Context: an optimization exercise on an open-source flow, tuned for small area and a short achievable clock period. The choices shown serve that exercise and are no tape-out recipe. Where RTL was checked, it was by simulation tests only, not by an equivalence proof against the original. Not every run is shown, and edits may drop behaviour that the tests do not exercise. No functional check of the RTL was part of runs 2 to 9.

### Cell sizes after repair, run 1

The bar under the picture is 50 microns long.
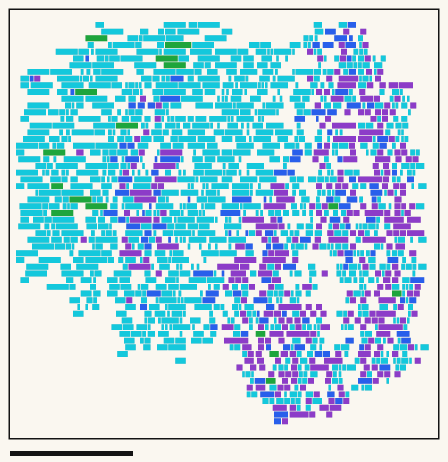
### Clock tree branches, run 1

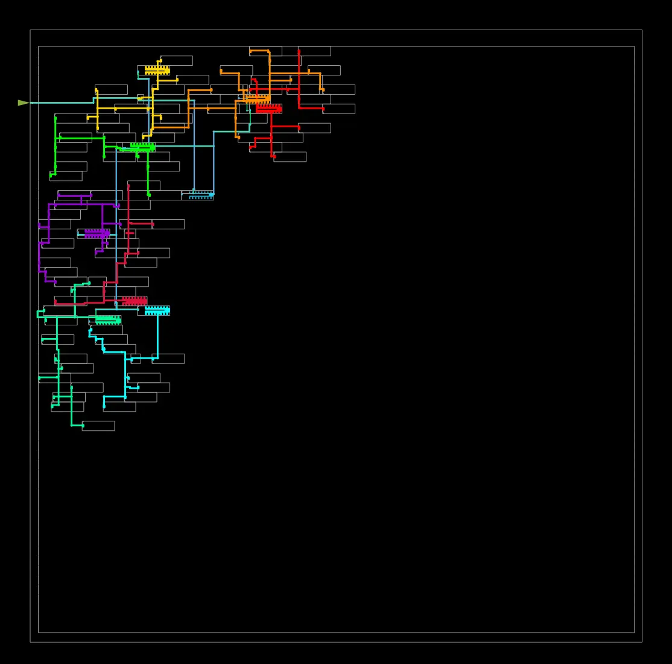
### Pin placement, run 1

Pins as bars across the die edge, other pins in grey.
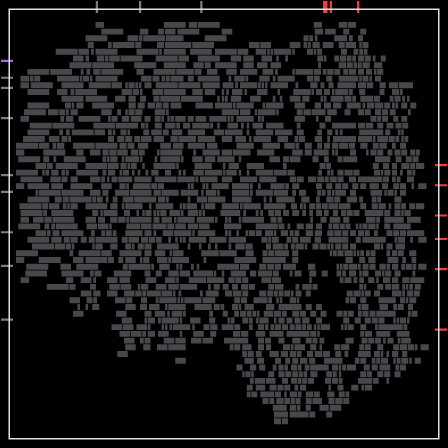
==> flow/design.v <==
module FIR(
input clk, 
input reset_p, 
input  [9:0]data_in, 
output [9:0]fir_data 
);
wire [31:0] mul_data_1;
wire [31:0] mul_data_2;
wire [31:0] mul_data_3;
wire [31:0] mul_data_4;
wire [31:0]add_data;
reg  [9:0] shift_data_0;
reg  [9:0] shift_data_1;
reg  [9:0] shift_data_2;
reg  [9:0] shift_data_3;
reg  [9:0] shift_data_4;
reg  [9:0] shift_data_5;
reg  [9:0] shift_data_6;
reg  [9:0] shift_data_7;
assign mul_data_1=9*(shift_data_0+shift_data_7); 
assign mul_data_2=48*(shift_data_1+shift_data_6);
assign mul_data_3=164*(shift_data_2+shift_data_5);
assign mul_data_4=279*(shift_data_3+shift_data_4); 
assign add_data=(mul_data_1+mul_data_2+mul_data_3+mul_data_4)/1000; 
assign fir_data=add_data[9:0]; 
always @(posedge clk or posedge reset_p)
    begin
        if(reset_p)
        begin
            shift_data_0<=10'd0;
            shift_data_1<=10'd0;
            shift_data_2<=10'd0;
            shift_data_3<=10'd0;
            shift_data_4<=10'd0;
            shift_data_5<=10'd0;
            shift_data_6<=10'd0;
            shift_data_7<=10'd0;
        end
        else
        begin
			shift_data_0<=data_in;
            shift_data_1<=shift_data_0;
            shift_data_2<=shift_data_1;
            shift_data_3<=shift_data_2;
            shift_data_4<=shift_data_3;
            shift_data_5<=shift_data_4;
            shift_data_6<=shift_data_5;
            shift_data_7<=shift_data_6;
        end
    end
endmodule
==> flow/run.sh <==
#!/bin/bash
# synth_recipe.tcl (not shown) runs the flow's synth.tcl, then flattens the netlist and writes it again
# the make line also repeats each setting of config.mk as NAME=value (left out here)
make -C /OpenROAD-flow-scripts/flow DESIGN_CONFIG=/design/flow/config.mk WORK_HOME=/design/flow/orfs CLKGATE_MAP_FILE= SYNTH_SCRIPT=/design/flow/synth_recipe.tcl finish
==> flow/config.mk <==
export PLATFORM = sky130hd
export DESIGN_NAME = FIR
export DESIGN_NICKNAME = FIR
export VERILOG_FILES = /design/flow/design.v
export SDC_FILE = /design/flow/constraint.sdc
export NUM_CORES = 4
export LEC_CHECK = 0
export CAP_MARGIN = 20
export CORE_MARGIN = 2
export CORE_UTILIZATION = 40
export SLEW_MARGIN = 20
==> flow/constraint.sdc <==
create_clock -name core_clock -period 19.0 [get_ports {clk}]
set_input_delay 3.8000 -clock core_clock [delete_from_list [all_inputs] [get_ports {clk}]]
set_output_delay 3.8000 -clock core_clock [all_outputs]
set_load 0.01 [all_outputs]
==> summary.txt, run 1 <==
* Status: finished clean
* Critical path fanouts, max at 6
* Synth Area in Adders at 33.3%
* Setup TNS at 0 ns
* HP Start: shift_data_1[2]
* Sequential portion of the cell area at 13.4%
* Reg2Reg Depth at 0
* Final setup vio count at 0
* End of the critical path: fir_data[0]
* Post-Layout Cell Count at 1867
* First-pass GRT wire length at 45.8 mm
* Commonest non-fill, non-tap cell in the layout: buf_4
* Met3 routed WL at 689 microns
* Synth cell count leaders: inv_1 (180), ha_1 (171), a21oi_1 (84), fa_1 (83), dfrtp_1 (80)
* Register area at 2000 sq um
* Syn-to-layout area delta at 30.7%
* Worst setup margin at 0.520 ns
* Number of fill cells at 2520
* Post_cts resized at 28
* R2R Path End: shift_data_3[1]
* Tapcell Cnt at 378
* Syn Std Cell Area at 11500 sq um
* Diode count at 0
* CP Depth at 63
* Grt total ovfl at 0
* Final ANT Viol Nets at 0
* Share of the synthesized area in the top cell type at 18.7%
* Setup CP Type: flop to output port
* Hold Worst Slack at 0.374 ns
* Met1 usage at 24.6%
* Fraction of area in multi-input gates at 63.7%
* Reg2reg start: shift_data_2[1]
* Pre-CTS setup slack at -0.0992 ns
* WHS Endpoint: shift_data_2[2]
* Non-clk bufs at 255
* Main combinational cell family by area after synthesis: adder cells
* Pin count of the biggest net entering global routing at 81
* Gr busiest metal: met2
* Met3 Use GR at 1.34%
* Top Ports at 22
* Ratio of cells with drive above 1 in the final layout at 30.0%
* Post-synth EDFFs at 0
* Worst Setup Start Kind: flop
* Clock latency at the later pin of the worst-skew pair at 0.33 ns
* Clock buf/inv share at 2.00%
* Type of destination of the critical path: output port
* Max Used Layer: met4
* Mean Syn Cell Area at 9.28 sq um
Back to the opening pictures, 'Cell sizes after repair':
[cyan] _0 and _1 cells | cells: 1043 | share: 70% | most used: inv_1
[purple] _3 and _4 cells | cells: 309 | share: 21% | most used: buf_4
[green] _6 and larger | cells: 16 | share: 1.1% | most used: clkbuf_16
[blue] _2 cells | cells: 121 | share: 8.1% | most used: a21oi_2

Back to the opening pictures, 'Clock tree branches':
CTS Root Cell: clkbuf_16
seq_cells: 80

Back to the opening pictures, 'Pin placement':
[purple] clk | pins: 1 | direction: input | edge: west
[red] fir_data | pins: 10 | direction: output | edge: 6 east, 4 north

## Run 2: what changed since run 1
==> flow/design.v (replaced) <==
module FIR(
input clk,
input reset_p,
input  [9:0]data_in,
output [9:0]fir_data
);
reg  [9:0] x1, x2, x3, x4, x5, x6, x7;
reg  [9:0] y;
wire [10:0] p1 = x1 + x6;
wire [10:0] p2 = x2 + x5;
wire [10:0] p3 = x3 + x4;
wire [19:0] s  = 48*p1 + 164*p2 + 279*p3 + 9*x7;
wire [9:0]  h  = s[19:10];
wire [14:0] t  = 24*h + s[9:0];
wire [4:0]  h2 = t[14:10];
wire [9:0]  q0 = h + h2;
wire [10:0] r0 = 24*h2 + t[9:0];
wire [13:0] v  = r0 + 9*data_in;
wire [3:0]  inc = (v >= 14'd10000) ? 4'd10 :
                  (v >= 14'd9000)  ? 4'd9  :
                  (v >= 14'd8000)  ? 4'd8  :
                  (v >= 14'd7000)  ? 4'd7  :
                  (v >= 14'd6000)  ? 4'd6  :
                  (v >= 14'd5000)  ? 4'd5  :
                  (v >= 14'd4000)  ? 4'd4  :
                  (v >= 14'd3000)  ? 4'd3  :
                  (v >= 14'd2000)  ? 4'd2  :
                  (v >= 14'd1000)  ? 4'd1  : 4'd0;
assign fir_data = y;
always @(posedge clk or posedge reset_p)
    begin
        if(reset_p)
        begin
            x1 <= 10'd0;
            x2 <= 10'd0;
            x3 <= 10'd0;
            x4 <= 10'd0;
            x5 <= 10'd0;
            x6 <= 10'd0;
            x7 <= 10'd0;
            y  <= 10'd0;
        end
        else
        begin
            x1 <= data_in;
            x2 <= x1;
            x3 <= x2;
            x4 <= x3;
            x5 <= x4;
            x6 <= x5;
            x7 <= x6;
            y  <= q0 + inc;
        end
    end
endmodule
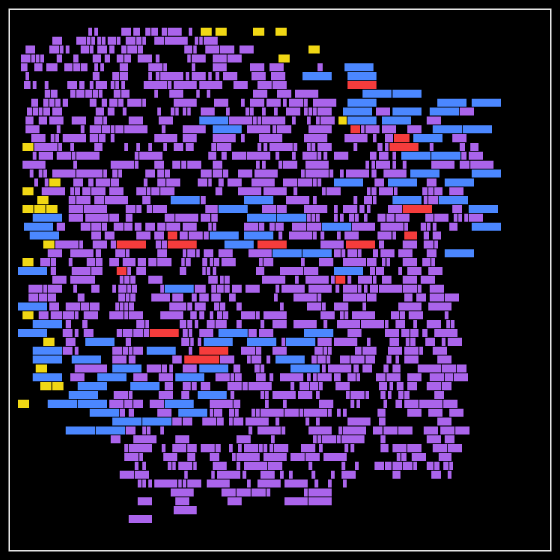
*Placed cells, one colour a class, run 2*
[blue] flops | cells: 80 | share of their area: 18%
[purple] combinational and other logic | cells: 987 | share of their area: 77%
[yellow] other buffers and delay cells | cells: 22 | share of their area: 2.0%
[red] clock drivers and dummy loads | cells: 16 | share of their area: 2.9%

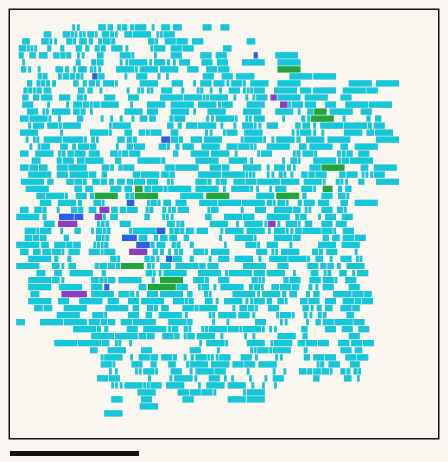
*Cell sizes after repair, run 2*
The bar under the picture is 50 microns long.
[purple] _3 and _4 cells | cells: 8 | share: 0.72% | most used: clkinv_4
[green] _6 and larger | cells: 13 | share: 1.2% | most used: clkbuf_16
[blue] _2 cells | cells: 11 | share: 1.0% | most used: or2_2
[cyan] _0 and _1 cells | cells: 1073 | share: 97% | most used: inv_1

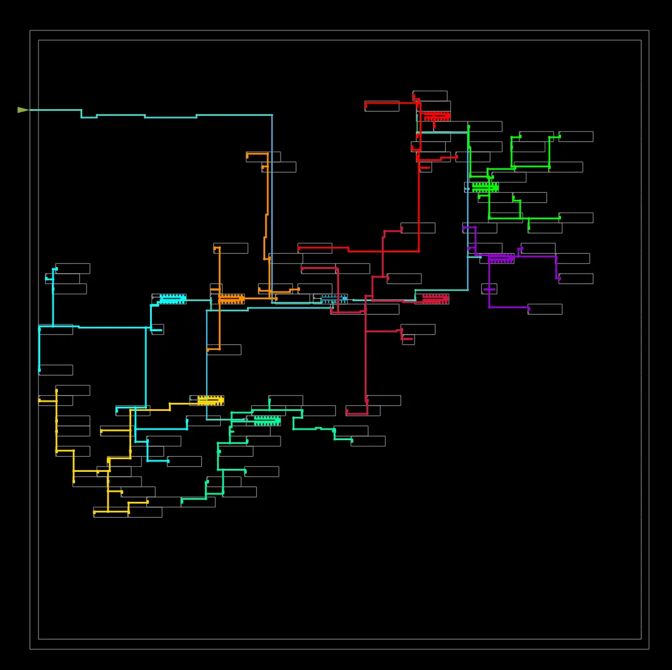
*Clock tree branches, run 2*
number of CTS-inserted buffers: 9
clock sink count: 80
htree depth: 3

==> summary.txt, run 2 <==
* Commonest non-fill, non-tap cell in the layout: inv_1
* Diode count at 0
* Ratio of cells with drive above 1 in the final layout at 2.90%
* Register area at 2000 sq um
* Pre-CTS setup slack at 1.70 ns
* Gr busiest metal: met2
* Die width at 166 microns
* Sequential portion of the cell area at 17.5%
* Share of the synthesized area in the top cell type at 25.1%
* Status: finished clean
* Invs w/o clock at 252
* Hold Worst Slack at 0.379 ns
* Post-Layout Cell Count at 1440
* Reg2reg start: x2[0]
* Worst Setup Start Kind: flop
* Type of destination of the critical path: flop
* Design Area, Final at 11400 sq um
* Syn-to-layout area delta at 8.92%
* CP Depth at 65
* HP Start: x4[2]
* Clock latency at the later pin of the worst-skew pair at 0.34 ns
* Met3 Use GR at 2.43%
* WHS Endpoint: x5[2]
* Post-synth EDFFs at 0
* Critical path fanouts, max at 7
* Setup TNS at 0 ns
* Antenna violations before repair at 0
* Worst setup margin at 1.81 ns
* Clkbuf count at 10
* Top Ports at 22
* Met3 routed WL at 736 microns
* Met1 usage at 24.0%
* Pin count of the biggest net entering global routing at 54
* Non-clk bufs at 22
* CTS Root Cell: clkbuf_16
* Synth cell count leaders: inv_1 (252), ha_1 (210), fa_1 (102), dfrtp_1 (80), xnor2_1 (66)
* End of the critical path: y[9]
* Grt total ovfl at 0
* Main combinational cell family by area after synthesis: adder cells
* R2R Path End: y[9]
* Number of fill cells at 2482
* First-pass GRT wire length at 37.7 mm
* Seq_cells at 80
* Reg2Reg Depth at 65
* Setup CP Type: flop to flop
* Final ANT Viol Nets at 0
* Final setup vio count at 0
* Post_cts resized at 0
* Mean Syn Cell Area at 9.78 sq um
* Tapcell Cnt at 335
* Synth Area in Adders at 44.8%
* Max Used Layer: met4
--- run 3 (changed files replaced; the others as in run 2) ---
==> flow/design.v <==
module FIR(
input clk,
input reset_p,
input  [9:0]data_in,
output [9:0]fir_data
);
reg  [9:0] x1, x2, x3, x4, x5, x6, x7;
reg  [9:0] y;
wire n1 = x1[0] ^ x6[0];
wire n2 = x1[0] & x6[0];
wire n3 = x1[1] ^ x6[1] ^ n2;
wire n4 = (x1[1] & x6[1]) | (x1[1] & n2) | (x6[1] & n2);
wire n5 = x1[2] ^ x6[2] ^ n4;
wire n6 = (x1[2] & x6[2]) | (x1[2] & n4) | (x6[2] & n4);
wire n7 = x1[3] ^ x6[3] ^ n6;
wire n8 = (x1[3] & x6[3]) | (x1[3] & n6) | (x6[3] & n6);
wire n9 = x1[4] ^ x6[4] ^ n8;
wire n10 = (x1[4] & x6[4]) | (x1[4] & n8) | (x6[4] & n8);
wire n11 = x1[5] ^ x6[5] ^ n10;
wire n12 = (x1[5] & x6[5]) | (x1[5] & n10) | (x6[5] & n10);
wire n13 = x1[6] ^ x6[6] ^ n12;
wire n14 = (x1[6] & x6[6]) | (x1[6] & n12) | (x6[6] & n12);
wire n15 = x1[7] ^ x6[7] ^ n14;
wire n16 = (x1[7] & x6[7]) | (x1[7] & n14) | (x6[7] & n14);
wire n17 = x1[8] ^ x6[8] ^ n16;
wire n18 = (x1[8] & x6[8]) | (x1[8] & n16) | (x6[8] & n16);
wire n19 = x1[9] ^ x6[9] ^ n18;
wire n20 = (x1[9] & x6[9]) | (x1[9] & n18) | (x6[9] & n18);
wire n21 = x2[0] ^ x5[0];
wire n22 = x2[0] & x5[0];
wire n23 = x2[1] ^ x5[1] ^ n22;
wire n24 = (x2[1] & x5[1]) | (x2[1] & n22) | (x5[1] & n22);
wire n25 = x2[2] ^ x5[2] ^ n24;
wire n26 = (x2[2] & x5[2]) | (x2[2] & n24) | (x5[2] & n24);
wire n27 = x2[3] ^ x5[3] ^ n26;
wire n28 = (x2[3] & x5[3]) | (x2[3] & n26) | (x5[3] & n26);
wire n29 = x2[4] ^ x5[4] ^ n28;
wire n30 = (x2[4] & x5[4]) | (x2[4] & n28) | (x5[4] & n28);
wire n31 = x2[5] ^ x5[5] ^ n30;
wire n32 = (x2[5] & x5[5]) | (x2[5] & n30) | (x5[5] & n30);
wire n33 = x2[6] ^ x5[6] ^ n32;
wire n34 = (x2[6] & x5[6]) | (x2[6] & n32) | (x5[6] & n32);
wire n35 = x2[7] ^ x5[7] ^ n34;
wire n36 = (x2[7] & x5[7]) | (x2[7] & n34) | (x5[7] & n34);
wire n37 = x2[8] ^ x5[8] ^ n36;
wire n38 = (x2[8] & x5[8]) | (x2[8] & n36) | (x5[8] & n36);
wire n39 = x2[9] ^ x5[9] ^ n38;
wire n40 = (x2[9] & x5[9]) | (x2[9] & n38) | (x5[9] & n38);
wire n41 = x3[0] ^ x4[0];
wire n42 = x3[0] & x4[0];
wire n43 = x3[1] ^ x4[1] ^ n42;
wire n44 = (x3[1] & x4[1]) | (x3[1] & n42) | (x4[1] & n42);
wire n45 = x3[2] ^ x4[2] ^ n44;
wire n46 = (x3[2] & x4[2]) | (x3[2] & n44) | (x4[2] & n44);
wire n47 = x3[3] ^ x4[3] ^ n46;
wire n48 = (x3[3] & x4[3]) | (x3[3] & n46) | (x4[3] & n46);
wire n49 = x3[4] ^ x4[4] ^ n48;
wire n50 = (x3[4] & x4[4]) | (x3[4] & n48) | (x4[4] & n48);
wire n51 = x3[5] ^ x4[5] ^ n50;
wire n52 = (x3[5] & x4[5]) | (x3[5] & n50) | (x4[5] & n50);
wire n53 = x3[6] ^ x4[6] ^ n52;
wire n54 = (x3[6] & x4[6]) | (x3[6] & n52) | (x4[6] & n52);
wire n55 = x3[7] ^ x4[7] ^ n54;
wire n56 = (x3[7] & x4[7]) | (x3[7] & n54) | (x4[7] & n54);
wire n57 = x3[8] ^ x4[8] ^ n56;
wire n58 = (x3[8] & x4[8]) | (x3[8] & n56) | (x4[8] & n56);
wire n59 = x3[9] ^ x4[9] ^ n58;
wire n60 = (x3[9] & x4[9]) | (x3[9] & n58) | (x4[9] & n58);
wire n61 = x7[0] ^ n41;
wire n62 = x7[0] & n41;
wire n63 = x7[1] ^ n41 ^ n62;
wire n64 = (x7[1] & n41) | (x7[1] & n62) | (n41 & n62);
wire n65 = n43 ^ n63;
wire n66 = n43 & n63;
wire n67 = x7[2] ^ n21 ^ n41;
wire n68 = (x7[2] & n21) | (x7[2] & n41) | (n21 & n41);
wire n69 = n43 ^ n67 ^ n64;
wire n70 = (n43 & n67) | (n43 & n64) | (n67 & n64);
wire n71 = n45 ^ n66 ^ n69;
wire n72 = (n45 & n66) | (n45 & n69) | (n66 & n69);
wire n73 = x7[3] ^ x7[0] ^ n68;
wire n74 = (x7[3] & x7[0]) | (x7[3] & n68) | (x7[0] & n68);
wire n75 = n23 ^ n43 ^ n45;
wire n76 = (n23 & n43) | (n23 & n45) | (n43 & n45);
wire n77 = n73 ^ n70 ^ n47;
wire n78 = (n73 & n70) | (n73 & n47) | (n70 & n47);
wire n79 = n75 ^ n72 ^ n77;
wire n80 = (n75 & n72) | (n75 & n77) | (n72 & n77);
wire n81 = x7[4] ^ x7[1] ^ n1;
wire n82 = (x7[4] & x7[1]) | (x7[4] & n1) | (x7[1] & n1);
wire n83 = n41 ^ n81 ^ n74;
wire n84 = (n41 & n81) | (n41 & n74) | (n81 & n74);
wire n85 = n25 ^ n45 ^ n47;
wire n86 = (n25 & n45) | (n25 & n47) | (n45 & n47);
wire n87 = n83 ^ n76 ^ n49;
wire n88 = (n83 & n76) | (n83 & n49) | (n76 & n49);
wire n89 = n78 ^ n85 ^ n80;
wire n90 = (n78 & n85) | (n78 & n80) | (n85 & n80);
wire n91 = n87 ^ n89;
wire n92 = n87 & n89;
wire n93 = x7[5] ^ x7[2] ^ n1;
wire n94 = (x7[5] & x7[2]) | (x7[5] & n1) | (x7[2] & n1);
wire n95 = n21 ^ n82 ^ n3;
wire n96 = (n21 & n82) | (n21 & n3) | (n82 & n3);
wire n97 = n43 ^ n93 ^ n95;
wire n98 = (n43 & n93) | (n43 & n95) | (n93 & n95);
wire n99 = n84 ^ n27 ^ n47;
wire n100 = (n84 & n27) | (n84 & n47) | (n27 & n47);
wire n101 = n97 ^ n49 ^ n86;
wire n102 = (n97 & n49) | (n97 & n86) | (n49 & n86);
wire n103 = n99 ^ n51 ^ n88;
wire n104 = (n99 & n51) | (n99 & n88) | (n51 & n88);
wire n105 = n101 ^ n90 ^ n103;
wire n106 = (n101 & n90) | (n101 & n103) | (n90 & n103);
wire n107 = n92 ^ n105;
wire n108 = n92 & n105;
wire n109 = x7[6] ^ x7[3] ^ n94;
wire n110 = (x7[6] & x7[3]) | (x7[6] & n94) | (x7[3] & n94);
wire n111 = n3 ^ n23 ^ n5;
wire n112 = (n3 & n23) | (n3 & n5) | (n23 & n5);
wire n113 = n45 ^ n109 ^ n96;
wire n114 = (n45 & n109) | (n45 & n96) | (n109 & n96);
wire n115 = n98 ^ n111 ^ n113;
wire n116 = (n98 & n111) | (n98 & n113) | (n111 & n113);
wire n117 = n29 ^ n49 ^ n100;
wire n118 = (n29 & n49) | (n29 & n100) | (n49 & n100);
wire n119 = n115 ^ n51 ^ n102;
wire n120 = (n115 & n51) | (n115 & n102) | (n51 & n102);
wire n121 = n117 ^ n53 ^ n104;
wire n122 = (n117 & n53) | (n117 & n104) | (n53 & n104);
wire n123 = n119 ^ n106 ^ n121;
wire n124 = (n119 & n106) | (n119 & n121) | (n106 & n121);
wire n125 = n108 ^ n123;
wire n126 = n108 & n123;
wire n127 = x7[7] ^ x7[4] ^ n21;
wire n128 = (x7[7] & x7[4]) | (x7[7] & n21) | (x7[4] & n21);
wire n129 = n127 ^ n110 ^ n5;
wire n130 = (n127 & n110) | (n127 & n5) | (n110 & n5);
wire n131 = n25 ^ n7 ^ n47;
wire n132 = (n25 & n7) | (n25 & n47) | (n7 & n47);
wire n133 = n112 ^ n114 ^ n129;
wire n134 = (n112 & n114) | (n112 & n129) | (n114 & n129);
wire n135 = n131 ^ n116 ^ n133;
wire n136 = (n131 & n116) | (n131 & n133) | (n116 & n133);
wire n137 = n31 ^ n51 ^ n118;
wire n138 = (n31 & n51) | (n31 & n118) | (n51 & n118);
wire n139 = n135 ^ n53 ^ n120;
wire n140 = (n135 & n53) | (n135 & n120) | (n53 & n120);
wire n141 = n137 ^ n55 ^ n122;
wire n142 = (n137 & n55) | (n137 & n122) | (n55 & n122);
wire n143 = n139 ^ n124 ^ n141;
wire n144 = (n139 & n124) | (n139 & n141) | (n124 & n141);
wire n145 = n126 ^ n143;
wire n146 = n126 & n143;
wire n147 = x7[8] ^ x7[5] ^ n41;
wire n148 = (x7[8] & x7[5]) | (x7[8] & n41) | (x7[5] & n41);
wire n149 = n128 ^ n23 ^ n147;
wire n150 = (n128 & n23) | (n128 & n147) | (n23 & n147);
wire n151 = n149 ^ n7 ^ n27;
wire n152 = (n149 & n7) | (n149 & n27) | (n7 & n27);
wire n153 = n130 ^ n9 ^ n49;
wire n154 = (n130 & n9) | (n130 & n49) | (n9 & n49);
wire n155 = n132 ^ n134 ^ n151;
wire n156 = (n132 & n134) | (n132 & n151) | (n134 & n151);
wire n157 = n153 ^ n136 ^ n155;
wire n158 = (n153 & n136) | (n153 & n155) | (n136 & n155);
wire n159 = n33 ^ n53 ^ n138;
wire n160 = (n33 & n53) | (n33 & n138) | (n53 & n138);
wire n161 = n157 ^ n55 ^ n140;
wire n162 = (n157 & n55) | (n157 & n140) | (n55 & n140);
wire n163 = n159 ^ n57 ^ n142;
wire n164 = (n159 & n57) | (n159 & n142) | (n57 & n142);
wire n165 = n161 ^ n144 ^ n163;
wire n166 = (n161 & n144) | (n161 & n163) | (n144 & n163);
wire n167 = n146 ^ n165;
wire n168 = n146 & n165;
wire n169 = x7[9] ^ x7[6] ^ n148;
wire n170 = (x7[9] & x7[6]) | (x7[9] & n148) | (x7[6] & n148);
wire n171 = n43 ^ n25 ^ n169;
wire n172 = (n43 & n25) | (n43 & n169) | (n25 & n169);
wire n173 = n150 ^ n171 ^ n9;
wire n174 = (n150 & n171) | (n150 & n9) | (n171 & n9);
wire n175 = n29 ^ n152 ^ n11;
wire n176 = (n29 & n152) | (n29 & n11) | (n152 & n11);
wire n177 = n51 ^ n154 ^ n156;
wire n178 = (n51 & n154) | (n51 & n156) | (n154 & n156);
wire n179 = n173 ^ n175 ^ n158;
wire n180 = (n173 & n175) | (n173 & n158) | (n175 & n158);
wire n181 = n177 ^ n35 ^ n55;
wire n182 = (n177 & n35) | (n177 & n55) | (n35 & n55);
wire n183 = n160 ^ n179 ^ n57;
wire n184 = (n160 & n179) | (n160 & n57) | (n179 & n57);
wire n185 = n162 ^ n181 ^ n59;
wire n186 = (n162 & n181) | (n162 & n59) | (n181 & n59);
wire n187 = n164 ^ n183 ^ n185;
wire n188 = (n164 & n183) | (n164 & n185) | (n183 & n185);
wire n189 = n166 ^ n168 ^ n187;
wire n190 = (n166 & n168) | (n166 & n187) | (n168 & n187);
wire n191 = x7[7] ^ n170 ^ n45;
wire n192 = (x7[7] & n170) | (x7[7] & n45) | (n170 & n45);
wire n193 = n27 ^ n172 ^ n191;
wire n194 = (n27 & n172) | (n27 & n191) | (n172 & n191);
wire n195 = n193 ^ n11 ^ n31;
wire n196 = (n193 & n11) | (n193 & n31) | (n11 & n31);
wire n197 = n174 ^ n13 ^ n53;
wire n198 = (n174 & n13) | (n174 & n53) | (n13 & n53);
wire n199 = n176 ^ n178 ^ n195;
wire n200 = (n176 & n178) | (n176 & n195) | (n178 & n195);
wire n201 = n197 ^ n180 ^ n199;
wire n202 = (n197 & n180) | (n197 & n199) | (n180 & n199);
wire n203 = n37 ^ n57 ^ n182;
wire n204 = (n37 & n57) | (n37 & n182) | (n57 & n182);
wire n205 = n201 ^ n60 ^ n59;
wire n206 = (n201 & n60) | (n201 & n59) | (n60 & n59);
wire n207 = n184 ^ n203 ^ n186;
wire n208 = (n184 & n203) | (n184 & n186) | (n203 & n186);
wire n209 = n205 ^ n188 ^ n207;
wire n210 = (n205 & n188) | (n205 & n207) | (n188 & n207);
wire n211 = n190 ^ n209;
wire n212 = n190 & n209;
wire n213 = x7[8] ^ n47 ^ n192;
wire n214 = (x7[8] & n47) | (x7[8] & n192) | (n47 & n192);
wire n215 = n29 ^ n194 ^ n213;
wire n216 = (n29 & n194) | (n29 & n213) | (n194 & n213);
wire n217 = n215 ^ n13 ^ n33;
wire n218 = (n215 & n13) | (n215 & n33) | (n13 & n33);
wire n219 = n196 ^ n15 ^ n55;
wire n220 = (n196 & n15) | (n196 & n55) | (n15 & n55);
wire n221 = n198 ^ n200 ^ n217;
wire n222 = (n198 & n200) | (n198 & n217) | (n200 & n217);
wire n223 = n219 ^ n202 ^ n221;
wire n224 = (n219 & n202) | (n219 & n221) | (n202 & n221);
wire n225 = n60 ^ n39 ^ n59;
wire n226 = (n60 & n39) | (n60 & n59) | (n39 & n59);
wire n227 = n204 ^ n223 ^ n206;
wire n228 = (n204 & n223) | (n204 & n206) | (n223 & n206);
wire n229 = n225 ^ n208 ^ n227;
wire n230 = (n225 & n208) | (n225 & n227) | (n208 & n227);
wire n231 = n210 ^ n229 ^ n212;
wire n232 = (n210 & n229) | (n210 & n212) | (n229 & n212);
wire n233 = x7[9] ^ n49 ^ n214;
wire n234 = (x7[9] & n49) | (x7[9] & n214) | (n49 & n214);
wire n235 = n31 ^ n216 ^ n233;
wire n236 = (n31 & n216) | (n31 & n233) | (n216 & n233);
wire n237 = n235 ^ n15 ^ n35;
wire n238 = (n235 & n15) | (n235 & n35) | (n15 & n35);
wire n239 = n218 ^ n17 ^ n57;
wire n240 = (n218 & n17) | (n218 & n57) | (n17 & n57);
wire n241 = n220 ^ n222 ^ n237;
wire n242 = (n220 & n222) | (n220 & n237) | (n222 & n237);
wire n243 = n40 ^ n60 ^ n239;
wire n244 = (n40 & n60) | (n40 & n239) | (n60 & n239);
wire n245 = n241 ^ n224 ^ n226;
wire n246 = (n241 & n224) | (n241 & n226) | (n224 & n226);
wire n247 = n243 ^ n228 ^ n245;
wire n248 = (n243 & n228) | (n243 & n245) | (n228 & n245);
wire n249 = n230 ^ n247 ^ n232;
wire n250 = (n230 & n247) | (n230 & n232) | (n247 & n232);
wire n251 = n51 ^ n234 ^ n33;
wire n252 = (n51 & n234) | (n51 & n33) | (n234 & n33);
wire n253 = n236 ^ n251 ^ n17;
wire n254 = (n236 & n251) | (n236 & n17) | (n251 & n17);
wire n255 = n37 ^ n238 ^ n19;
wire n256 = (n37 & n238) | (n37 & n19) | (n238 & n19);
wire n257 = n59 ^ n240 ^ n242;
wire n258 = (n59 & n240) | (n59 & n242) | (n240 & n242);
wire n259 = n253 ^ n255 ^ n244;
wire n260 = (n253 & n255) | (n253 & n244) | (n255 & n244);
wire n261 = n257 ^ n246 ^ n259;
wire n262 = (n257 & n246) | (n257 & n259) | (n246 & n259);
wire n263 = n248 ^ n261 ^ n250;
wire n264 = (n248 & n261) | (n248 & n250) | (n261 & n250);
wire n265 = n53 ^ n35 ^ n252;
wire n266 = (n53 & n35) | (n53 & n252) | (n35 & n252);
wire n267 = n265 ^ n20 ^ n60;
wire n268 = (n265 & n20) | (n265 & n60) | (n20 & n60);
wire n269 = n19 ^ n39 ^ n254;
wire n270 = (n19 & n39) | (n19 & n254) | (n39 & n254);
wire n271 = n256 ^ n267 ^ n258;
wire n272 = (n256 & n267) | (n256 & n258) | (n267 & n258);
wire n273 = n269 ^ n260 ^ n271;
wire n274 = (n269 & n260) | (n269 & n271) | (n260 & n271);
wire n275 = n262 ^ n273 ^ n264;
wire n276 = (n262 & n273) | (n262 & n264) | (n273 & n264);
wire n277 = n55 ^ n37 ^ n266;
wire n278 = (n55 & n37) | (n55 & n266) | (n37 & n266);
wire n279 = n20 ^ n40 ^ n277;
wire n280 = (n20 & n40) | (n20 & n277) | (n40 & n277);
wire n281 = n268 ^ n270 ^ n279;
wire n282 = (n268 & n270) | (n268 & n279) | (n270 & n279);
wire n283 = n272 ^ n281 ^ n274;
wire n284 = (n272 & n281) | (n272 & n274) | (n281 & n274);
wire n285 = n283 ^ n276;
wire n286 = n283 & n276;
wire n287 = n57 ^ n39 ^ n278;
wire n288 = (n57 & n39) | (n57 & n278) | (n39 & n278);
wire n289 = n280 ^ n287 ^ n282;
wire n290 = (n280 & n287) | (n280 & n282) | (n287 & n282);
wire n291 = n289 ^ n284 ^ n286;
wire n292 = (n289 & n284) | (n289 & n286) | (n284 & n286);
wire n293 = n40 ^ n59 ^ n288;
wire n294 = (n40 & n59) | (n40 & n288) | (n59 & n288);
wire n295 = n293 ^ n290 ^ n292;
wire n296 = (n293 & n290) | (n293 & n292) | (n290 & n292);
wire n297 = n60 ^ n294 ^ n296;
wire n298 = (n60 & n294) | (n60 & n296) | (n294 & n296);
wire n299 = n79 ^ n211;
wire n300 = n79 & n211;
wire n301 = n91 ^ n211 ^ n300;
wire n302 = (n91 & n211) | (n91 & n300) | (n211 & n300);
wire n303 = n231 ^ n301;
wire n304 = n231 & n301;
wire n305 = n107 ^ n231 ^ n302;
wire n306 = (n107 & n231) | (n107 & n302) | (n231 & n302);
wire n307 = n249 ^ n304 ^ n305;
wire n308 = (n249 & n304) | (n249 & n305) | (n304 & n305);
wire n309 = n125 ^ n249 ^ n306;
wire n310 = (n125 & n249) | (n125 & n306) | (n249 & n306);
wire n311 = n263 ^ n308 ^ n309;
wire n312 = (n263 & n308) | (n263 & n309) | (n308 & n309);
wire n313 = n145 ^ n263 ^ n310;
wire n314 = (n145 & n263) | (n145 & n310) | (n263 & n310);
wire n315 = n275 ^ n312 ^ n313;
wire n316 = (n275 & n312) | (n275 & n313) | (n312 & n313);
wire n317 = n167 ^ n275 ^ n285;
wire n318 = (n167 & n275) | (n167 & n285) | (n275 & n285);
wire n319 = n314 ^ n316 ^ n317;
wire n320 = (n314 & n316) | (n314 & n317) | (n316 & n317);
wire n321 = n189 ^ n285 ^ n318;
wire n322 = (n189 & n285) | (n189 & n318) | (n285 & n318);
wire n323 = n291 ^ n321 ^ n320;
wire n324 = (n291 & n321) | (n291 & n320) | (n321 & n320);
wire n325 = n291 ^ n322 ^ n295;
wire n326 = (n291 & n322) | (n291 & n295) | (n322 & n295);
wire n327 = n324 ^ n325;
wire n328 = n324 & n325;
wire n329 = n295 ^ n297 ^ n326;
wire n330 = (n295 & n297) | (n295 & n326) | (n297 & n326);
wire n331 = n328 ^ n329;
wire n332 = n328 & n329;
wire n333 = n298 ^ n297 ^ n330;
wire n334 = (n298 & n297) | (n298 & n330) | (n297 & n330);
wire n335 = n332 ^ n333;
wire n336 = n332 & n333;
wire n337 = n298 ^ n334 ^ n336;
wire n338 = (n298 & n334) | (n298 & n336) | (n334 & n336);
wire n339 = n211 ^ n327;
wire n340 = n211 & n327;
wire n341 = n231 ^ n340 ^ n331;
wire n342 = (n231 & n340) | (n231 & n331) | (n340 & n331);
wire n343 = n249 ^ n335 ^ n342;
wire n344 = (n249 & n335) | (n249 & n342) | (n335 & n342);
wire n345 = n263 ^ n344 ^ n337;
wire n346 = (n263 & n344) | (n263 & n337) | (n344 & n337);
wire n347 = n275 ^ n338 ^ n346;
wire n348 = (n275 & n338) | (n275 & n346) | (n338 & n346);
wire n349 = n285 ^ n348;
wire n350 = n285 & n348;
wire n351 = n291 ^ n350;
wire n352 = n291 & n350;
wire n353 = n295 ^ n352;
wire n354 = n295 & n352;
wire n355 = n297 ^ n354;
wire n356 = n297 & n354;
wire n357 = n298 ^ n356;
wire n358 = n298 & n356;
wire n359 = n299 ^ n327;
wire n360 = n299 & n327;
wire n361 = n303 ^ n327 ^ n360;
wire n362 = (n303 & n327) | (n303 & n360) | (n327 & n360);
wire n363 = n331 ^ n361;
wire n364 = n331 & n361;
wire n365 = n307 ^ n331 ^ n362;
wire n366 = (n307 & n331) | (n307 & n362) | (n331 & n362);
wire n367 = n335 ^ n364 ^ n365;
wire n368 = (n335 & n364) | (n335 & n365) | (n364 & n365);
wire n369 = n311 ^ n335 ^ n366;
wire n370 = (n311 & n335) | (n311 & n366) | (n335 & n366);
wire n371 = n337 ^ n368 ^ n369;
wire n372 = (n337 & n368) | (n337 & n369) | (n368 & n369);
wire n373 = n315 ^ n338 ^ n337;
wire n374 = (n315 & n338) | (n315 & n337) | (n338 & n337);
wire n375 = n370 ^ n373 ^ n372;
wire n376 = (n370 & n373) | (n370 & n372) | (n373 & n372);
wire n377 = n319 ^ n338 ^ n374;
wire n378 = (n319 & n338) | (n319 & n374) | (n338 & n374);
wire n379 = n377 ^ n376;
wire n380 = n377 & n376;
wire n381 = n323 ^ n378 ^ n380;
wire n382 = (n323 & n378) | (n323 & n380) | (n378 & n380);
wire [9:0] q0 = {n357, n355, n353, n351, n349, n347, n345, n343, n341, n339};
wire [10:0] r0 = {n382, n381, n379, n375, n371, n367, n363, n359, n71, n65, n61};
wire [13:0] v = r0 + 9*data_in;
wire [3:0]  inc = (v >= 14'd10000) ? 4'd10 :
                  (v >= 14'd9000)  ? 4'd9  :
                  (v >= 14'd8000)  ? 4'd8  :
                  (v >= 14'd7000)  ? 4'd7  :
                  (v >= 14'd6000)  ? 4'd6  :
                  (v >= 14'd5000)  ? 4'd5  :
                  (v >= 14'd4000)  ? 4'd4  :
                  (v >= 14'd3000)  ? 4'd3  :
                  (v >= 14'd2000)  ? 4'd2  :
                  (v >= 14'd1000)  ? 4'd1  : 4'd0;
wire [9:0] y_next = q0 + inc;
assign fir_data = y;
always @(posedge clk or posedge reset_p)
    begin
        if(reset_p)
        begin
            x1 <= 10'd0;
            x2 <= 10'd0;
            x3 <= 10'd0;
            x4 <= 10'd0;
            x5 <= 10'd0;
            x6 <= 10'd0;
            x7 <= 10'd0;
            y  <= 10'd0;
        end
        else
        begin
            x1 <= data_in;
            x2 <= x1;
            x3 <= x2;
            x4 <= x3;
            x5 <= x4;
            x6 <= x5;
            x7 <= x6;
            y  <= y_next;
        end
    end
endmodule
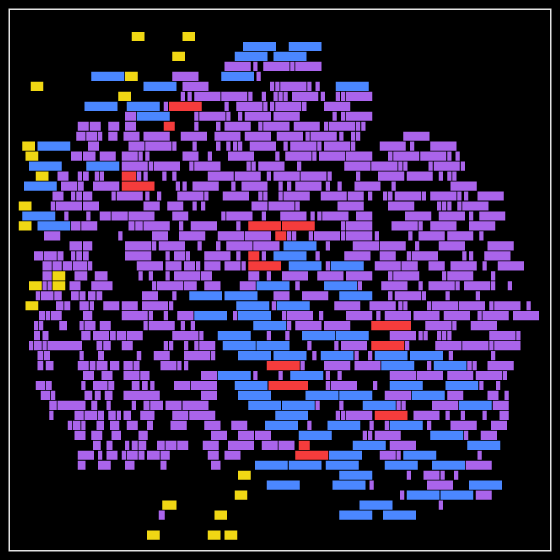
*Placed cells, one colour a class, run 3*
[yellow] other buffers and delay cells | cells: 22 | share of their area: 2.5%
[purple] combinational and other logic | cells: 632 | share of their area: 71%
[red] clock drivers and dummy loads | cells: 16 | share of their area: 3.8%
[blue] flops | cells: 80 | share of their area: 23%

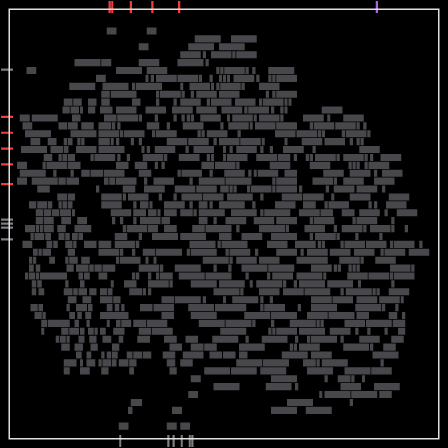
*Pin placement, run 3*
Pins as bars across the die edge, other pins in grey.
[red] fir_data | pins: 10 | direction: output | edge: 5 west, 5 north
[purple] clk | pins: 1 | direction: input | edge: north

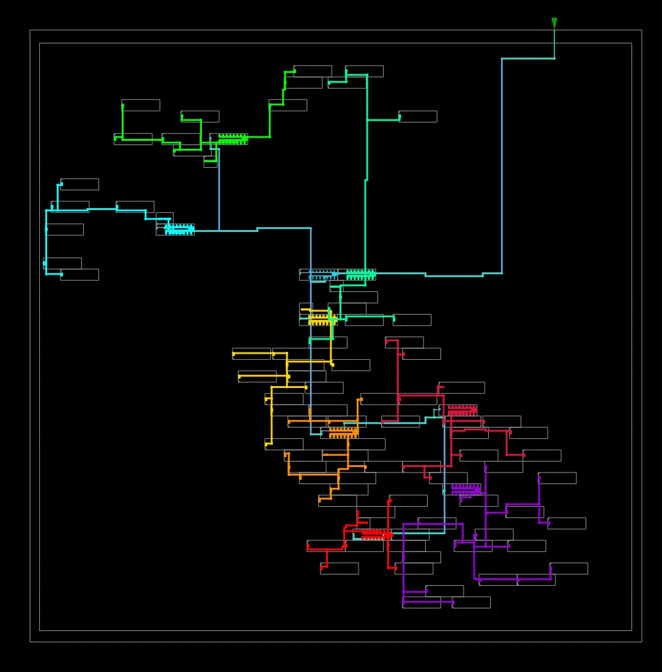
*Clock tree branches, run 3*

==> summary.txt, run 3 <==
* Setup CP Type: flop to flop
* Post-Layout Cell Count at 1020
* Die width at 147 microns
* Clock sink count at 80
* Synth Area in Adders at 49.8%
* Number of CTS-inserted buffers at 9
* Critical path fanouts, max at 9
* Type of destination of the critical path: flop
* Clock latency at the later pin of the worst-skew pair at 0.35 ns
* Synth cell count leaders: inv_1 (244), fa_1 (169), dfrtp_1 (80), ha_1 (56), nor2_1 (22)
* Final ANT Viol Nets at 0
* Gr busiest metal: met2
* Fraction of area in multi-input gates at 57.9%
* Commonest non-fill, non-tap cell in the layout: inv_1
* HP Start: x3[2]
* Met1 usage at 22.5%
* Sequential portion of the cell area at 22.1%
* R2R Path End: y[7]
* Diode count at 0
* Status: finished clean
* CTS Root Cell: clkbuf_16
* Number of fill cells at 1925
* CP Depth at 65
==> run 4: a larger rewrite; changed files in full <==
==> flow/design.v <==
module FIR(
input clk,
input reset_p,
input  [9:0]data_in,
output [9:0]fir_data
);
reg  [9:0] x1, x2, x3, x4, x5;
reg  [11:0] t3;
reg  [10:0] qp;
reg  [19:0] b;
reg  [9:0] qa;
reg  [14:0] ra;
reg  [9:0] q;
reg  [13:0] vr;
wire n1, n2;
fir_ha u_n1 (.a(data_in[1]), .b(data_in[0]), .s(n1), .co(n2));
wire n3, n4;
fir_ha u_n3 (.a(data_in[2]), .b(data_in[1]), .s(n3), .co(n4));
wire n5, n6;
fir_ha u_n5 (.a(data_in[3]), .b(data_in[2]), .s(n5), .co(n6));
wire n7, n8;
fir_ha u_n7 (.a(data_in[4]), .b(data_in[3]), .s(n7), .co(n8));
wire n9, n10;
fir_ha u_n9 (.a(data_in[5]), .b(data_in[4]), .s(n9), .co(n10));
wire n11, n12;
fir_ha u_n11 (.a(data_in[6]), .b(data_in[5]), .s(n11), .co(n12));
wire n13, n14;
fir_ha u_n13 (.a(data_in[7]), .b(data_in[6]), .s(n13), .co(n14));
wire n15, n16;
fir_ha u_n15 (.a(data_in[8]), .b(data_in[7]), .s(n15), .co(n16));
wire n17, n18;
fir_ha u_n17 (.a(data_in[9]), .b(data_in[8]), .s(n17), .co(n18));
wire n19 = n1 & data_in[0];
wire n20 = n6 | (n5 & n4);
wire n21 = n5 & n3;
wire n22 = n10 | (n9 & n8);
wire n23 = n9 & n7;
wire n24 = n14 | (n13 & n12);
wire n25 = n13 & n11;
wire n26 = n18 | (n17 & n16);
wire n27 = n17 & n15;
wire n28 = n4 | (n3 & n2);
wire n29 = n3 & n19;
wire n30 = n20 | (n21 & n2);
wire n31 = n21 & n19;
wire n32 = n12 | (n11 & n22);
wire n33 = n11 & n23;
wire n34 = n24 | (n25 & n22);
wire n35 = n25 & n23;
wire n36 = data_in[9] & n26;
wire n37 = data_in[9] & n27;
wire n38 = n8 | (n7 & n30);
wire n39 = n7 & n31;
wire n40 = n22 | (n23 & n30);
wire n41 = n23 & n31;
wire n42 = n32 | (n33 & n30);
wire n43 = n33 & n31;
wire n44 = n34 | (n35 & n30);
wire n45 = n35 & n31;
wire n46 = n16 | (n15 & n44);
wire n47 = n15 & n45;
wire n48 = n26 | (n27 & n44);
wire n49 = n27 & n45;
wire n50 = n36 | (n37 & n44);
wire n51 = n37 & n45;
wire n52 = n3 ^ n2;
wire n53 = n5 ^ n28;
wire n54 = n7 ^ n30;
wire n55 = n9 ^ n38;
wire n56 = n11 ^ n40;
wire n57 = n13 ^ n42;
wire n58 = n15 ^ n44;
wire n59 = n17 ^ n46;
wire n60 = data_in[9] ^ n48;
wire [11:0] t3_next = {n50, n60, n59, n58, n57, n56, n55, n54, n53, n52, n1, data_in[0]};
wire n61, n62;
fir_ha u_n61 (.a(x3[0]), .b(data_in[0]), .s(n61), .co(n62));
wire n63, n64;
fir_ha u_n63 (.a(x3[1]), .b(data_in[1]), .s(n63), .co(n64));
wire n65, n66;
fir_ha u_n65 (.a(x3[2]), .b(data_in[2]), .s(n65), .co(n66));
wire n67, n68;
fir_ha u_n67 (.a(x3[3]), .b(data_in[3]), .s(n67), .co(n68));
wire n69, n70;
fir_ha u_n69 (.a(x3[4]), .b(data_in[4]), .s(n69), .co(n70));
wire n71, n72;
fir_ha u_n71 (.a(x3[5]), .b(data_in[5]), .s(n71), .co(n72));
wire n73, n74;
fir_ha u_n73 (.a(x3[6]), .b(data_in[6]), .s(n73), .co(n74));
wire n75, n76;
fir_ha u_n75 (.a(x3[7]), .b(data_in[7]), .s(n75), .co(n76));
wire n77, n78;
fir_ha u_n77 (.a(x3[8]), .b(data_in[8]), .s(n77), .co(n78));
wire n79, n80;
fir_ha u_n79 (.a(x3[9]), .b(data_in[9]), .s(n79), .co(n80));
wire n81 = n64 | (n63 & n62);
wire n82 = n63 & n61;
wire n83 = n68 | (n67 & n66);
wire n84 = n67 & n65;
wire n85 = n72 | (n71 & n70);
wire n86 = n71 & n69;
wire n87 = n76 | (n75 & n74);
wire n88 = n75 & n73;
wire n89 = n80 | (n79 & n78);
wire n90 = n79 & n77;
wire n91 = n66 | (n65 & n81);
wire n92 = n65 & n82;
wire n93 = n83 | (n84 & n81);
wire n94 = n84 & n82;
wire n95 = n74 | (n73 & n85);
wire n96 = n73 & n86;
wire n97 = n87 | (n88 & n85);
wire n98 = n88 & n86;
wire n99 = n70 | (n69 & n93);
wire n100 = n69 & n94;
wire n101 = n85 | (n86 & n93);
wire n102 = n86 & n94;
wire n103 = n95 | (n96 & n93);
wire n104 = n96 & n94;
wire n105 = n97 | (n98 & n93);
wire n106 = n98 & n94;
wire n107 = n78 | (n77 & n105);
wire n108 = n77 & n106;
wire n109 = n89 | (n90 & n105);
wire n110 = n90 & n106;
wire n111 = n63 ^ n62;
wire n112 = n65 ^ n81;
wire n113 = n67 ^ n91;
wire n114 = n69 ^ n93;
wire n115 = n71 ^ n99;
wire n116 = n73 ^ n101;
wire n117 = n75 ^ n103;
wire n118 = n77 ^ n105;
wire n119 = n79 ^ n107;
wire [10:0] qp_next = {n109, n119, n118, n117, n116, n115, n114, n113, n112, n111, n61};
wire n120, n121;
fir_ha u_n120 (.a(x1[0]), .b(x2[0]), .s(n120), .co(n121));
wire n122, n123;
fir_ha u_n122 (.a(x1[1]), .b(x2[1]), .s(n122), .co(n123));
wire n124, n125;
fir_ha u_n124 (.a(x1[2]), .b(x2[2]), .s(n124), .co(n125));
wire n126, n127;
fir_ha u_n126 (.a(x1[3]), .b(x2[3]), .s(n126), .co(n127));
wire n128, n129;
fir_ha u_n128 (.a(x1[4]), .b(x2[4]), .s(n128), .co(n129));
wire n130, n131;
fir_ha u_n130 (.a(x1[5]), .b(x2[5]), .s(n130), .co(n131));
wire n132, n133;
fir_ha u_n132 (.a(x1[6]), .b(x2[6]), .s(n132), .co(n133));
wire n134, n135;
fir_ha u_n134 (.a(x1[7]), .b(x2[7]), .s(n134), .co(n135));
wire n136, n137;
fir_ha u_n136 (.a(x1[8]), .b(x2[8]), .s(n136), .co(n137));
wire n138, n139;
fir_ha u_n138 (.a(x1[9]), .b(x2[9]), .s(n138), .co(n139));
wire n140 = n123 | (n122 & n121);
wire n141 = n122 & n120;
wire n142 = n127 | (n126 & n125);
wire n143 = n126 & n124;
wire n144 = n131 | (n130 & n129);
wire n145 = n130 & n128;
wire n146 = n135 | (n134 & n133);
wire n147 = n134 & n132;
wire n148 = n139 | (n138 & n137);
wire n149 = n138 & n136;
wire n150 = n125 | (n124 & n140);
wire n151 = n124 & n141;
wire n152 = n142 | (n143 & n140);
wire n153 = n143 & n141;
wire n154 = n133 | (n132 & n144);
wire n155 = n132 & n145;
wire n156 = n146 | (n147 & n144);
wire n157 = n147 & n145;
wire n158 = n129 | (n128 & n152);
wire n159 = n128 & n153;
wire n160 = n144 | (n145 & n152);
wire n161 = n145 & n153;
wire n162 = n154 | (n155 & n152);
wire n163 = n155 & n153;
wire n164 = n156 | (n157 & n152);
wire n165 = n157 & n153;
wire n166 = n137 | (n136 & n164);
wire n167 = n136 & n165;
wire n168 = n148 | (n149 & n164);
wire n169 = n149 & n165;
wire n170 = n122 ^ n121;
wire n171 = n124 ^ n140;
wire n172 = n126 ^ n150;
wire n173 = n128 ^ n152;
wire n174 = n130 ^ n158;
wire n175 = n132 ^ n160;
wire n176 = n134 ^ n162;
wire n177 = n136 ^ n164;
wire n178 = n138 ^ n166;
wire n179, n180;
fir_fa u_n179 (.a(x5[1]), .b(n120), .c(n170), .s(n179), .co(n180));
wire n181, n182;
fir_fa u_n181 (.a(x5[2]), .b(n120), .c(n170), .s(n181), .co(n182));
wire n183, n184;
fir_fa u_n183 (.a(n171), .b(n180), .c(n181), .s(n183), .co(n184));
wire n185, n186;
fir_fa u_n185 (.a(x5[3]), .b(x5[0]), .c(n170), .s(n185), .co(n186));
wire n187, n188;
fir_fa u_n187 (.a(n171), .b(n172), .c(n182), .s(n187), .co(n188));
wire n189, n190;
fir_fa u_n189 (.a(n185), .b(n184), .c(n187), .s(n189), .co(n190));
wire n191, n192;
fir_fa u_n191 (.a(x4[0]), .b(x5[4]), .c(x5[1]), .s(n191), .co(n192));
wire n193, n194;
fir_fa u_n193 (.a(n120), .b(n191), .c(n171), .s(n193), .co(n194));
wire n195, n196;
fir_fa u_n195 (.a(n173), .b(n172), .c(n186), .s(n195), .co(n196));
wire n197, n198;
fir_fa u_n197 (.a(n193), .b(n188), .c(n195), .s(n197), .co(n198));
wire n199, n200;
fir_fa u_n199 (.a(x4[1]), .b(x4[0]), .c(x5[5]), .s(n199), .co(n200));
wire n201, n202;
fir_fa u_n201 (.a(x5[2]), .b(n192), .c(n199), .s(n201), .co(n202));
wire n203, n204;
fir_fa u_n203 (.a(n170), .b(n173), .c(n172), .s(n203), .co(n204));
wire n205, n206;
fir_fa u_n205 (.a(n201), .b(n174), .c(n194), .s(n205), .co(n206));
wire n207, n208;
fir_fa u_n207 (.a(n196), .b(n203), .c(n205), .s(n207), .co(n208));
wire n209, n210;
fir_fa u_n209 (.a(x4[2]), .b(x4[1]), .c(x5[6]), .s(n209), .co(n210));
wire n211, n212;
fir_fa u_n211 (.a(x5[3]), .b(n200), .c(n209), .s(n211), .co(n212));
wire n213, n214;
fir_fa u_n213 (.a(n171), .b(n173), .c(n202), .s(n213), .co(n214));
wire n215, n216;
fir_fa u_n215 (.a(n211), .b(n175), .c(n174), .s(n215), .co(n216));
wire n217, n218;
fir_fa u_n217 (.a(n204), .b(n213), .c(n206), .s(n217), .co(n218));
wire n219, n220;
fir_fa u_n219 (.a(n215), .b(n208), .c(n217), .s(n219), .co(n220));
wire n221, n222;
fir_fa u_n221 (.a(x4[3]), .b(x4[2]), .c(x5[7]), .s(n221), .co(n222));
wire n223, n224;
fir_fa u_n223 (.a(x5[4]), .b(n210), .c(n221), .s(n223), .co(n224));
wire n225, n226;
fir_fa u_n225 (.a(n172), .b(n212), .c(n223), .s(n225), .co(n226));
wire n227, n228;
fir_fa u_n227 (.a(n176), .b(n175), .c(n174), .s(n227), .co(n228));
wire n229, n230;
fir_fa u_n229 (.a(n214), .b(n216), .c(n225), .s(n229), .co(n230));
wire n231, n232;
fir_fa u_n231 (.a(n227), .b(n218), .c(n229), .s(n231), .co(n232));
wire n233, n234;
fir_fa u_n233 (.a(x4[4]), .b(x4[3]), .c(x5[8]), .s(n233), .co(n234));
wire n235, n236;
fir_fa u_n235 (.a(x5[5]), .b(n120), .c(n222), .s(n235), .co(n236));
wire n237, n238;
fir_fa u_n237 (.a(n233), .b(n173), .c(n224), .s(n237), .co(n238));
wire n239, n240;
fir_fa u_n239 (.a(n235), .b(n177), .c(n176), .s(n239), .co(n240));
wire n241, n242;
fir_fa u_n241 (.a(n175), .b(n226), .c(n237), .s(n241), .co(n242));
wire n243, n244;
fir_fa u_n243 (.a(n228), .b(n239), .c(n230), .s(n243), .co(n244));
wire n245, n246;
fir_fa u_n245 (.a(n241), .b(n232), .c(n243), .s(n245), .co(n246));
wire n247, n248;
fir_fa u_n247 (.a(x4[5]), .b(x4[4]), .c(x5[9]), .s(n247), .co(n248));
wire n249, n250;
fir_fa u_n249 (.a(x5[6]), .b(n234), .c(n247), .s(n249), .co(n250));
wire n251, n252;
fir_fa u_n251 (.a(n170), .b(n236), .c(n249), .s(n251), .co(n252));
wire n253, n254;
fir_fa u_n253 (.a(n177), .b(n176), .c(n174), .s(n253), .co(n254));
wire n255, n256;
fir_fa u_n255 (.a(n178), .b(n238), .c(n240), .s(n255), .co(n256));
wire n257, n258;
fir_fa u_n257 (.a(n251), .b(n253), .c(n242), .s(n257), .co(n258));
wire n259, n260;
fir_fa u_n259 (.a(n255), .b(n244), .c(n257), .s(n259), .co(n260));
wire n261, n262;
fir_fa u_n261 (.a(x4[6]), .b(x4[5]), .c(x5[7]), .s(n261), .co(n262));
wire n263, n264;
fir_fa u_n263 (.a(n248), .b(n261), .c(n171), .s(n263), .co(n264));
wire n265, n266;
fir_fa u_n265 (.a(n250), .b(n168), .c(n177), .s(n265), .co(n266));
wire n267, n268;
fir_fa u_n267 (.a(n175), .b(n263), .c(n178), .s(n267), .co(n268));
wire n269, n270;
fir_fa u_n269 (.a(n252), .b(n254), .c(n265), .s(n269), .co(n270));
wire n271, n272;
fir_fa u_n271 (.a(n267), .b(n256), .c(n269), .s(n271), .co(n272));
wire n273, n274;
fir_fa u_n273 (.a(n258), .b(n271), .c(n260), .s(n273), .co(n274));
wire n275, n276;
fir_fa u_n275 (.a(x4[7]), .b(x4[6]), .c(x5[8]), .s(n275), .co(n276));
wire n277, n278;
fir_fa u_n277 (.a(n262), .b(n275), .c(n172), .s(n277), .co(n278));
wire n279, n280;
fir_fa u_n279 (.a(n168), .b(n176), .c(n264), .s(n279), .co(n280));
wire n281, n282;
fir_fa u_n281 (.a(n178), .b(n277), .c(n266), .s(n281), .co(n282));
wire n283, n284;
fir_fa u_n283 (.a(n279), .b(n268), .c(n270), .s(n283), .co(n284));
wire n285, n286;
fir_fa u_n285 (.a(n281), .b(n272), .c(n283), .s(n285), .co(n286));
wire n287, n288;
fir_fa u_n287 (.a(x4[8]), .b(x4[7]), .c(x5[9]), .s(n287), .co(n288));
wire n289, n290;
fir_fa u_n289 (.a(n276), .b(n287), .c(n173), .s(n289), .co(n290));
wire n291, n292;
fir_fa u_n291 (.a(n168), .b(n177), .c(n278), .s(n291), .co(n292));
wire n293, n294;
fir_fa u_n293 (.a(n289), .b(n280), .c(n291), .s(n293), .co(n294));
wire n295, n296;
fir_fa u_n295 (.a(n282), .b(n293), .c(n284), .s(n295), .co(n296));
wire n297, n298;
fir_fa u_n297 (.a(x4[9]), .b(x4[8]), .c(n288), .s(n297), .co(n298));
wire n299, n300;
fir_fa u_n299 (.a(n297), .b(n174), .c(n178), .s(n299), .co(n300));
wire n301, n302;
fir_fa u_n301 (.a(n290), .b(n292), .c(n299), .s(n301), .co(n302));
wire n303, n304;
fir_fa u_n303 (.a(n294), .b(n301), .c(n296), .s(n303), .co(n304));
wire n305, n306;
fir_fa u_n305 (.a(x4[9]), .b(n298), .c(n168), .s(n305), .co(n306));
wire n307, n308;
fir_fa u_n307 (.a(n175), .b(n305), .c(n300), .s(n307), .co(n308));
wire n309, n310;
fir_fa u_n309 (.a(n302), .b(n307), .c(n304), .s(n309), .co(n310));
wire n311, n312;
fir_fa u_n311 (.a(n176), .b(n306), .c(n308), .s(n311), .co(n312));
wire n313, n314;
fir_ha u_n313 (.a(x5[0]), .b(n120), .s(n313), .co(n314));
wire n315, n316;
fir_ha u_n315 (.a(n190), .b(n197), .s(n315), .co(n316));
wire n317, n318;
fir_ha u_n317 (.a(n198), .b(n207), .s(n317), .co(n318));
wire n319, n320;
fir_ha u_n319 (.a(n220), .b(n231), .s(n319), .co(n320));
wire n321, n322;
fir_ha u_n321 (.a(n246), .b(n259), .s(n321), .co(n322));
wire n323, n324;
fir_ha u_n323 (.a(n274), .b(n285), .s(n323), .co(n324));
wire n325, n326;
fir_ha u_n325 (.a(n286), .b(n295), .s(n325), .co(n326));
wire n327, n328;
fir_ha u_n327 (.a(n310), .b(n311), .s(n327), .co(n328));
wire n329, n330;
fir_ha u_n329 (.a(n177), .b(n312), .s(n329), .co(n330));
wire n331 = n179 & n314;
wire n332 = n179 & n313;
wire n333 = n189 & n183;
wire n334 = n318 | (n317 & n316);
wire n335 = n317 & n315;
wire n336 = n319 & n219;
wire n337 = n321 & n245;
wire n338 = n323 & n273;
wire n339 = n303 & n326;
wire n340 = n303 & n325;
wire n341 = n327 & n309;
wire n342 = n178 & n330;
wire n343 = n178 & n329;
wire n344 = n183 & n331;
wire n345 = n183 & n332;
wire n346 = n333 & n331;
wire n347 = n333 & n332;
wire n348 = n219 & n334;
wire n349 = n219 & n335;
wire n350 = n320 | (n336 & n334);
wire n351 = n336 & n335;
wire n352 = n273 & n322;
wire n353 = n273 & n337;
wire n354 = n324 | (n338 & n322);
wire n355 = n338 & n337;
wire n356 = n309 & n339;
wire n357 = n309 & n340;
wire n358 = n328 | (n341 & n339);
wire n359 = n341 & n340;
wire n360 = n168 & n342;
wire n361 = n168 & n343;
wire n362 = n316 | (n315 & n346);
wire n363 = n315 & n347;
wire n364 = n334 | (n335 & n346);
wire n365 = n335 & n347;
wire n366 = n348 | (n349 & n346);
wire n367 = n349 & n347;
wire n368 = n350 | (n351 & n346);
wire n369 = n351 & n347;
wire n370 = n326 | (n325 & n354);
wire n371 = n325 & n355;
wire n372 = n339 | (n340 & n354);
wire n373 = n340 & n355;
wire n374 = n356 | (n357 & n354);
wire n375 = n357 & n355;
wire n376 = n358 | (n359 & n354);
wire n377 = n359 & n355;
wire n378 = n245 & n368;
wire n379 = n245 & n369;
wire n380 = n322 | (n337 & n368);
wire n381 = n337 & n369;
wire n382 = n352 | (n353 & n368);
wire n383 = n353 & n369;
wire n384 = n354 | (n355 & n368);
wire n385 = n355 & n369;
wire n386 = n370 | (n371 & n368);
wire n387 = n371 & n369;
wire n388 = n372 | (n373 & n368);
wire n389 = n373 & n369;
wire n390 = n374 | (n375 & n368);
wire n391 = n375 & n369;
wire n392 = n376 | (n377 & n368);
wire n393 = n377 & n369;
wire n394 = n330 | (n329 & n392);
wire n395 = n329 & n393;
wire n396 = n342 | (n343 & n392);
wire n397 = n343 & n393;
wire n398 = n360 | (n361 & n392);
wire n399 = n361 & n393;
wire n400 = n179 ^ n314;
wire n401 = n183 ^ n331;
wire n402 = n189 ^ n344;
wire n403 = n315 ^ n346;
wire n404 = n317 ^ n362;
wire n405 = n219 ^ n364;
wire n406 = n319 ^ n366;
wire n407 = n245 ^ n368;
wire n408 = n321 ^ n378;
wire n409 = n273 ^ n380;
wire n410 = n323 ^ n382;
wire n411 = n325 ^ n384;
wire n412 = n303 ^ n386;
wire n413 = n309 ^ n388;
wire n414 = n327 ^ n390;
wire n415 = n329 ^ n392;
wire n416 = n178 ^ n394;
wire n417 = n168 ^ n396;
wire [19:0] b_next = {n398, n417, n416, n415, n414, n413, n412, n411, n410, n409, n408, n407, n406, n405, n404, n403, n402, n401, n400, n313};
wire n418, n419;
fir_fa u_n418 (.a(b[5]), .b(qp[3]), .c(qp[0]), .s(n418), .co(n419));
wire n420, n421;
fir_fa u_n420 (.a(b[6]), .b(qp[4]), .c(qp[1]), .s(n420), .co(n421));
wire n422, n423;
fir_fa u_n422 (.a(b[7]), .b(qp[5]), .c(qp[2]), .s(n422), .co(n423));
wire n424, n425;
fir_fa u_n424 (.a(qp[0]), .b(n421), .c(n422), .s(n424), .co(n425));
wire n426, n427;
fir_fa u_n426 (.a(b[8]), .b(qp[6]), .c(qp[3]), .s(n426), .co(n427));
wire n428, n429;
fir_fa u_n428 (.a(qp[1]), .b(n423), .c(n426), .s(n428), .co(n429));
wire n430, n431;
fir_fa u_n430 (.a(b[9]), .b(qp[7]), .c(qp[4]), .s(n430), .co(n431));
wire n432, n433;
fir_fa u_n432 (.a(qp[2]), .b(n427), .c(n430), .s(n432), .co(n433));
wire n434, n435;
fir_fa u_n434 (.a(b[10]), .b(qp[8]), .c(qp[5]), .s(n434), .co(n435));
wire n436, n437;
fir_fa u_n436 (.a(qp[3]), .b(n431), .c(n434), .s(n436), .co(n437));
wire n438, n439;
fir_fa u_n438 (.a(b[11]), .b(qp[9]), .c(qp[6]), .s(n438), .co(n439));
wire n440, n441;
fir_fa u_n440 (.a(qp[4]), .b(n435), .c(n438), .s(n440), .co(n441));
wire n442, n443;
fir_fa u_n442 (.a(b[12]), .b(qp[10]), .c(qp[7]), .s(n442), .co(n443));
wire n444, n445;
fir_fa u_n444 (.a(qp[5]), .b(n439), .c(n442), .s(n444), .co(n445));
wire n446, n447;
fir_fa u_n446 (.a(b[13]), .b(qp[8]), .c(qp[6]), .s(n446), .co(n447));
wire n448, n449;
fir_fa u_n448 (.a(n443), .b(n446), .c(n445), .s(n448), .co(n449));
wire n450, n451;
fir_fa u_n450 (.a(b[14]), .b(qp[9]), .c(qp[7]), .s(n450), .co(n451));
wire n452, n453;
fir_fa u_n452 (.a(n447), .b(n450), .c(n449), .s(n452), .co(n453));
wire n454, n455;
fir_fa u_n454 (.a(b[15]), .b(qp[10]), .c(qp[8]), .s(n454), .co(n455));
wire n456, n457;
fir_fa u_n456 (.a(n451), .b(n454), .c(n453), .s(n456), .co(n457));
wire n458, n459;
fir_fa u_n458 (.a(b[16]), .b(qp[9]), .c(n455), .s(n458), .co(n459));
wire n460, n461;
fir_fa u_n460 (.a(b[17]), .b(qp[10]), .c(n459), .s(n460), .co(n461));
wire n462, n463;
fir_ha u_n462 (.a(b[2]), .b(qp[0]), .s(n462), .co(n463));
wire n464, n465;
fir_ha u_n464 (.a(b[3]), .b(qp[1]), .s(n464), .co(n465));
wire n466, n467;
fir_ha u_n466 (.a(b[4]), .b(qp[2]), .s(n466), .co(n467));
wire n468, n469;
fir_ha u_n468 (.a(n419), .b(n420), .s(n468), .co(n469));
wire n470, n471;
fir_ha u_n470 (.a(n425), .b(n428), .s(n470), .co(n471));
wire n472, n473;
fir_ha u_n472 (.a(n429), .b(n432), .s(n472), .co(n473));
wire n474, n475;
fir_ha u_n474 (.a(n433), .b(n436), .s(n474), .co(n475));
wire n476, n477;
fir_ha u_n476 (.a(n437), .b(n440), .s(n476), .co(n477));
wire n478, n479;
fir_ha u_n478 (.a(n441), .b(n444), .s(n478), .co(n479));
wire n480, n481;
fir_ha u_n480 (.a(n457), .b(n458), .s(n480), .co(n481));
wire n482, n483;
fir_ha u_n482 (.a(b[18]), .b(n461), .s(n482), .co(n483));
wire n484 = b[1] & b[0];
wire n485 = n465 | (n464 & n463);
wire n486 = n464 & n462;
wire n487 = n418 & n467;
wire n488 = n418 & n466;
wire n489 = n424 & n469;
wire n490 = n424 & n468;
wire n491 = n473 | (n472 & n471);
wire n492 = n472 & n470;
wire n493 = n477 | (n476 & n475);
wire n494 = n476 & n474;
wire n495 = n448 & n479;
wire n496 = n448 & n478;
wire n497 = n456 & n452;
wire n498 = n460 & n481;
wire n499 = n460 & n480;
wire n500 = b[19] & n483;
wire n501 = b[19] & n482;
wire n502 = n462 & n484;
wire n503 = n486 & n484;
wire n504 = n469 | (n468 & n487);
wire n505 = n468 & n488;
wire n506 = n489 | (n490 & n487);
wire n507 = n490 & n488;
wire n508 = n475 | (n474 & n491);
wire n509 = n474 & n492;
wire n510 = n493 | (n494 & n491);
wire n511 = n494 & n492;
wire n512 = n452 & n495;
wire n513 = n452 & n496;
wire n514 = n497 & n495;
wire n515 = n497 & n496;
wire n516 = n483 | (n482 & n498);
wire n517 = n482 & n499;
wire n518 = n500 | (n501 & n498);
wire n519 = n501 & n499;
wire n520 = n467 | (n466 & n485);
wire n521 = n466 & n503;
wire n522 = n487 | (n488 & n485);
wire n523 = n488 & n503;
wire n524 = n504 | (n505 & n485);
wire n525 = n505 & n503;
wire n526 = n506 | (n507 & n485);
wire n527 = n507 & n503;
wire n528 = n479 | (n478 & n510);
wire n529 = n478 & n511;
wire n530 = n495 | (n496 & n510);
wire n531 = n496 & n511;
wire n532 = n512 | (n513 & n510);
wire n533 = n513 & n511;
wire n534 = n514 | (n515 & n510);
wire n535 = n515 & n511;
wire n536 = n471 | (n470 & n526);
wire n537 = n470 & n527;
wire n538 = n491 | (n492 & n526);
wire n539 = n492 & n527;
wire n540 = n508 | (n509 & n526);
wire n541 = n509 & n527;
wire n542 = n510 | (n511 & n526);
wire n543 = n511 & n527;
wire n544 = n528 | (n529 & n526);
wire n545 = n529 & n527;
wire n546 = n530 | (n531 & n526);
wire n547 = n531 & n527;
wire n548 = n532 | (n533 & n526);
wire n549 = n533 & n527;
wire n550 = n534 | (n535 & n526);
wire n551 = n535 & n527;
wire n552 = n481 | (n480 & n550);
wire n553 = n480 & n551;
wire n554 = n498 | (n499 & n550);
wire n555 = n499 & n551;
wire n556 = n516 | (n517 & n550);
wire n557 = n517 & n551;
wire n558 = n518 | (n519 & n550);
wire n559 = n519 & n551;
wire n560 = n464 ^ n463;
wire n561 = n466 ^ n485;
wire n562 = n418 ^ n520;
wire n563 = n468 ^ n522;
wire n564 = n424 ^ n524;
wire n565 = n470 ^ n526;
wire n566 = n472 ^ n536;
wire n567 = n474 ^ n538;
wire n568 = n476 ^ n540;
wire n569 = n478 ^ n542;
wire n570 = n448 ^ n544;
wire n571 = n452 ^ n546;
wire n572 = n456 ^ n548;
wire n573 = n480 ^ n550;
wire n574 = n460 ^ n552;
wire n575 = n482 ^ n554;
wire n576 = b[19] ^ n556;
wire n577, n578;
fir_fa u_n577 (.a(n561), .b(n567), .c(n568), .s(n577), .co(n578));
wire n579, n580;
fir_fa u_n579 (.a(n562), .b(n569), .c(n568), .s(n579), .co(n580));
wire n581, n582;
fir_fa u_n581 (.a(n563), .b(n569), .c(n570), .s(n581), .co(n582));
wire n583, n584;
fir_fa u_n583 (.a(n564), .b(n571), .c(n570), .s(n583), .co(n584));
wire n585, n586;
fir_fa u_n585 (.a(n565), .b(n571), .c(n572), .s(n585), .co(n586));
wire n587, n588;
fir_fa u_n587 (.a(n566), .b(n572), .c(n586), .s(n587), .co(n588));
wire n589, n590;
fir_fa u_n589 (.a(n573), .b(n574), .c(n588), .s(n589), .co(n590));
wire n591, n592;
fir_fa u_n591 (.a(n575), .b(n574), .c(n590), .s(n591), .co(n592));
wire n593, n594;
fir_fa u_n593 (.a(n576), .b(n575), .c(n592), .s(n593), .co(n594));
wire n595, n596;
fir_ha u_n595 (.a(n560), .b(n567), .s(n595), .co(n596));
wire n597, n598;
fir_ha u_n597 (.a(n578), .b(n579), .s(n597), .co(n598));
wire n599, n600;
fir_ha u_n599 (.a(n580), .b(n581), .s(n599), .co(n600));
wire n601, n602;
fir_ha u_n601 (.a(n582), .b(n583), .s(n601), .co(n602));
wire n603, n604;
fir_ha u_n603 (.a(n584), .b(n585), .s(n603), .co(n604));
wire n605, n606;
fir_ha u_n605 (.a(n573), .b(n587), .s(n605), .co(n606));
wire n607, n608;
fir_ha u_n607 (.a(n576), .b(n594), .s(n607), .co(n608));
wire n609 = b[1] & b[0];
wire n610 = n595 & n462;
wire n611 = n597 & n577;
wire n612 = n602 | (n601 & n600);
wire n613 = n601 & n599;
wire n614 = n606 | (n605 & n604);
wire n615 = n605 & n603;
wire n616 = n591 & n589;
wire n617 = n607 & n593;
wire n618 = n462 & n609;
wire n619 = n610 & n609;
wire n620 = n600 | (n599 & n598);
wire n621 = n599 & n611;
wire n622 = n612 | (n613 & n598);
wire n623 = n613 & n611;
wire n624 = n589 & n614;
wire n625 = n589 & n615;
wire n626 = n616 & n614;
wire n627 = n616 & n615;
wire n628 = n577 & n596;
wire n629 = n577 & n619;
wire n630 = n598 | (n611 & n596);
wire n631 = n611 & n619;
wire n632 = n620 | (n621 & n596);
wire n633 = n621 & n619;
wire n634 = n622 | (n623 & n596);
wire n635 = n623 & n619;
wire n636 = n593 & n626;
wire n637 = n593 & n627;
wire n638 = n608 | (n617 & n626);
wire n639 = n617 & n627;
wire n640 = n604 | (n603 & n634);
wire n641 = n603 & n635;
wire n642 = n614 | (n615 & n634);
wire n643 = n615 & n635;
wire n644 = n624 | (n625 & n634);
wire n645 = n625 & n635;
wire n646 = n626 | (n627 & n634);
wire n647 = n627 & n635;
wire n648 = n636 | (n637 & n634);
wire n649 = n637 & n635;
wire n650 = n638 | (n639 & n634);
wire n651 = n639 & n635;
wire n652 = n577 ^ n596;
wire n653 = n597 ^ n628;
wire n654 = n599 ^ n630;
wire n655 = n601 ^ n632;
wire n656 = n603 ^ n634;
wire n657 = n605 ^ n640;
wire n658 = n589 ^ n642;
wire n659 = n591 ^ n644;
wire n660 = n593 ^ n646;
wire n661 = n607 ^ n648;
wire [9:0] qa_next = {n576, n575, n574, n573, n572, n571, n570, n569, n568, n567};
wire [14:0] ra_next = {n650, n661, n660, n659, n658, n657, n656, n655, n654, n653, n652, n595, n462, b[1], b[0]};
wire n662, n663;
fir_fa u_n662 (.a(ra[3]), .b(ra[10]), .c(t3[6]), .s(n662), .co(n663));
wire n664, n665;
fir_fa u_n664 (.a(ra[4]), .b(ra[11]), .c(ra[10]), .s(n664), .co(n665));
wire n666, n667;
fir_fa u_n666 (.a(t3[0]), .b(t3[7]), .c(t3[6]), .s(n666), .co(n667));
wire n668, n669;
fir_fa u_n668 (.a(n663), .b(n664), .c(n666), .s(n668), .co(n669));
wire n670, n671;
fir_fa u_n670 (.a(ra[5]), .b(ra[12]), .c(ra[11]), .s(n670), .co(n671));
wire n672, n673;
fir_fa u_n672 (.a(t3[1]), .b(t3[8]), .c(t3[7]), .s(n672), .co(n673));
wire n674, n675;
fir_fa u_n674 (.a(n665), .b(n667), .c(n670), .s(n674), .co(n675));
wire n676, n677;
fir_fa u_n676 (.a(n672), .b(n669), .c(n674), .s(n676), .co(n677));
wire n678, n679;
fir_fa u_n678 (.a(ra[6]), .b(ra[13]), .c(ra[12]), .s(n678), .co(n679));
wire n680, n681;
fir_fa u_n680 (.a(t3[2]), .b(t3[9]), .c(t3[8]), .s(n680), .co(n681));
wire n682, n683;
fir_fa u_n682 (.a(n671), .b(n673), .c(n678), .s(n682), .co(n683));
wire n684, n685;
fir_fa u_n684 (.a(n680), .b(n675), .c(n682), .s(n684), .co(n685));
wire n686, n687;
fir_fa u_n686 (.a(ra[7]), .b(ra[14]), .c(ra[13]), .s(n686), .co(n687));
wire n688, n689;
fir_fa u_n688 (.a(t3[3]), .b(t3[10]), .c(t3[9]), .s(n688), .co(n689));
wire n690, n691;
fir_fa u_n690 (.a(n679), .b(n681), .c(n686), .s(n690), .co(n691));
wire n692, n693;
fir_fa u_n692 (.a(n688), .b(n683), .c(n690), .s(n692), .co(n693));
wire n694, n695;
fir_fa u_n694 (.a(ra[8]), .b(ra[14]), .c(t3[4]), .s(n694), .co(n695));
wire n696, n697;
fir_fa u_n696 (.a(t3[11]), .b(t3[10]), .c(n687), .s(n696), .co(n697));
wire n698, n699;
fir_fa u_n698 (.a(n689), .b(n694), .c(n691), .s(n698), .co(n699));
wire n700, n701;
fir_fa u_n700 (.a(n696), .b(n693), .c(n698), .s(n700), .co(n701));
wire n702, n703;
fir_fa u_n702 (.a(ra[9]), .b(t3[5]), .c(t3[11]), .s(n702), .co(n703));
wire n704, n705;
fir_fa u_n704 (.a(n695), .b(n702), .c(n697), .s(n704), .co(n705));
wire n706, n707;
fir_fa u_n706 (.a(n699), .b(n704), .c(n701), .s(n706), .co(n707));
wire n708, n709;
fir_fa u_n708 (.a(n703), .b(n705), .c(n707), .s(n708), .co(n709));
wire n710, n711;
fir_ha u_n710 (.a(n677), .b(n684), .s(n710), .co(n711));
wire n712, n713;
fir_ha u_n712 (.a(n685), .b(n692), .s(n712), .co(n713));
wire n714 = ra[1] & ra[0];
wire n715 = n662 & ra[2];
wire n716 = n676 & n668;
wire n717 = n713 | (n712 & n711);
wire n718 = n712 & n710;
wire n719 = n706 & n700;
wire n720 = n709 & n708;
wire n721 = ra[2] & n714;
wire n722 = n715 & n714;
wire n723 = n710 & n716;
wire n724 = n718 & n716;
wire n725 = n708 & n719;
wire n726 = n720 & n719;
wire n727 = n668 & n722;
wire n728 = n716 & n722;
wire n729 = n723 & n722;
wire n730 = n724 & n722;
wire n731 = n700 & n717;
wire n732 = n700 & n730;
wire n733 = n719 & n717;
wire n734 = n719 & n730;
wire n735 = n725 & n717;
wire n736 = n725 & n730;
wire n737 = n726 & n717;
wire n738 = n726 & n730;
wire n739 = n712 ^ n711;
wire n740 = n700 ^ n717;
wire n741 = n706 ^ n731;
wire n742 = n708 ^ n733;
wire n743 = n709 ^ n735;
wire n744, n745;
fir_fa u_n744 (.a(qa[0]), .b(ra[10]), .c(t3[6]), .s(n744), .co(n745));
wire n746, n747;
fir_fa u_n746 (.a(qa[1]), .b(ra[11]), .c(t3[7]), .s(n746), .co(n747));
wire n748, n749;
fir_ha u_n748 (.a(n745), .b(n746), .s(n748), .co(n749));
wire n750, n751;
fir_fa u_n750 (.a(qa[2]), .b(ra[12]), .c(t3[8]), .s(n750), .co(n751));
wire n752, n753;
fir_fa u_n752 (.a(n747), .b(n750), .c(n749), .s(n752), .co(n753));
wire n754, n755;
fir_fa u_n754 (.a(qa[3]), .b(ra[13]), .c(t3[9]), .s(n754), .co(n755));
wire n756, n757;
fir_fa u_n756 (.a(n751), .b(n754), .c(n753), .s(n756), .co(n757));
wire n758, n759;
fir_fa u_n758 (.a(qa[4]), .b(ra[14]), .c(t3[10]), .s(n758), .co(n759));
wire n760, n761;
fir_fa u_n760 (.a(n755), .b(n758), .c(n757), .s(n760), .co(n761));
wire n762, n763;
fir_fa u_n762 (.a(qa[5]), .b(t3[11]), .c(n759), .s(n762), .co(n763));
wire n764, n765;
fir_ha u_n764 (.a(n761), .b(n762), .s(n764), .co(n765));
wire n766, n767;
fir_fa u_n766 (.a(qa[6]), .b(n763), .c(n765), .s(n766), .co(n767));
wire n768, n769;
fir_ha u_n768 (.a(qa[7]), .b(n767), .s(n768), .co(n769));
wire n770, n771;
fir_ha u_n770 (.a(qa[8]), .b(n769), .s(n770), .co(n771));
wire n772, n773;
fir_ha u_n772 (.a(qa[9]), .b(n771), .s(n772), .co(n773));
wire [9:0] q_next = {n772, n770, n768, n766, n764, n760, n756, n752, n748, n744};
wire n774, n775;
fir_fa u_n774 (.a(n662), .b(data_in[3]), .c(data_in[0]), .s(n774), .co(n775));
wire n776, n777;
fir_fa u_n776 (.a(n668), .b(data_in[4]), .c(data_in[1]), .s(n776), .co(n777));
wire n778, n779;
fir_fa u_n778 (.a(n676), .b(data_in[5]), .c(data_in[2]), .s(n778), .co(n779));
wire n780, n781;
fir_fa u_n780 (.a(n710), .b(data_in[6]), .c(data_in[3]), .s(n780), .co(n781));
wire n782, n783;
fir_fa u_n782 (.a(n739), .b(data_in[7]), .c(data_in[4]), .s(n782), .co(n783));
wire n784, n785;
fir_fa u_n784 (.a(n740), .b(data_in[8]), .c(data_in[5]), .s(n784), .co(n785));
wire n786, n787;
fir_fa u_n786 (.a(n741), .b(data_in[9]), .c(data_in[6]), .s(n786), .co(n787));
wire n788, n789;
fir_fa u_n788 (.a(n742), .b(data_in[7]), .c(n787), .s(n788), .co(n789));
wire n790, n791;
fir_fa u_n790 (.a(n743), .b(data_in[8]), .c(n789), .s(n790), .co(n791));
wire n792, n793;
fir_ha u_n792 (.a(ra[0]), .b(data_in[0]), .s(n792), .co(n793));
wire n794, n795;
fir_ha u_n794 (.a(ra[1]), .b(data_in[1]), .s(n794), .co(n795));
wire n796, n797;
fir_ha u_n796 (.a(ra[2]), .b(data_in[2]), .s(n796), .co(n797));
wire n798, n799;
fir_ha u_n798 (.a(n775), .b(n776), .s(n798), .co(n799));
wire n800, n801;
fir_ha u_n800 (.a(n777), .b(n778), .s(n800), .co(n801));
wire n802, n803;
fir_ha u_n802 (.a(n779), .b(n780), .s(n802), .co(n803));
wire n804, n805;
fir_ha u_n804 (.a(n781), .b(n782), .s(n804), .co(n805));
wire n806, n807;
fir_ha u_n806 (.a(n783), .b(n784), .s(n806), .co(n807));
wire n808, n809;
fir_ha u_n808 (.a(n785), .b(n786), .s(n808), .co(n809));
wire n810, n811;
fir_ha u_n810 (.a(data_in[9]), .b(n791), .s(n810), .co(n811));
wire n812 = n795 | (n794 & n793);
wire n813 = n794 & n792;
wire n814 = n774 & n797;
wire n815 = n774 & n796;
wire n816 = n801 | (n800 & n799);
wire n817 = n800 & n798;
wire n818 = n805 | (n804 & n803);
wire n819 = n804 & n802;
wire n820 = n809 | (n808 & n807);
wire n821 = n808 & n806;
wire n822 = n790 & n788;
wire n823 = n797 | (n796 & n812);
wire n824 = n796 & n813;
wire n825 = n814 | (n815 & n812);
wire n826 = n815 & n813;
wire n827 = n803 | (n802 & n816);
wire n828 = n802 & n817;
wire n829 = n818 | (n819 & n816);
wire n830 = n819 & n817;
wire n831 = n788 & n820;
wire n832 = n788 & n821;
wire n833 = n822 & n820;
wire n834 = n822 & n821;
wire n835 = n799 | (n798 & n825);
wire n836 = n798 & n826;
wire n837 = n816 | (n817 & n825);
wire n838 = n817 & n826;
wire n839 = n827 | (n828 & n825);
wire n840 = n828 & n826;
wire n841 = n829 | (n830 & n825);
wire n842 = n830 & n826;
wire n843 = n811 | (n810 & n833);
wire n844 = n810 & n834;
wire n845 = n807 | (n806 & n841);
wire n846 = n806 & n842;
wire n847 = n820 | (n821 & n841);
wire n848 = n821 & n842;
wire n849 = n831 | (n832 & n841);
wire n850 = n832 & n842;
wire n851 = n833 | (n834 & n841);
wire n852 = n834 & n842;
wire n853 = n843 | (n844 & n841);
wire n854 = n844 & n842;
wire n855 = n794 ^ n793;
wire n856 = n796 ^ n812;
wire n857 = n774 ^ n823;
wire n858 = n798 ^ n825;
wire n859 = n800 ^ n835;
wire n860 = n802 ^ n837;
wire n861 = n804 ^ n839;
wire n862 = n806 ^ n841;
wire n863 = n808 ^ n845;
wire n864 = n788 ^ n847;
wire n865 = n790 ^ n849;
wire n866 = n810 ^ n851;
wire [13:0] v = {n853, n866, n865, n864, n863, n862, n861, n860, n859, n858, n857, n856, n855, n792};
wire [12:1] tk;
assign tk[1]  = vr >= 14'd1000;
assign tk[2]  = vr >= 14'd2000;
assign tk[3]  = vr >= 14'd3000;
assign tk[4]  = vr >= 14'd4000;
assign tk[5]  = vr >= 14'd5000;
assign tk[6]  = vr >= 14'd6000;
assign tk[7]  = vr >= 14'd7000;
assign tk[8]  = vr >= 14'd8000;
assign tk[9]  = vr >= 14'd9000;
assign tk[10] = vr >= 14'd10000;
assign tk[11] = vr >= 14'd11000;
assign tk[12] = vr >= 14'd12000;
wire [3:0] i_enc;
assign i_enc[3] = tk[8];
assign i_enc[2] = (tk[4] & ~tk[8]) | tk[12];
assign i_enc[1] = (tk[2] & ~tk[4]) | (tk[6] & ~tk[8]) | (tk[10] & ~tk[12]);
assign i_enc[0] = (tk[1] & ~tk[2]) | (tk[3] & ~tk[4]) | (tk[5] & ~tk[6]) | (tk[7] & ~tk[8]) | (tk[9] & ~tk[10]) | (tk[11] & ~tk[12]);
assign fir_data = q + i_enc;
always @(posedge clk or posedge reset_p)
    begin
        if(reset_p)
        begin
            x1 <= 10'd0;
            x2 <= 10'd0;
            x3 <= 10'd0;
            x4 <= 10'd0;
            x5 <= 10'd0;
            t3 <= 12'd0;
            qp <= 11'd0;
            b  <= 20'd0;
            qa <= 10'd0;
            ra <= 15'd0;
            q  <= 10'd0;
            vr <= 14'd0;
        end
        else
        begin
            x1 <= data_in;
            x2 <= x1;
            x3 <= x2;
            x4 <= x3;
            x5 <= x4;
            t3 <= t3_next;
            qp <= qp_next;
            b  <= b_next;
            qa <= qa_next;
            ra <= ra_next;
            q  <= q_next;
            vr <= v;
        end
    end
endmodule
module fir_fa(input a, input b, input c, output s, output co);
assign s = a ^ b ^ c;
assign co = (a & b) | (a & c) | (b & c);
endmodule
module fir_ha(input a, input b, output s, output co);
assign s = a ^ b;
assign co = a & b;
endmodule
==> flow/config.mk <==
export PLATFORM = sky130hd
export DESIGN_NAME = FIR
export DESIGN_NICKNAME = FIR
export VERILOG_FILES = /design/flow/design.v
export SDC_FILE = /design/flow/constraint.sdc
export NUM_CORES = 4
export LEC_CHECK = 0
export CAP_MARGIN = 20
export CORE_MARGIN = 2
export CORE_UTILIZATION = 40
export SLEW_MARGIN = 20
export SYNTH_HIERARCHICAL = 1
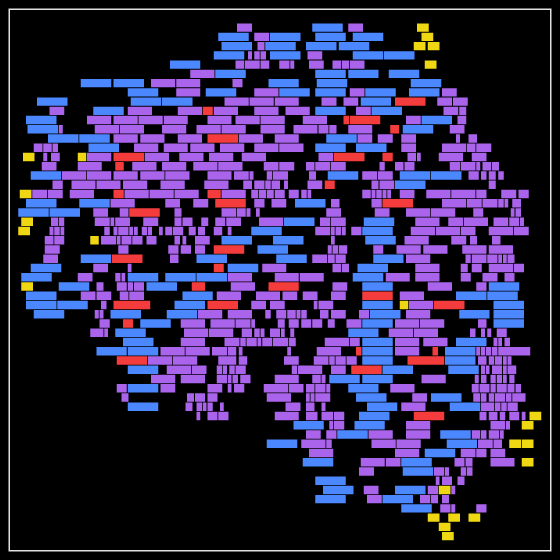
*Placed cells, one colour a class, run 4*
Final Util: 45.8%
sequential portion of the cell area: 32.0%
Design Area, Final: 10800 sq um
row cnt: 56

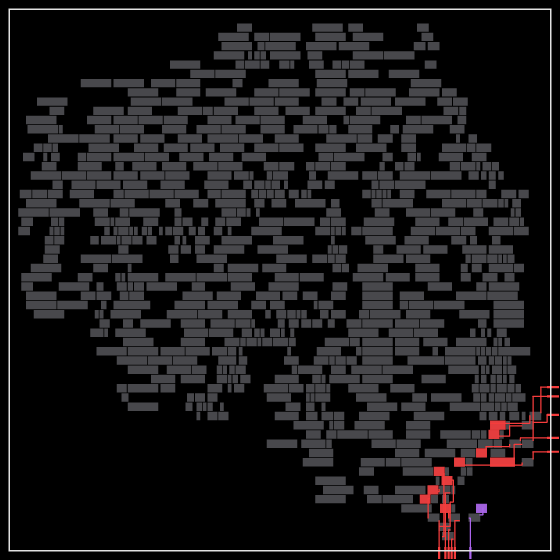
*Wires at chosen ports, followed through buffers, run 4*
[red] fir_data | bits: 10 | direction: output | edge: 5 east, 5 south | end cells: 10 | buffers: 10 | wire: 201 microns
[purple] reset_p | bits: 1 | direction: input | edge: south | end cells: 1 | buffers: 1 | wire: 12.4 microns

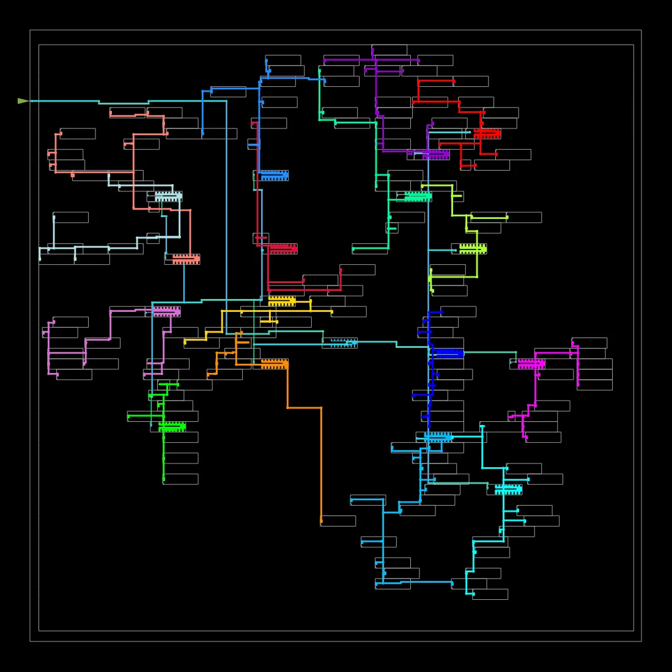
*Clock tree branches, run 4*
clock sink count: 138
number of CTS-inserted buffers: 17
seq_cells: 138
htree depth: 4

==> summary.txt, run 4 <==
* Status: finished clean
* Type of destination of the critical path: output port
* Commonest non-fill, non-tap cell in the layout: fa_1
* First-pass GRT wire length at 31.3 mm
* Non-clk bufs at 24
* R2R Path End: b[17]
* Gr busiest metal: met2
* Hold Worst Slack at 0.355 ns
* CP Depth at 14
* Die width at 159 microns
* Fraction of area in multi-input gates at 56.1%
* Setup TNS at 0 ns
* Diode count at 0
* Final ANT Viol Nets at 0
* Pin count of the biggest net entering global routing at 78
* Met1 usage at 20.2%
* Syn-to-layout area delta at 12.3%
* Main combinational cell family by area after synthesis: adder cells
* End of the critical path: fir_data[8]
* WHS Endpoint: ra[0]
* Grt total ovfl at 0
* Final setup vio count at 0
## Run 5: what changed since run 4
==> flow/flow/run.sh (new file) <==
#!/bin/bash
# Standard layout flow, with port buffers of a faster cell than the
# default (every input and output port still gets its own buffer).
set -o pipefail
export BUFFER_PORTS_ARGS="-buffer_cell sky130_fd_sc_hd__buf_2"
echo "BUFFER_PORTS_ARGS=$BUFFER_PORTS_ARGS" > run.log
bash standard.sh > standard.log 2>&1
rc=$?
echo "standard.sh exit $rc" >> run.log
exit $rc
==> flow/standard.sh (new file) <==
#!/bin/bash
# synth_recipe.tcl (not shown) runs the flow's synth.tcl, then flattens the netlist and writes it again
# the make line also repeats each setting of config.mk as NAME=value (left out here)
make -C /OpenROAD-flow-scripts/flow DESIGN_CONFIG=/design/flow/config.mk WORK_HOME=/design/flow/orfs CLKGATE_MAP_FILE= SYNTH_SCRIPT=/design/flow/synth_recipe.tcl "${@:-finish}"
removed: flow/run.sh
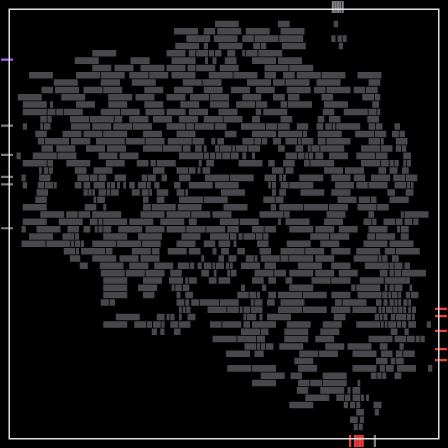
*Pin placement, run 5*
Pins as bars across the die edge, other pins in grey.
chip height: 159 microns
die width: 159 microns
IO buf count: 21

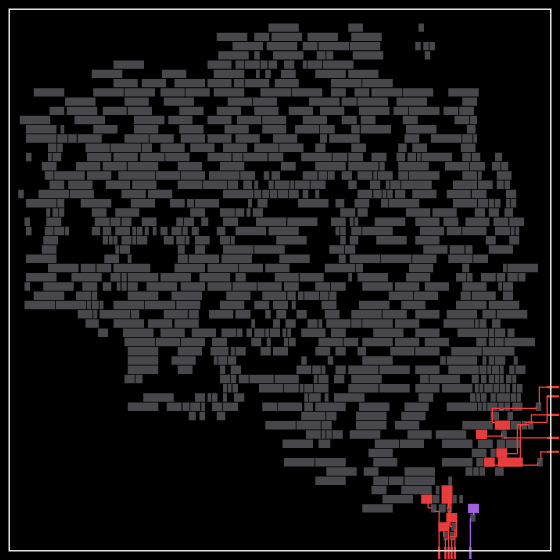
*Wires at chosen ports, followed through buffers, run 5*
[red] fir_data | bits: 10 | direction: output | edge: 5 east, 5 south | end cells: 10 | buffers: 10 | wire: 177 microns
[purple] reset_p | bits: 1 | direction: input | edge: south | end cells: 1 | buffers: 1 | wire: 11.1 microns

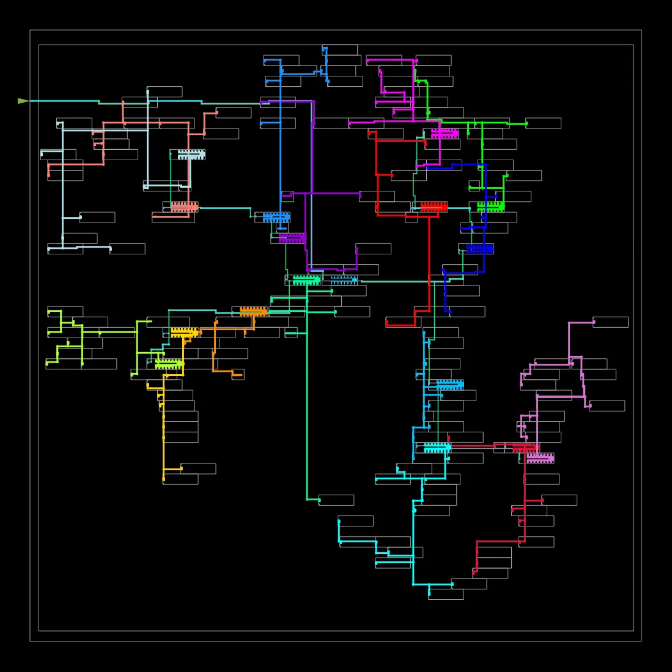
*Clock tree branches, run 5*

==> summary.txt, run 5 <==
* Number of fill cells at 2114
* WHS Endpoint: ra[1]
* Non-clk bufs at 24
* Diode count at 0
* Ratio of cells with drive above 1 in the final layout at 8.85%
* HP Start: b[1]
* Htree depth at 4
* Final Util at 45.3%
* Critical path fanouts, max at 9
* Share of the synthesized area in the top cell type at 36.0%
* Sequential portion of the cell area at 32.4%
* Antenna violations before repair at 0
* Clkbuf count at 17
* Main combinational cell family by area after synthesis: adder cells
* CTS Root Cell: clkbuf_16
* Top Ports at 22
* Mean Syn Cell Area at 13.8 sq um
* Invs w/o clock at 14
* Post-synth EDFFs at 0
* Syn-to-layout area delta at 11.2%
* Grt total ovfl at 0
* Clock latency at the later pin of the worst-skew pair at 0.41 ns
* Design Area, Final at 10700 sq um
* Status: finished clean
* Pin count of the biggest net entering global routing at 78
* Row cnt at 56
* Pre-CTS setup slack at 11.90 ns
* Worst setup margin at 11.37 ns
* Fraction of area in multi-input gates at 56.6%
* End of the critical path: fir_data[8]
* Gr busiest metal: met2
* CP Depth at 14
* Setup CP Type: flop to output port
* Post_cts resized at 0
* Synth Area in Adders at 43.3%
* Synth cell count leaders: fa_1 (142), dfrtp_1 (138), ha_1 (105), xnor2_1 (48), nor2_1 (46)
* Met1 usage at 19.2%
## Run 6: what changed since run 5
--- a/flow/design.v
+++ b/flow/design.v
@@ -11,7 +11,7 @@
 reg  [9:0] qa;
 reg  [14:0] ra;
 reg  [9:0] q;
-reg  [13:0] vr;
+reg  [3:0] i;
 wire n1, n2;
 fir_ha u_n1 (.a(data_in[1]), .b(data_in[0]), .s(n1), .co(n2));
 wire n3, n4;
@@ -885,25 +885,67 @@
 wire n865 = n790 ^ n849;
 wire n866 = n810 ^ n851;
 wire [13:0] v = {n853, n866, n865, n864, n863, n862, n861, n860, n859, n858, n857, n856, n855, n792};
-wire [12:1] tk;
-assign tk[1]  = vr >= 14'd1000;
-assign tk[2]  = vr >= 14'd2000;
-assign tk[3]  = vr >= 14'd3000;
-assign tk[4]  = vr >= 14'd4000;
-assign tk[5]  = vr >= 14'd5000;
-assign tk[6]  = vr >= 14'd6000;
-assign tk[7]  = vr >= 14'd7000;
-assign tk[8]  = vr >= 14'd8000;
-assign tk[9]  = vr >= 14'd9000;
-assign tk[10] = vr >= 14'd10000;
-assign tk[11] = vr >= 14'd11000;
-assign tk[12] = vr >= 14'd12000;
-wire [3:0] i_enc;
-assign i_enc[3] = tk[8];
-assign i_enc[2] = (tk[4] & ~tk[8]) | tk[12];
-assign i_enc[1] = (tk[2] & ~tk[4]) | (tk[6] & ~tk[8]) | (tk[10] & ~tk[12]);
-assign i_enc[0] = (tk[1] & ~tk[2]) | (tk[3] & ~tk[4]) | (tk[5] & ~tk[6]) | (tk[7] & ~tk[8]) | (tk[9] & ~tk[10]) | (tk[11] & ~tk[12]);
-assign fir_data = q + i_enc;
+wire n867, n868;
+fir_ha u_n867 (.a(q[0]), .b(i[0]), .s(n867), .co(n868));
+wire n869, n870;
+fir_ha u_n869 (.a(q[1]), .b(i[1]), .s(n869), .co(n870));
+wire n871, n872;
+fir_ha u_n871 (.a(q[2]), .b(i[2]), .s(n871), .co(n872));
+wire n873, n874;
+fir_ha u_n873 (.a(q[3]), .b(i[3]), .s(n873), .co(n874));
+wire n875 = n870 | (n869 & n868);
+wire n876 = n869 & n867;
+wire n877 = n874 | (n873 & n872);
+wire n878 = n873 & n871;
+wire n879 = q[5] & q[4];
+wire n880 = q[7] & q[6];
+wire n881 = q[9] & q[8];
+wire n882 = n872 | (n871 & n875);
+wire n883 = n871 & n876;
+wire n884 = n877 | (n878 & n875);
+wire n885 = n878 & n876;
+wire n886 = q[6] & n879;
+wire n887 = n880 & n879;
+wire n888 = q[4] & n884;
+wire n889 = q[4] & n885;
+wire n890 = n879 & n884;
+wire n891 = n879 & n885;
+wire n892 = n886 & n884;
+wire n893 = n886 & n885;
+wire n894 = n887 & n884;
+wire n895 = n887 & n885;
+wire n896 = q[8] & n894;
+wire n897 = q[8] & n895;
+wire n898 = n881 & n894;
+wire n899 = n881 & n895;
+wire n900 = n869 ^ n868;
+wire n901 = n871 ^ n875;
+wire n902 = n873 ^ n882;
+wire n903 = q[4] ^ n884;
+wire n904 = q[5] ^ n888;
+wire n905 = q[6] ^ n890;
+wire n906 = q[7] ^ n892;
+wire n907 = q[8] ^ n894;
+wire n908 = q[9] ^ n896;
+wire [9:0] y = {n908, n907, n906, n905, n904, n903, n902, n901, n900, n867};
+wire t1 = v >= 14'd1000;
+wire t2 = v >= 14'd2000;
+wire t3_ = v >= 14'd3000;
+wire t4 = v >= 14'd4000;
+wire t5 = v >= 14'd5000;
+wire t6 = v >= 14'd6000;
+wire t7 = v >= 14'd7000;
+wire t8 = v >= 14'd8000;
+wire t9 = v >= 14'd9000;
+wire t10 = v >= 14'd10000;
+wire t11 = v >= 14'd11000;
+wire t12 = v >= 14'd12000;
+wire [3:0] i_next;
+assign i_next[3] = t8;
+assign i_next[2] = (t4 & ~t8) | t12;
+assign i_next[1] = (t2 & ~t4) | (t6 & ~t8) | (t10 & ~t12);
+assign i_next[0] = (t1 & ~t2) | (t3_ & ~t4) | (t5 & ~t6) | (t7 & ~t8) | (t9 & ~t10) | (t11 & ~t12);
+assign fir_data = y;
 always @(posedge clk or posedge reset_p)
     begin
         if(reset_p)
@@ -919,7 +961,7 @@
             qa <= 10'd0;
             ra <= 15'd0;
             q  <= 10'd0;
-            vr <= 14'd0;
+            i  <= 4'd0;
         end
         else
         begin
@@ -934,7 +976,7 @@
             qa <= qa_next;
             ra <= ra_next;
             q  <= q_next;
-            vr <= v;
+            i  <= i_next;
         end
     end
 endmodule
==> flow/run.sh (new file) <==
#!/bin/bash
# synth_recipe.tcl (not shown) runs the flow's synth.tcl, then flattens the netlist and writes it again
# the make line also repeats each setting of config.mk as NAME=value (left out here)
make -C /OpenROAD-flow-scripts/flow DESIGN_CONFIG=/design/flow/config.mk WORK_HOME=/design/flow/orfs CLKGATE_MAP_FILE= SYNTH_SCRIPT=/design/flow/synth_recipe.tcl finish
removed: flow/flow/run.sh
removed: flow/standard.sh
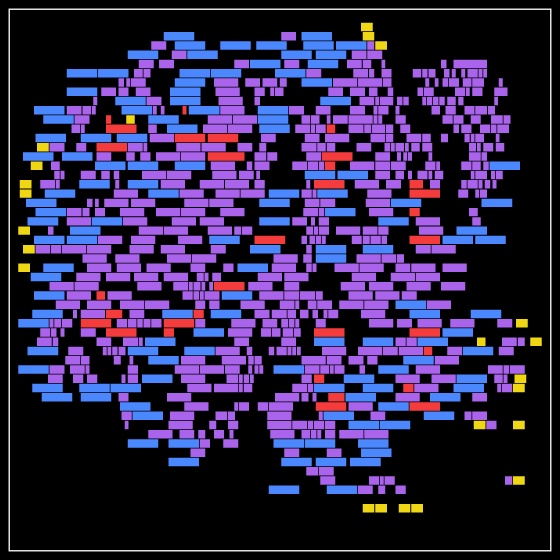
*Placed cells, one colour a class, run 6*
[blue] flops | cells: 131 | share of their area: 32%
[yellow] other buffers and delay cells | cells: 23 | share of their area: 2.2%
[purple] combinational and other logic | cells: 564 | share of their area: 60%
[red] clock drivers and dummy loads | cells: 32 | share of their area: 5.6%

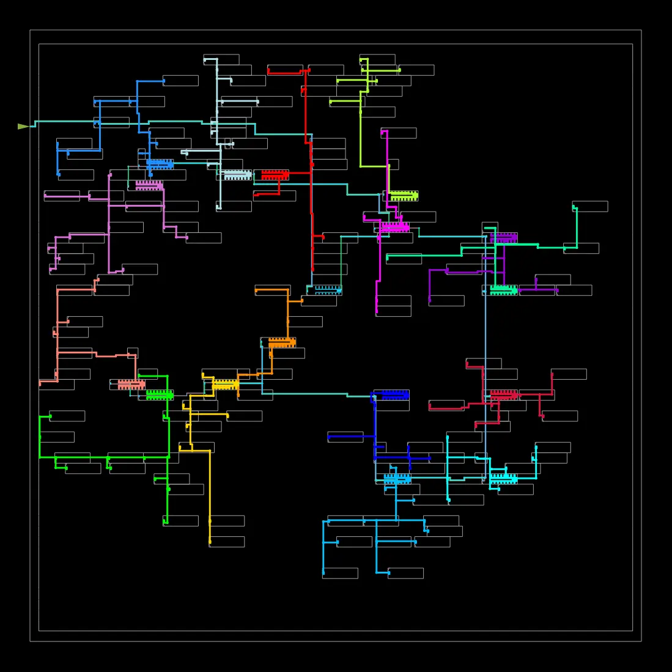
*Clock tree branches, run 6*
clock sink count: 131
seq_cells: 131

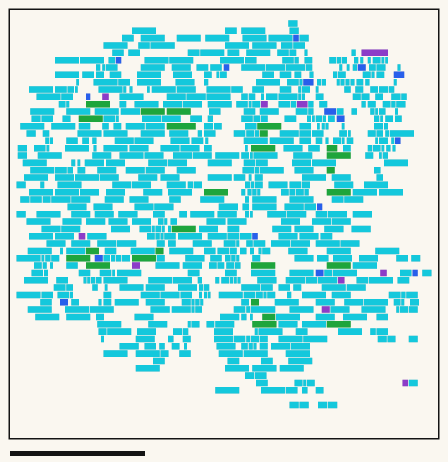
*Cell sizes after repair, run 6*
The bar under the picture is 50 microns long.
[green] _6 and larger | cells: 25 | share: 3.3% | most used: clkbuf_16
[cyan] _0 and _1 cells | cells: 699 | share: 93% | most used: fa_1
[blue] _2 cells | cells: 16 | share: 2.1% | most used: or2_2
[purple] _3 and _4 cells | cells: 10 | share: 1.3% | most used: clkinvlp_4

==> summary.txt, run 6 <==
* Status: finished clean
* Number of CTS-inserted buffers at 17
* Post-Layout Cell Count at 1069
* Pre-CTS setup slack at 10.90 ns
* Final ANT Viol Nets at 0
* Post-synth EDFFs at 0
* Syn Std Cell Area at 9570 sq um
* Hold Worst Slack at 0.357 ns
* Invs w/o clock at 14
* Sequential portion of the cell area at 30.7%
* Reg2Reg Depth at 24
* Htree depth at 4
* HP Start: b[1]
* Synth cell count leaders: fa_1 (141), dfrtp_1 (131), ha_1 (109), nor2_1 (49), xnor2_1 (37)
* Ratio of cells with drive above 1 in the final layout at 6.80%
* Reg2reg start: t3[0]
* Main combinational cell family by area after synthesis: adder cells
* Diode count at 0
* Die width at 159 microns
* Met1 usage at 20.2%
* Critical path fanouts, max at 12
* Worst setup margin at 11.30 ns
* Clkbuf count at 20
* IO buf count at 21
* Setup TNS at 0 ns
* Setup CP Type: input port to flop
* Non-clk bufs at 23
* Type of destination of the critical path: flop
* Mean Syn Cell Area at 13.4 sq um
* Worst Setup Start Kind: input port
==> run 7: too many edits to list; what changed since run 6 <==
flow/design.v: 990 -> 954 lines; modules unchanged: 2
  FIR: edited, 982 -> 946 lines
==> flow/flow/run.sh (new file) <==
#!/bin/bash
# Standard layout flow, with port buffers of a faster cell than the
# default (every input and output port still gets its own buffer).
set -o pipefail
export BUFFER_PORTS_ARGS="-buffer_cell sky130_fd_sc_hd__buf_2"
echo "BUFFER_PORTS_ARGS=$BUFFER_PORTS_ARGS" > run.log
bash standard.sh > standard.log 2>&1
rc=$?
echo "standard.sh exit $rc" >> run.log
exit $rc
==> flow/standard.sh (new file) <==
#!/bin/bash
# synth_recipe.tcl (not shown) runs the flow's synth.tcl, then flattens the netlist and writes it again
# the make line also repeats each setting of config.mk as NAME=value (left out here)
make -C /OpenROAD-flow-scripts/flow DESIGN_CONFIG=/design/flow/config.mk WORK_HOME=/design/flow/orfs CLKGATE_MAP_FILE= SYNTH_SCRIPT=/design/flow/synth_recipe.tcl "${@:-finish}"
removed: flow/run.sh
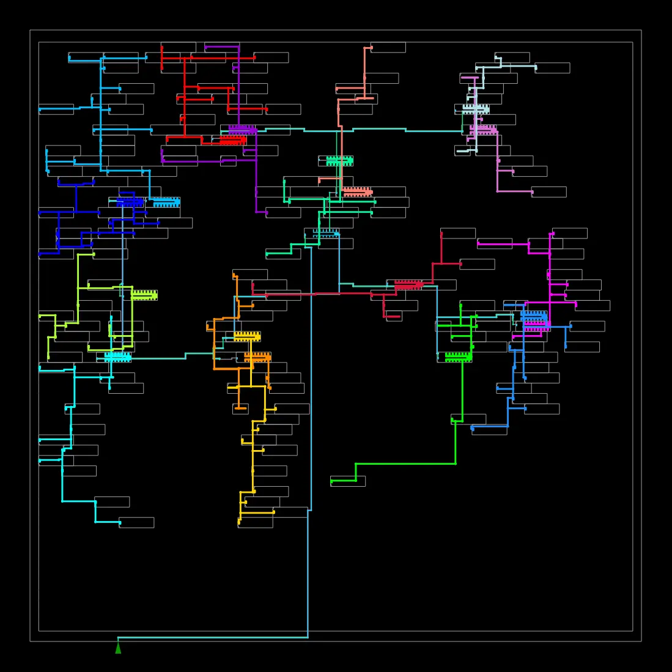
*Clock tree branches, run 7*
clock sink count: 149
seq_cells: 149

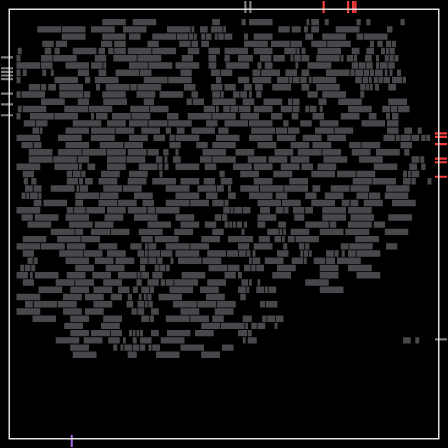
*Pin placement, run 7*
Pins as bars across the die edge, other pins in grey.
[purple] clk | pins: 1 | direction: input | edge: south
[red] fir_data | pins: 10 | direction: output | edge: 6 east, 4 north

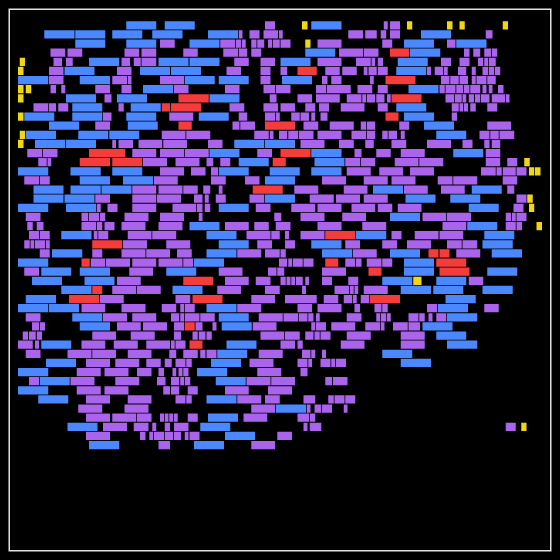
*Placed cells, one colour a class, run 7*
[red] clock drivers and dummy loads | cells: 32 | share of their area: 5.7%
[purple] combinational and other logic | cells: 550 | share of their area: 58%
[blue] flops | cells: 149 | share of their area: 35%
[yellow] other buffers and delay cells | cells: 22 | share of their area: 1.1%

==> summary.txt, run 7 <==
* Status: finished clean
* Final setup vio count at 0
* Grt total ovfl at 0
* Syn-to-layout area delta at 11.3%
* Antenna violations before repair at 0
* First-pass GRT wire length at 32.1 mm
* Commonest non-fill, non-tap cell in the layout: dfrtp_1
* Critical path fanouts, max at 10
* Main combinational cell family by area after synthesis: adder cells
* Final ANT Viol Nets at 0
* Mean Syn Cell Area at 14.0 sq um
* CTS Root Cell: clkbuf_16
* Post_cts resized at 0
* Clock buf/inv share at 5.52%
* Row cnt at 57
* Design Area, Final at 11000 sq um
* Reg2Reg Depth at 16
* Type of destination of the critical path: output port
* Htree depth at 4
* Diode count at 1
* Setup CP Type: flop to output port
* Pre-CTS setup slack at 11.77 ns
* Synth cell count leaders: dfrtp_1 (149), fa_1 (142), ha_1 (106), xnor2_1 (45), nor2_1 (38)
* Fraction of area in multi-input gates at 55.3%
* Post-synth EDFFs at 0
* Met3 Use GR at 2.70%
* Tapcell Cnt at 324
* Max Used Layer: met4
* HP Start: x2[9]
* Reg2reg start: qp[7]
* Syn Std Cell Area at 9860 sq um
* Final Util at 45.2%
* WHS Endpoint: x3[9]
## Run 8: what changed since run 7
--- a/flow/design.v
+++ b/flow/design.v
@@ -887,27 +887,69 @@
 wire n865 = n790 ^ n849;
 wire n866 = n810 ^ n851;
 wire [13:0] v = {n853, n866, n865, n864, n863, n862, n861, n860, n859, n858, n857, n856, n855, n792};
-wire [12:1] tk;
-assign tk[1]  = vr >= 14'd1000;
-assign tk[2]  = vr >= 14'd2000;
-assign tk[3]  = vr >= 14'd3000;
-assign tk[4]  = vr >= 14'd4000;
-assign tk[5]  = vr >= 14'd5000;
-assign tk[6]  = vr >= 14'd6000;
-assign tk[7]  = vr >= 14'd7000;
-assign tk[8]  = vr >= 14'd8000;
-assign tk[9]  = vr >= 14'd9000;
-assign tk[10] = vr >= 14'd10000;
-assign tk[11] = vr >= 14'd11000;
-assign tk[12] = vr >= 14'd12000;
-wire [3:0] i_enc;
-assign i_enc[3] = tk[8];
-assign i_enc[2] = (tk[4] & ~tk[8]) | tk[12];
-assign i_enc[1] = (tk[2] & ~tk[4]) | (tk[6] & ~tk[8]) | (tk[10] & ~tk[12]);
-assign i_enc[0] = (tk[1] & ~tk[2]) | (tk[3] & ~tk[4]) | (tk[5] & ~tk[6]) | (tk[7] & ~tk[8]) | (tk[9] & ~tk[10]) | (tk[11] & ~tk[12]);
-wire [4:0] y_lo = q[3:0] + i_enc;
-wire [5:0] q_hi1 = q[9:4] + 6'd1;
-assign fir_data = {y_lo[4] ? q_hi1 : q[9:4], y_lo[3:0]};
+wire n867, n868;
+fir_ha u_n867 (.a(q[0]), .b(vr[10]), .s(n867), .co(n868));
+wire n869, n870;
+fir_ha u_n869 (.a(q[1]), .b(vr[11]), .s(n869), .co(n870));
+wire n871, n872;
+fir_ha u_n871 (.a(q[2]), .b(vr[12]), .s(n871), .co(n872));
+wire n873, n874;
+fir_ha u_n873 (.a(q[3]), .b(vr[13]), .s(n873), .co(n874));
+wire n875 = n870 | (n869 & n868);
+wire n876 = n869 & n867;
+wire n877 = n874 | (n873 & n872);
+wire n878 = n873 & n871;
+wire n879 = q[5] & q[4];
+wire n880 = q[7] & q[6];
+wire n881 = q[9] & q[8];
+wire n882 = n872 | (n871 & n875);
+wire n883 = n871 & n876;
+wire n884 = n877 | (n878 & n875);
+wire n885 = n878 & n876;
+wire n886 = q[6] & n879;
+wire n887 = n880 & n879;
+wire n888 = q[4] & n884;
+wire n889 = q[4] & n885;
+wire n890 = n879 & n884;
+wire n891 = n879 & n885;
+wire n892 = n886 & n884;
+wire n893 = n886 & n885;
+wire n894 = n887 & n884;
+wire n895 = n887 & n885;
+wire n896 = q[8] & n894;
+wire n897 = q[8] & n895;
+wire n898 = n881 & n894;
+wire n899 = n881 & n895;
+wire n900 = n867 ^ c_out;
+wire n901 = n868 | (n867 & c_out);
+wire n902 = n869 ^ n901;
+wire n903 = n875 | (n876 & c_out);
+wire n904 = n871 ^ n903;
+wire n905 = n882 | (n883 & c_out);
+wire n906 = n873 ^ n905;
+wire n907 = n884 | (n885 & c_out);
+wire n908 = q[4] ^ n907;
+wire n909 = n888 | (n889 & c_out);
+wire n910 = q[5] ^ n909;
+wire n911 = n890 | (n891 & c_out);
+wire n912 = q[6] ^ n911;
+wire n913 = n892 | (n893 & c_out);
+wire n914 = q[7] ^ n913;
+wire n915 = n894 | (n895 & c_out);
+wire n916 = q[8] ^ n915;
+wire n917 = n896 | (n897 & c_out);
+wire n918 = q[9] ^ n917;
+wire [9:0] y = {n918, n916, n914, n912, n910, n908, n906, n904, n902, n900};
+wire [3:0] jv = vr[13:10];
+wire [9:0] lo = vr[9:0];
+wire c_out = (jv == 4'd0  & lo >= 10'd1000) | (jv == 4'd1  & lo >= 10'd976) |
+             (jv == 4'd2  & lo >= 10'd952)  | (jv == 4'd3  & lo >= 10'd928) |
+             (jv == 4'd4  & lo >= 10'd904)  | (jv == 4'd5  & lo >= 10'd880) |
+             (jv == 4'd6  & lo >= 10'd856)  | (jv == 4'd7  & lo >= 10'd832) |
+             (jv == 4'd8  & lo >= 10'd808)  | (jv == 4'd9  & lo >= 10'd784) |
+             (jv == 4'd10 & lo >= 10'd760)  | (jv == 4'd11 & lo >= 10'd736) |
+             (jv == 4'd12 & lo >= 10'd712);
+assign fir_data = y;
 always @(posedge clk or posedge reset_p)
     begin
         if(reset_p)
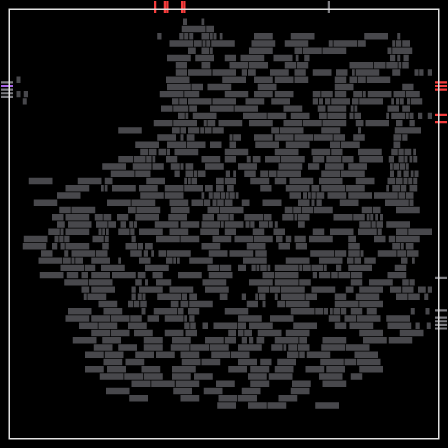
*Pin placement, run 8*
Pins as bars across the die edge, other pins in grey.
die width: 161 microns
chip height: 161 microns

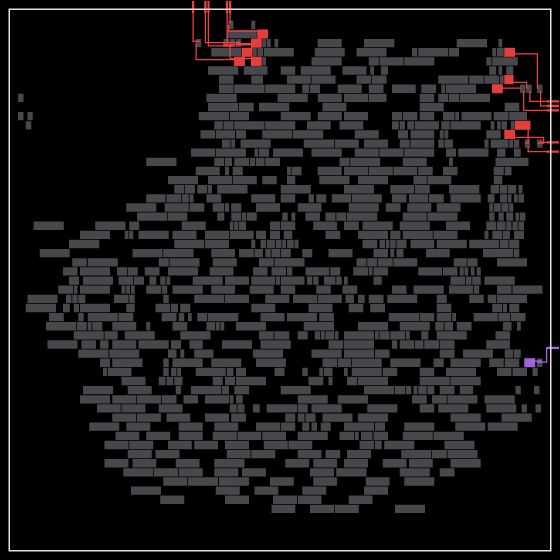
*Wires at chosen ports, followed through buffers, run 8*
Top Ports: 22

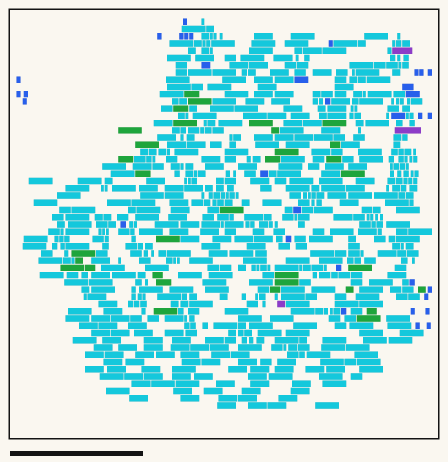
*Cell sizes after repair, run 8*
The bar under the picture is 50 microns long.
[cyan] _0 and _1 cells | cells: 668 | share: 91% | most used: dfrtp_1
[blue] _2 cells | cells: 34 | share: 4.6% | most used: buf_2
[green] _6 and larger | cells: 33 | share: 4.5% | most used: clkbuf_16
[purple] _3 and _4 cells | cells: 3 | share: 0.41%

==> summary.txt, run 8 <==
* Invs w/o clock at 11
* Non-clk bufs at 22
* Hold Worst Slack at 0.351 ns
* Met3 Use GR at 3.62%
* Main combinational cell family by area after synthesis: adder cells
* First-pass GRT wire length at 32.8 mm
* Gr busiest metal: met2
* Seq_cells at 149
* Setup CP Type: flop to output port
* Met3 routed WL at 544 microns
* Clock sink count at 149
* Tapcell Cnt at 324
* Syn-to-layout area delta at 10.7%
* Critical path fanouts, max at 8
* Reg2Reg Depth at 13
* Design Area, Final at 10900 sq um
* Diode count at 0
* WHS Endpoint: ra[0]
* Mean Syn Cell Area at 14.1 sq um
* Row cnt at 57
* Synth cell count leaders: dfrtp_1 (149), fa_1 (141), ha_1 (106), nor2_1 (44), xnor2_1 (44)
* Syn Std Cell Area at 9840 sq um
* Pin count of the biggest net entering global routing at 87
* Post-synth EDFFs at 0
* IO buf count at 21
* Reg2reg start: qp[10]
* End of the critical path: fir_data[7]
* Pre-CTS setup slack at 12.52 ns
* Register area at 3730 sq um
* CTS Root Cell: clkbuf_16
* Fraction of area in multi-input gates at 54.9%
* Final Util at 44.9%
* Final setup vio count at 0
* Number of CTS-inserted buffers at 17
* Type of destination of the critical path: output port
* Clkbuf count at 17
* Final ANT Viol Nets at 0
* Commonest non-fill, non-tap cell in the layout: dfrtp_1
* Number of fill cells at 2167
* Htree depth at 4
* CP Depth at 8
* Ratio of cells with drive above 1 in the final layout at 9.49%
* Worst Setup Start Kind: flop
* Post_cts resized at 0
* Met1 usage at 21.4%
* Worst setup margin at 12.48 ns
* Antenna violations before repair at 0
* Status: finished clean
## Run 9: what changed since run 8
--- a/flow/config.mk
+++ b/flow/config.mk
@@ -8,5 +8,6 @@
 export CAP_MARGIN = 20
 export CORE_MARGIN = 2
 export CORE_UTILIZATION = 40
+export CTS_BUF_LIST = sky130_fd_sc_hd__clkbuf_4 sky130_fd_sc_hd__clkbuf_8
 export SLEW_MARGIN = 20
 export SYNTH_HIERARCHICAL = 1
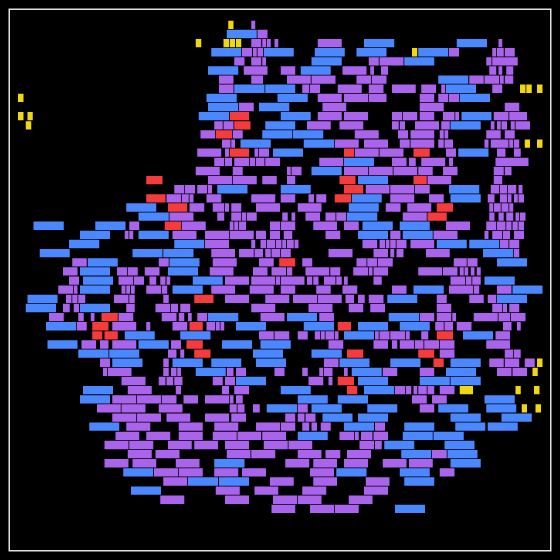
*Placed cells, one colour a class, run 9*
[red] clock drivers and dummy loads | cells: 32 | share of their area: 4.2%
[yellow] other buffers and delay cells | cells: 22 | share of their area: 1.1%
[purple] combinational and other logic | cells: 535 | share of their area: 58%
[blue] flops | cells: 149 | share of their area: 36%

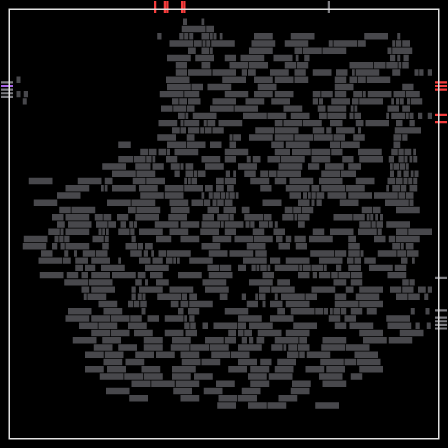
*Pin placement, run 9*
Pins as bars across the die edge, other pins in grey.
[red] fir_data | pins: 10 | direction: output | edge: 5 east, 5 north
[purple] clk | pins: 1 | direction: input | edge: west

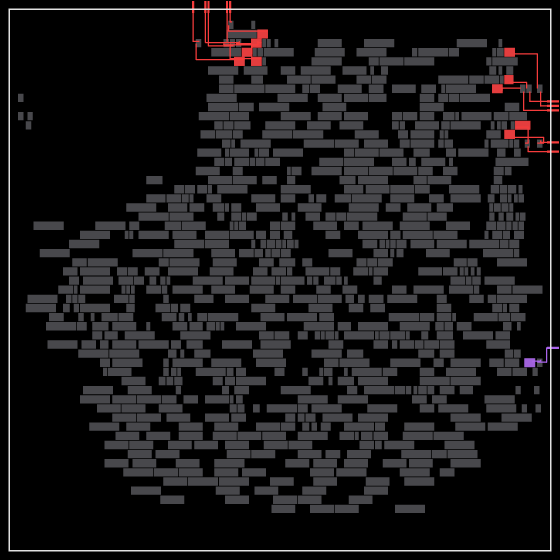
*Wires at chosen ports, followed through buffers, run 9*

==> summary.txt, run 9 <==
* Worst Setup Start Kind: flop
* Fraction of area in multi-input gates at 55.8%
* Invs w/o clock at 11
* HP Start: x2[4]
* Share of the synthesized area in the top cell type at 37.9%
* Ratio of cells with drive above 1 in the final layout at 9.49%
* Sequential portion of the cell area at 34.8%
* Met3 routed WL at 538 microns
* Seq_cells at 149
* Gr busiest metal: met2
* Syn Std Cell Area at 9840 sq um
* Top Ports at 22
* Type of destination of the critical path: output port
* Commonest non-fill, non-tap cell in the layout: dfrtp_1
* Max Used Layer: met4
* Number of fill cells at 2193
* IO buf count at 21
* Setup TNS at 0 ns
* Main combinational cell family by area after synthesis: adder cells
* Htree depth at 4
* First-pass GRT wire length at 32.5 mm
* Status: finished clean
* Antenna violations before repair at 0
* Clock sink count at 149
* Met1 usage at 21.4%
* Grt total ovfl at 0
* Clock latency at the later pin of the worst-skew pair at 0.47 ns
* WHS Endpoint: x3[4]
* Clock buf/inv share at 4.00%
* Diode count at 0
* Mean Syn Cell Area at 14.1 sq um
* Chip height at 161 microns
* Reg2Reg Depth at 13

==> gallery <==
Placed cells, one colour a class.
Plate I
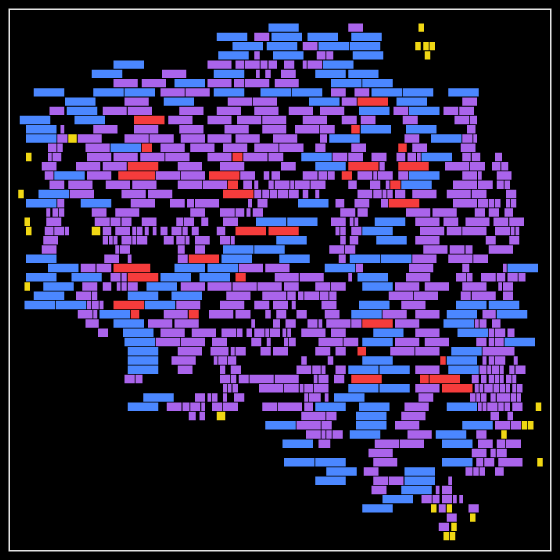
Plate II
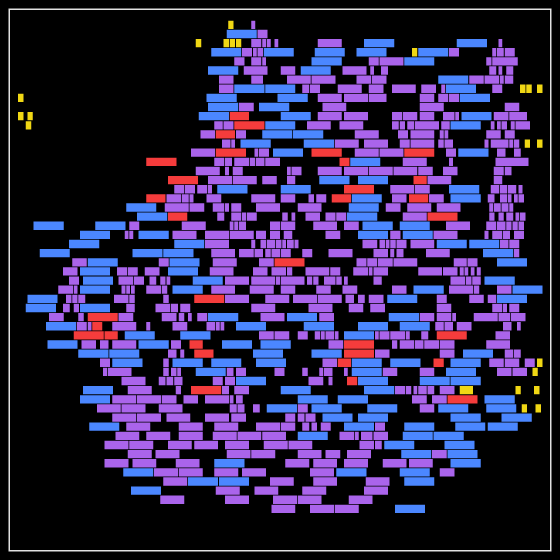
Plate III
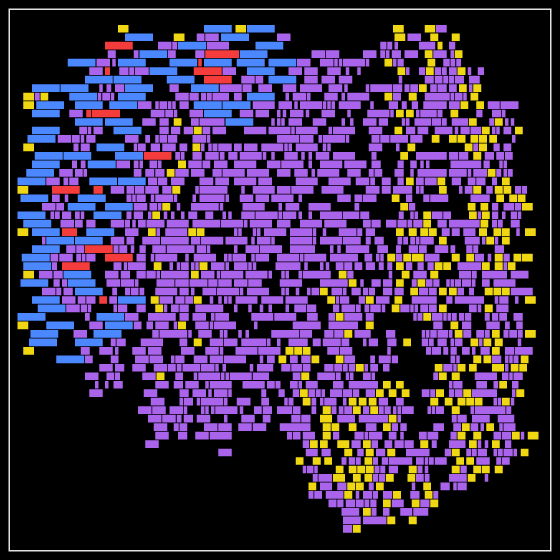
Plate III is run 1.
Plate I is run 5.
Plate II is run 8.


==> gallery <==
Cell sizes after repair.
The bar under the picture is 50 microns long.
(a)
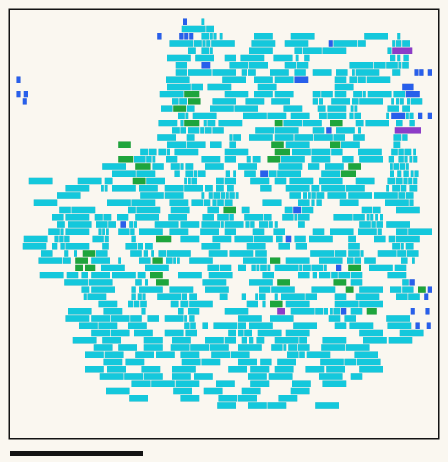
(b)
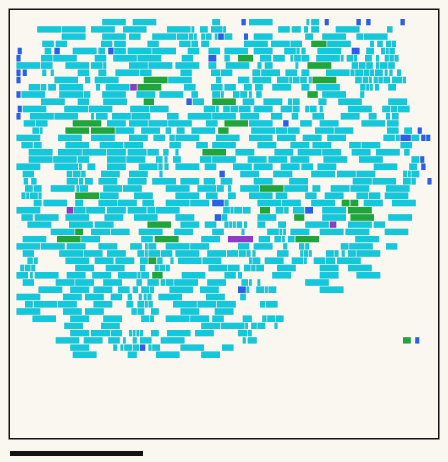
(c)
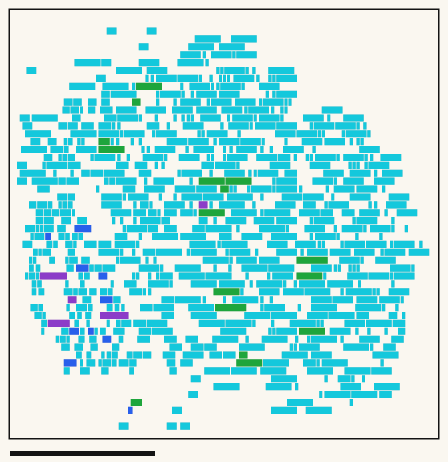
(d)
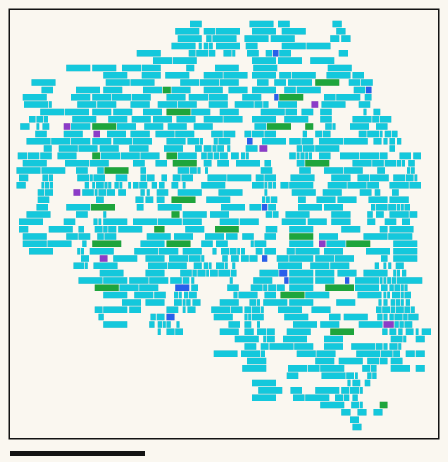
(c) is run 3.
(d) is run 4.
(a) is run 9.
(b) is run 7.

==> re-timing with driven ports <==
In the flow no input, the clock included, has a driving cell. The finished layouts below were timed again as built, in two steps. Step 1: set_driving_cell puts a clkbuf_16 on clk and a buf_2 on each other input, an assumption about the parent block. Step 2, shift: input delay + t, output delay - t, t = (earliest + latest rising clock arrival at the registers) / 2. This alone moves slack from input paths to output paths. Slacks: ideal ports / drivers / drivers and shift; pairs: ideal ports / drivers.
run | t, ns | setup WS [ns] | worst register clock-pin slew, ns
run 1 | 0.362 | 0.520 / 0.486 / 0.848 | 0.06 / 0.06
run 2 | 0.385 | 1.809 / 1.809 / 1.809 | 0.07 / 0.07
run 3 | 0.381 | 2.763 / 2.763 / 2.763 | 0.07 / 0.07
run 4 | 0.468 | 10.921 / 10.877 / 11.344 | 0.06 / 0.06
run 5 | 0.450 | 11.373 / 11.330 / 11.780 | 0.06 / 0.06
run 6 | 0.463 | 11.296 / 11.315 / 10.852 | 0.06 / 0.06
run 7 | 0.469 | 11.270 / 11.223 / 11.692 | 0.07 / 0.07
run 8 | 0.472 | 12.482 / 12.440 / 12.349 | 0.07 / 0.07
run 9 | 0.495 | 12.462 / 12.424 / 12.402 | 0.11 / 0.11
After both steps setup and hold are still met in every run listed. The setup slack of run 6, which loses most, moves by +0.019 ns with the drivers and by -0.444 ns with both steps.
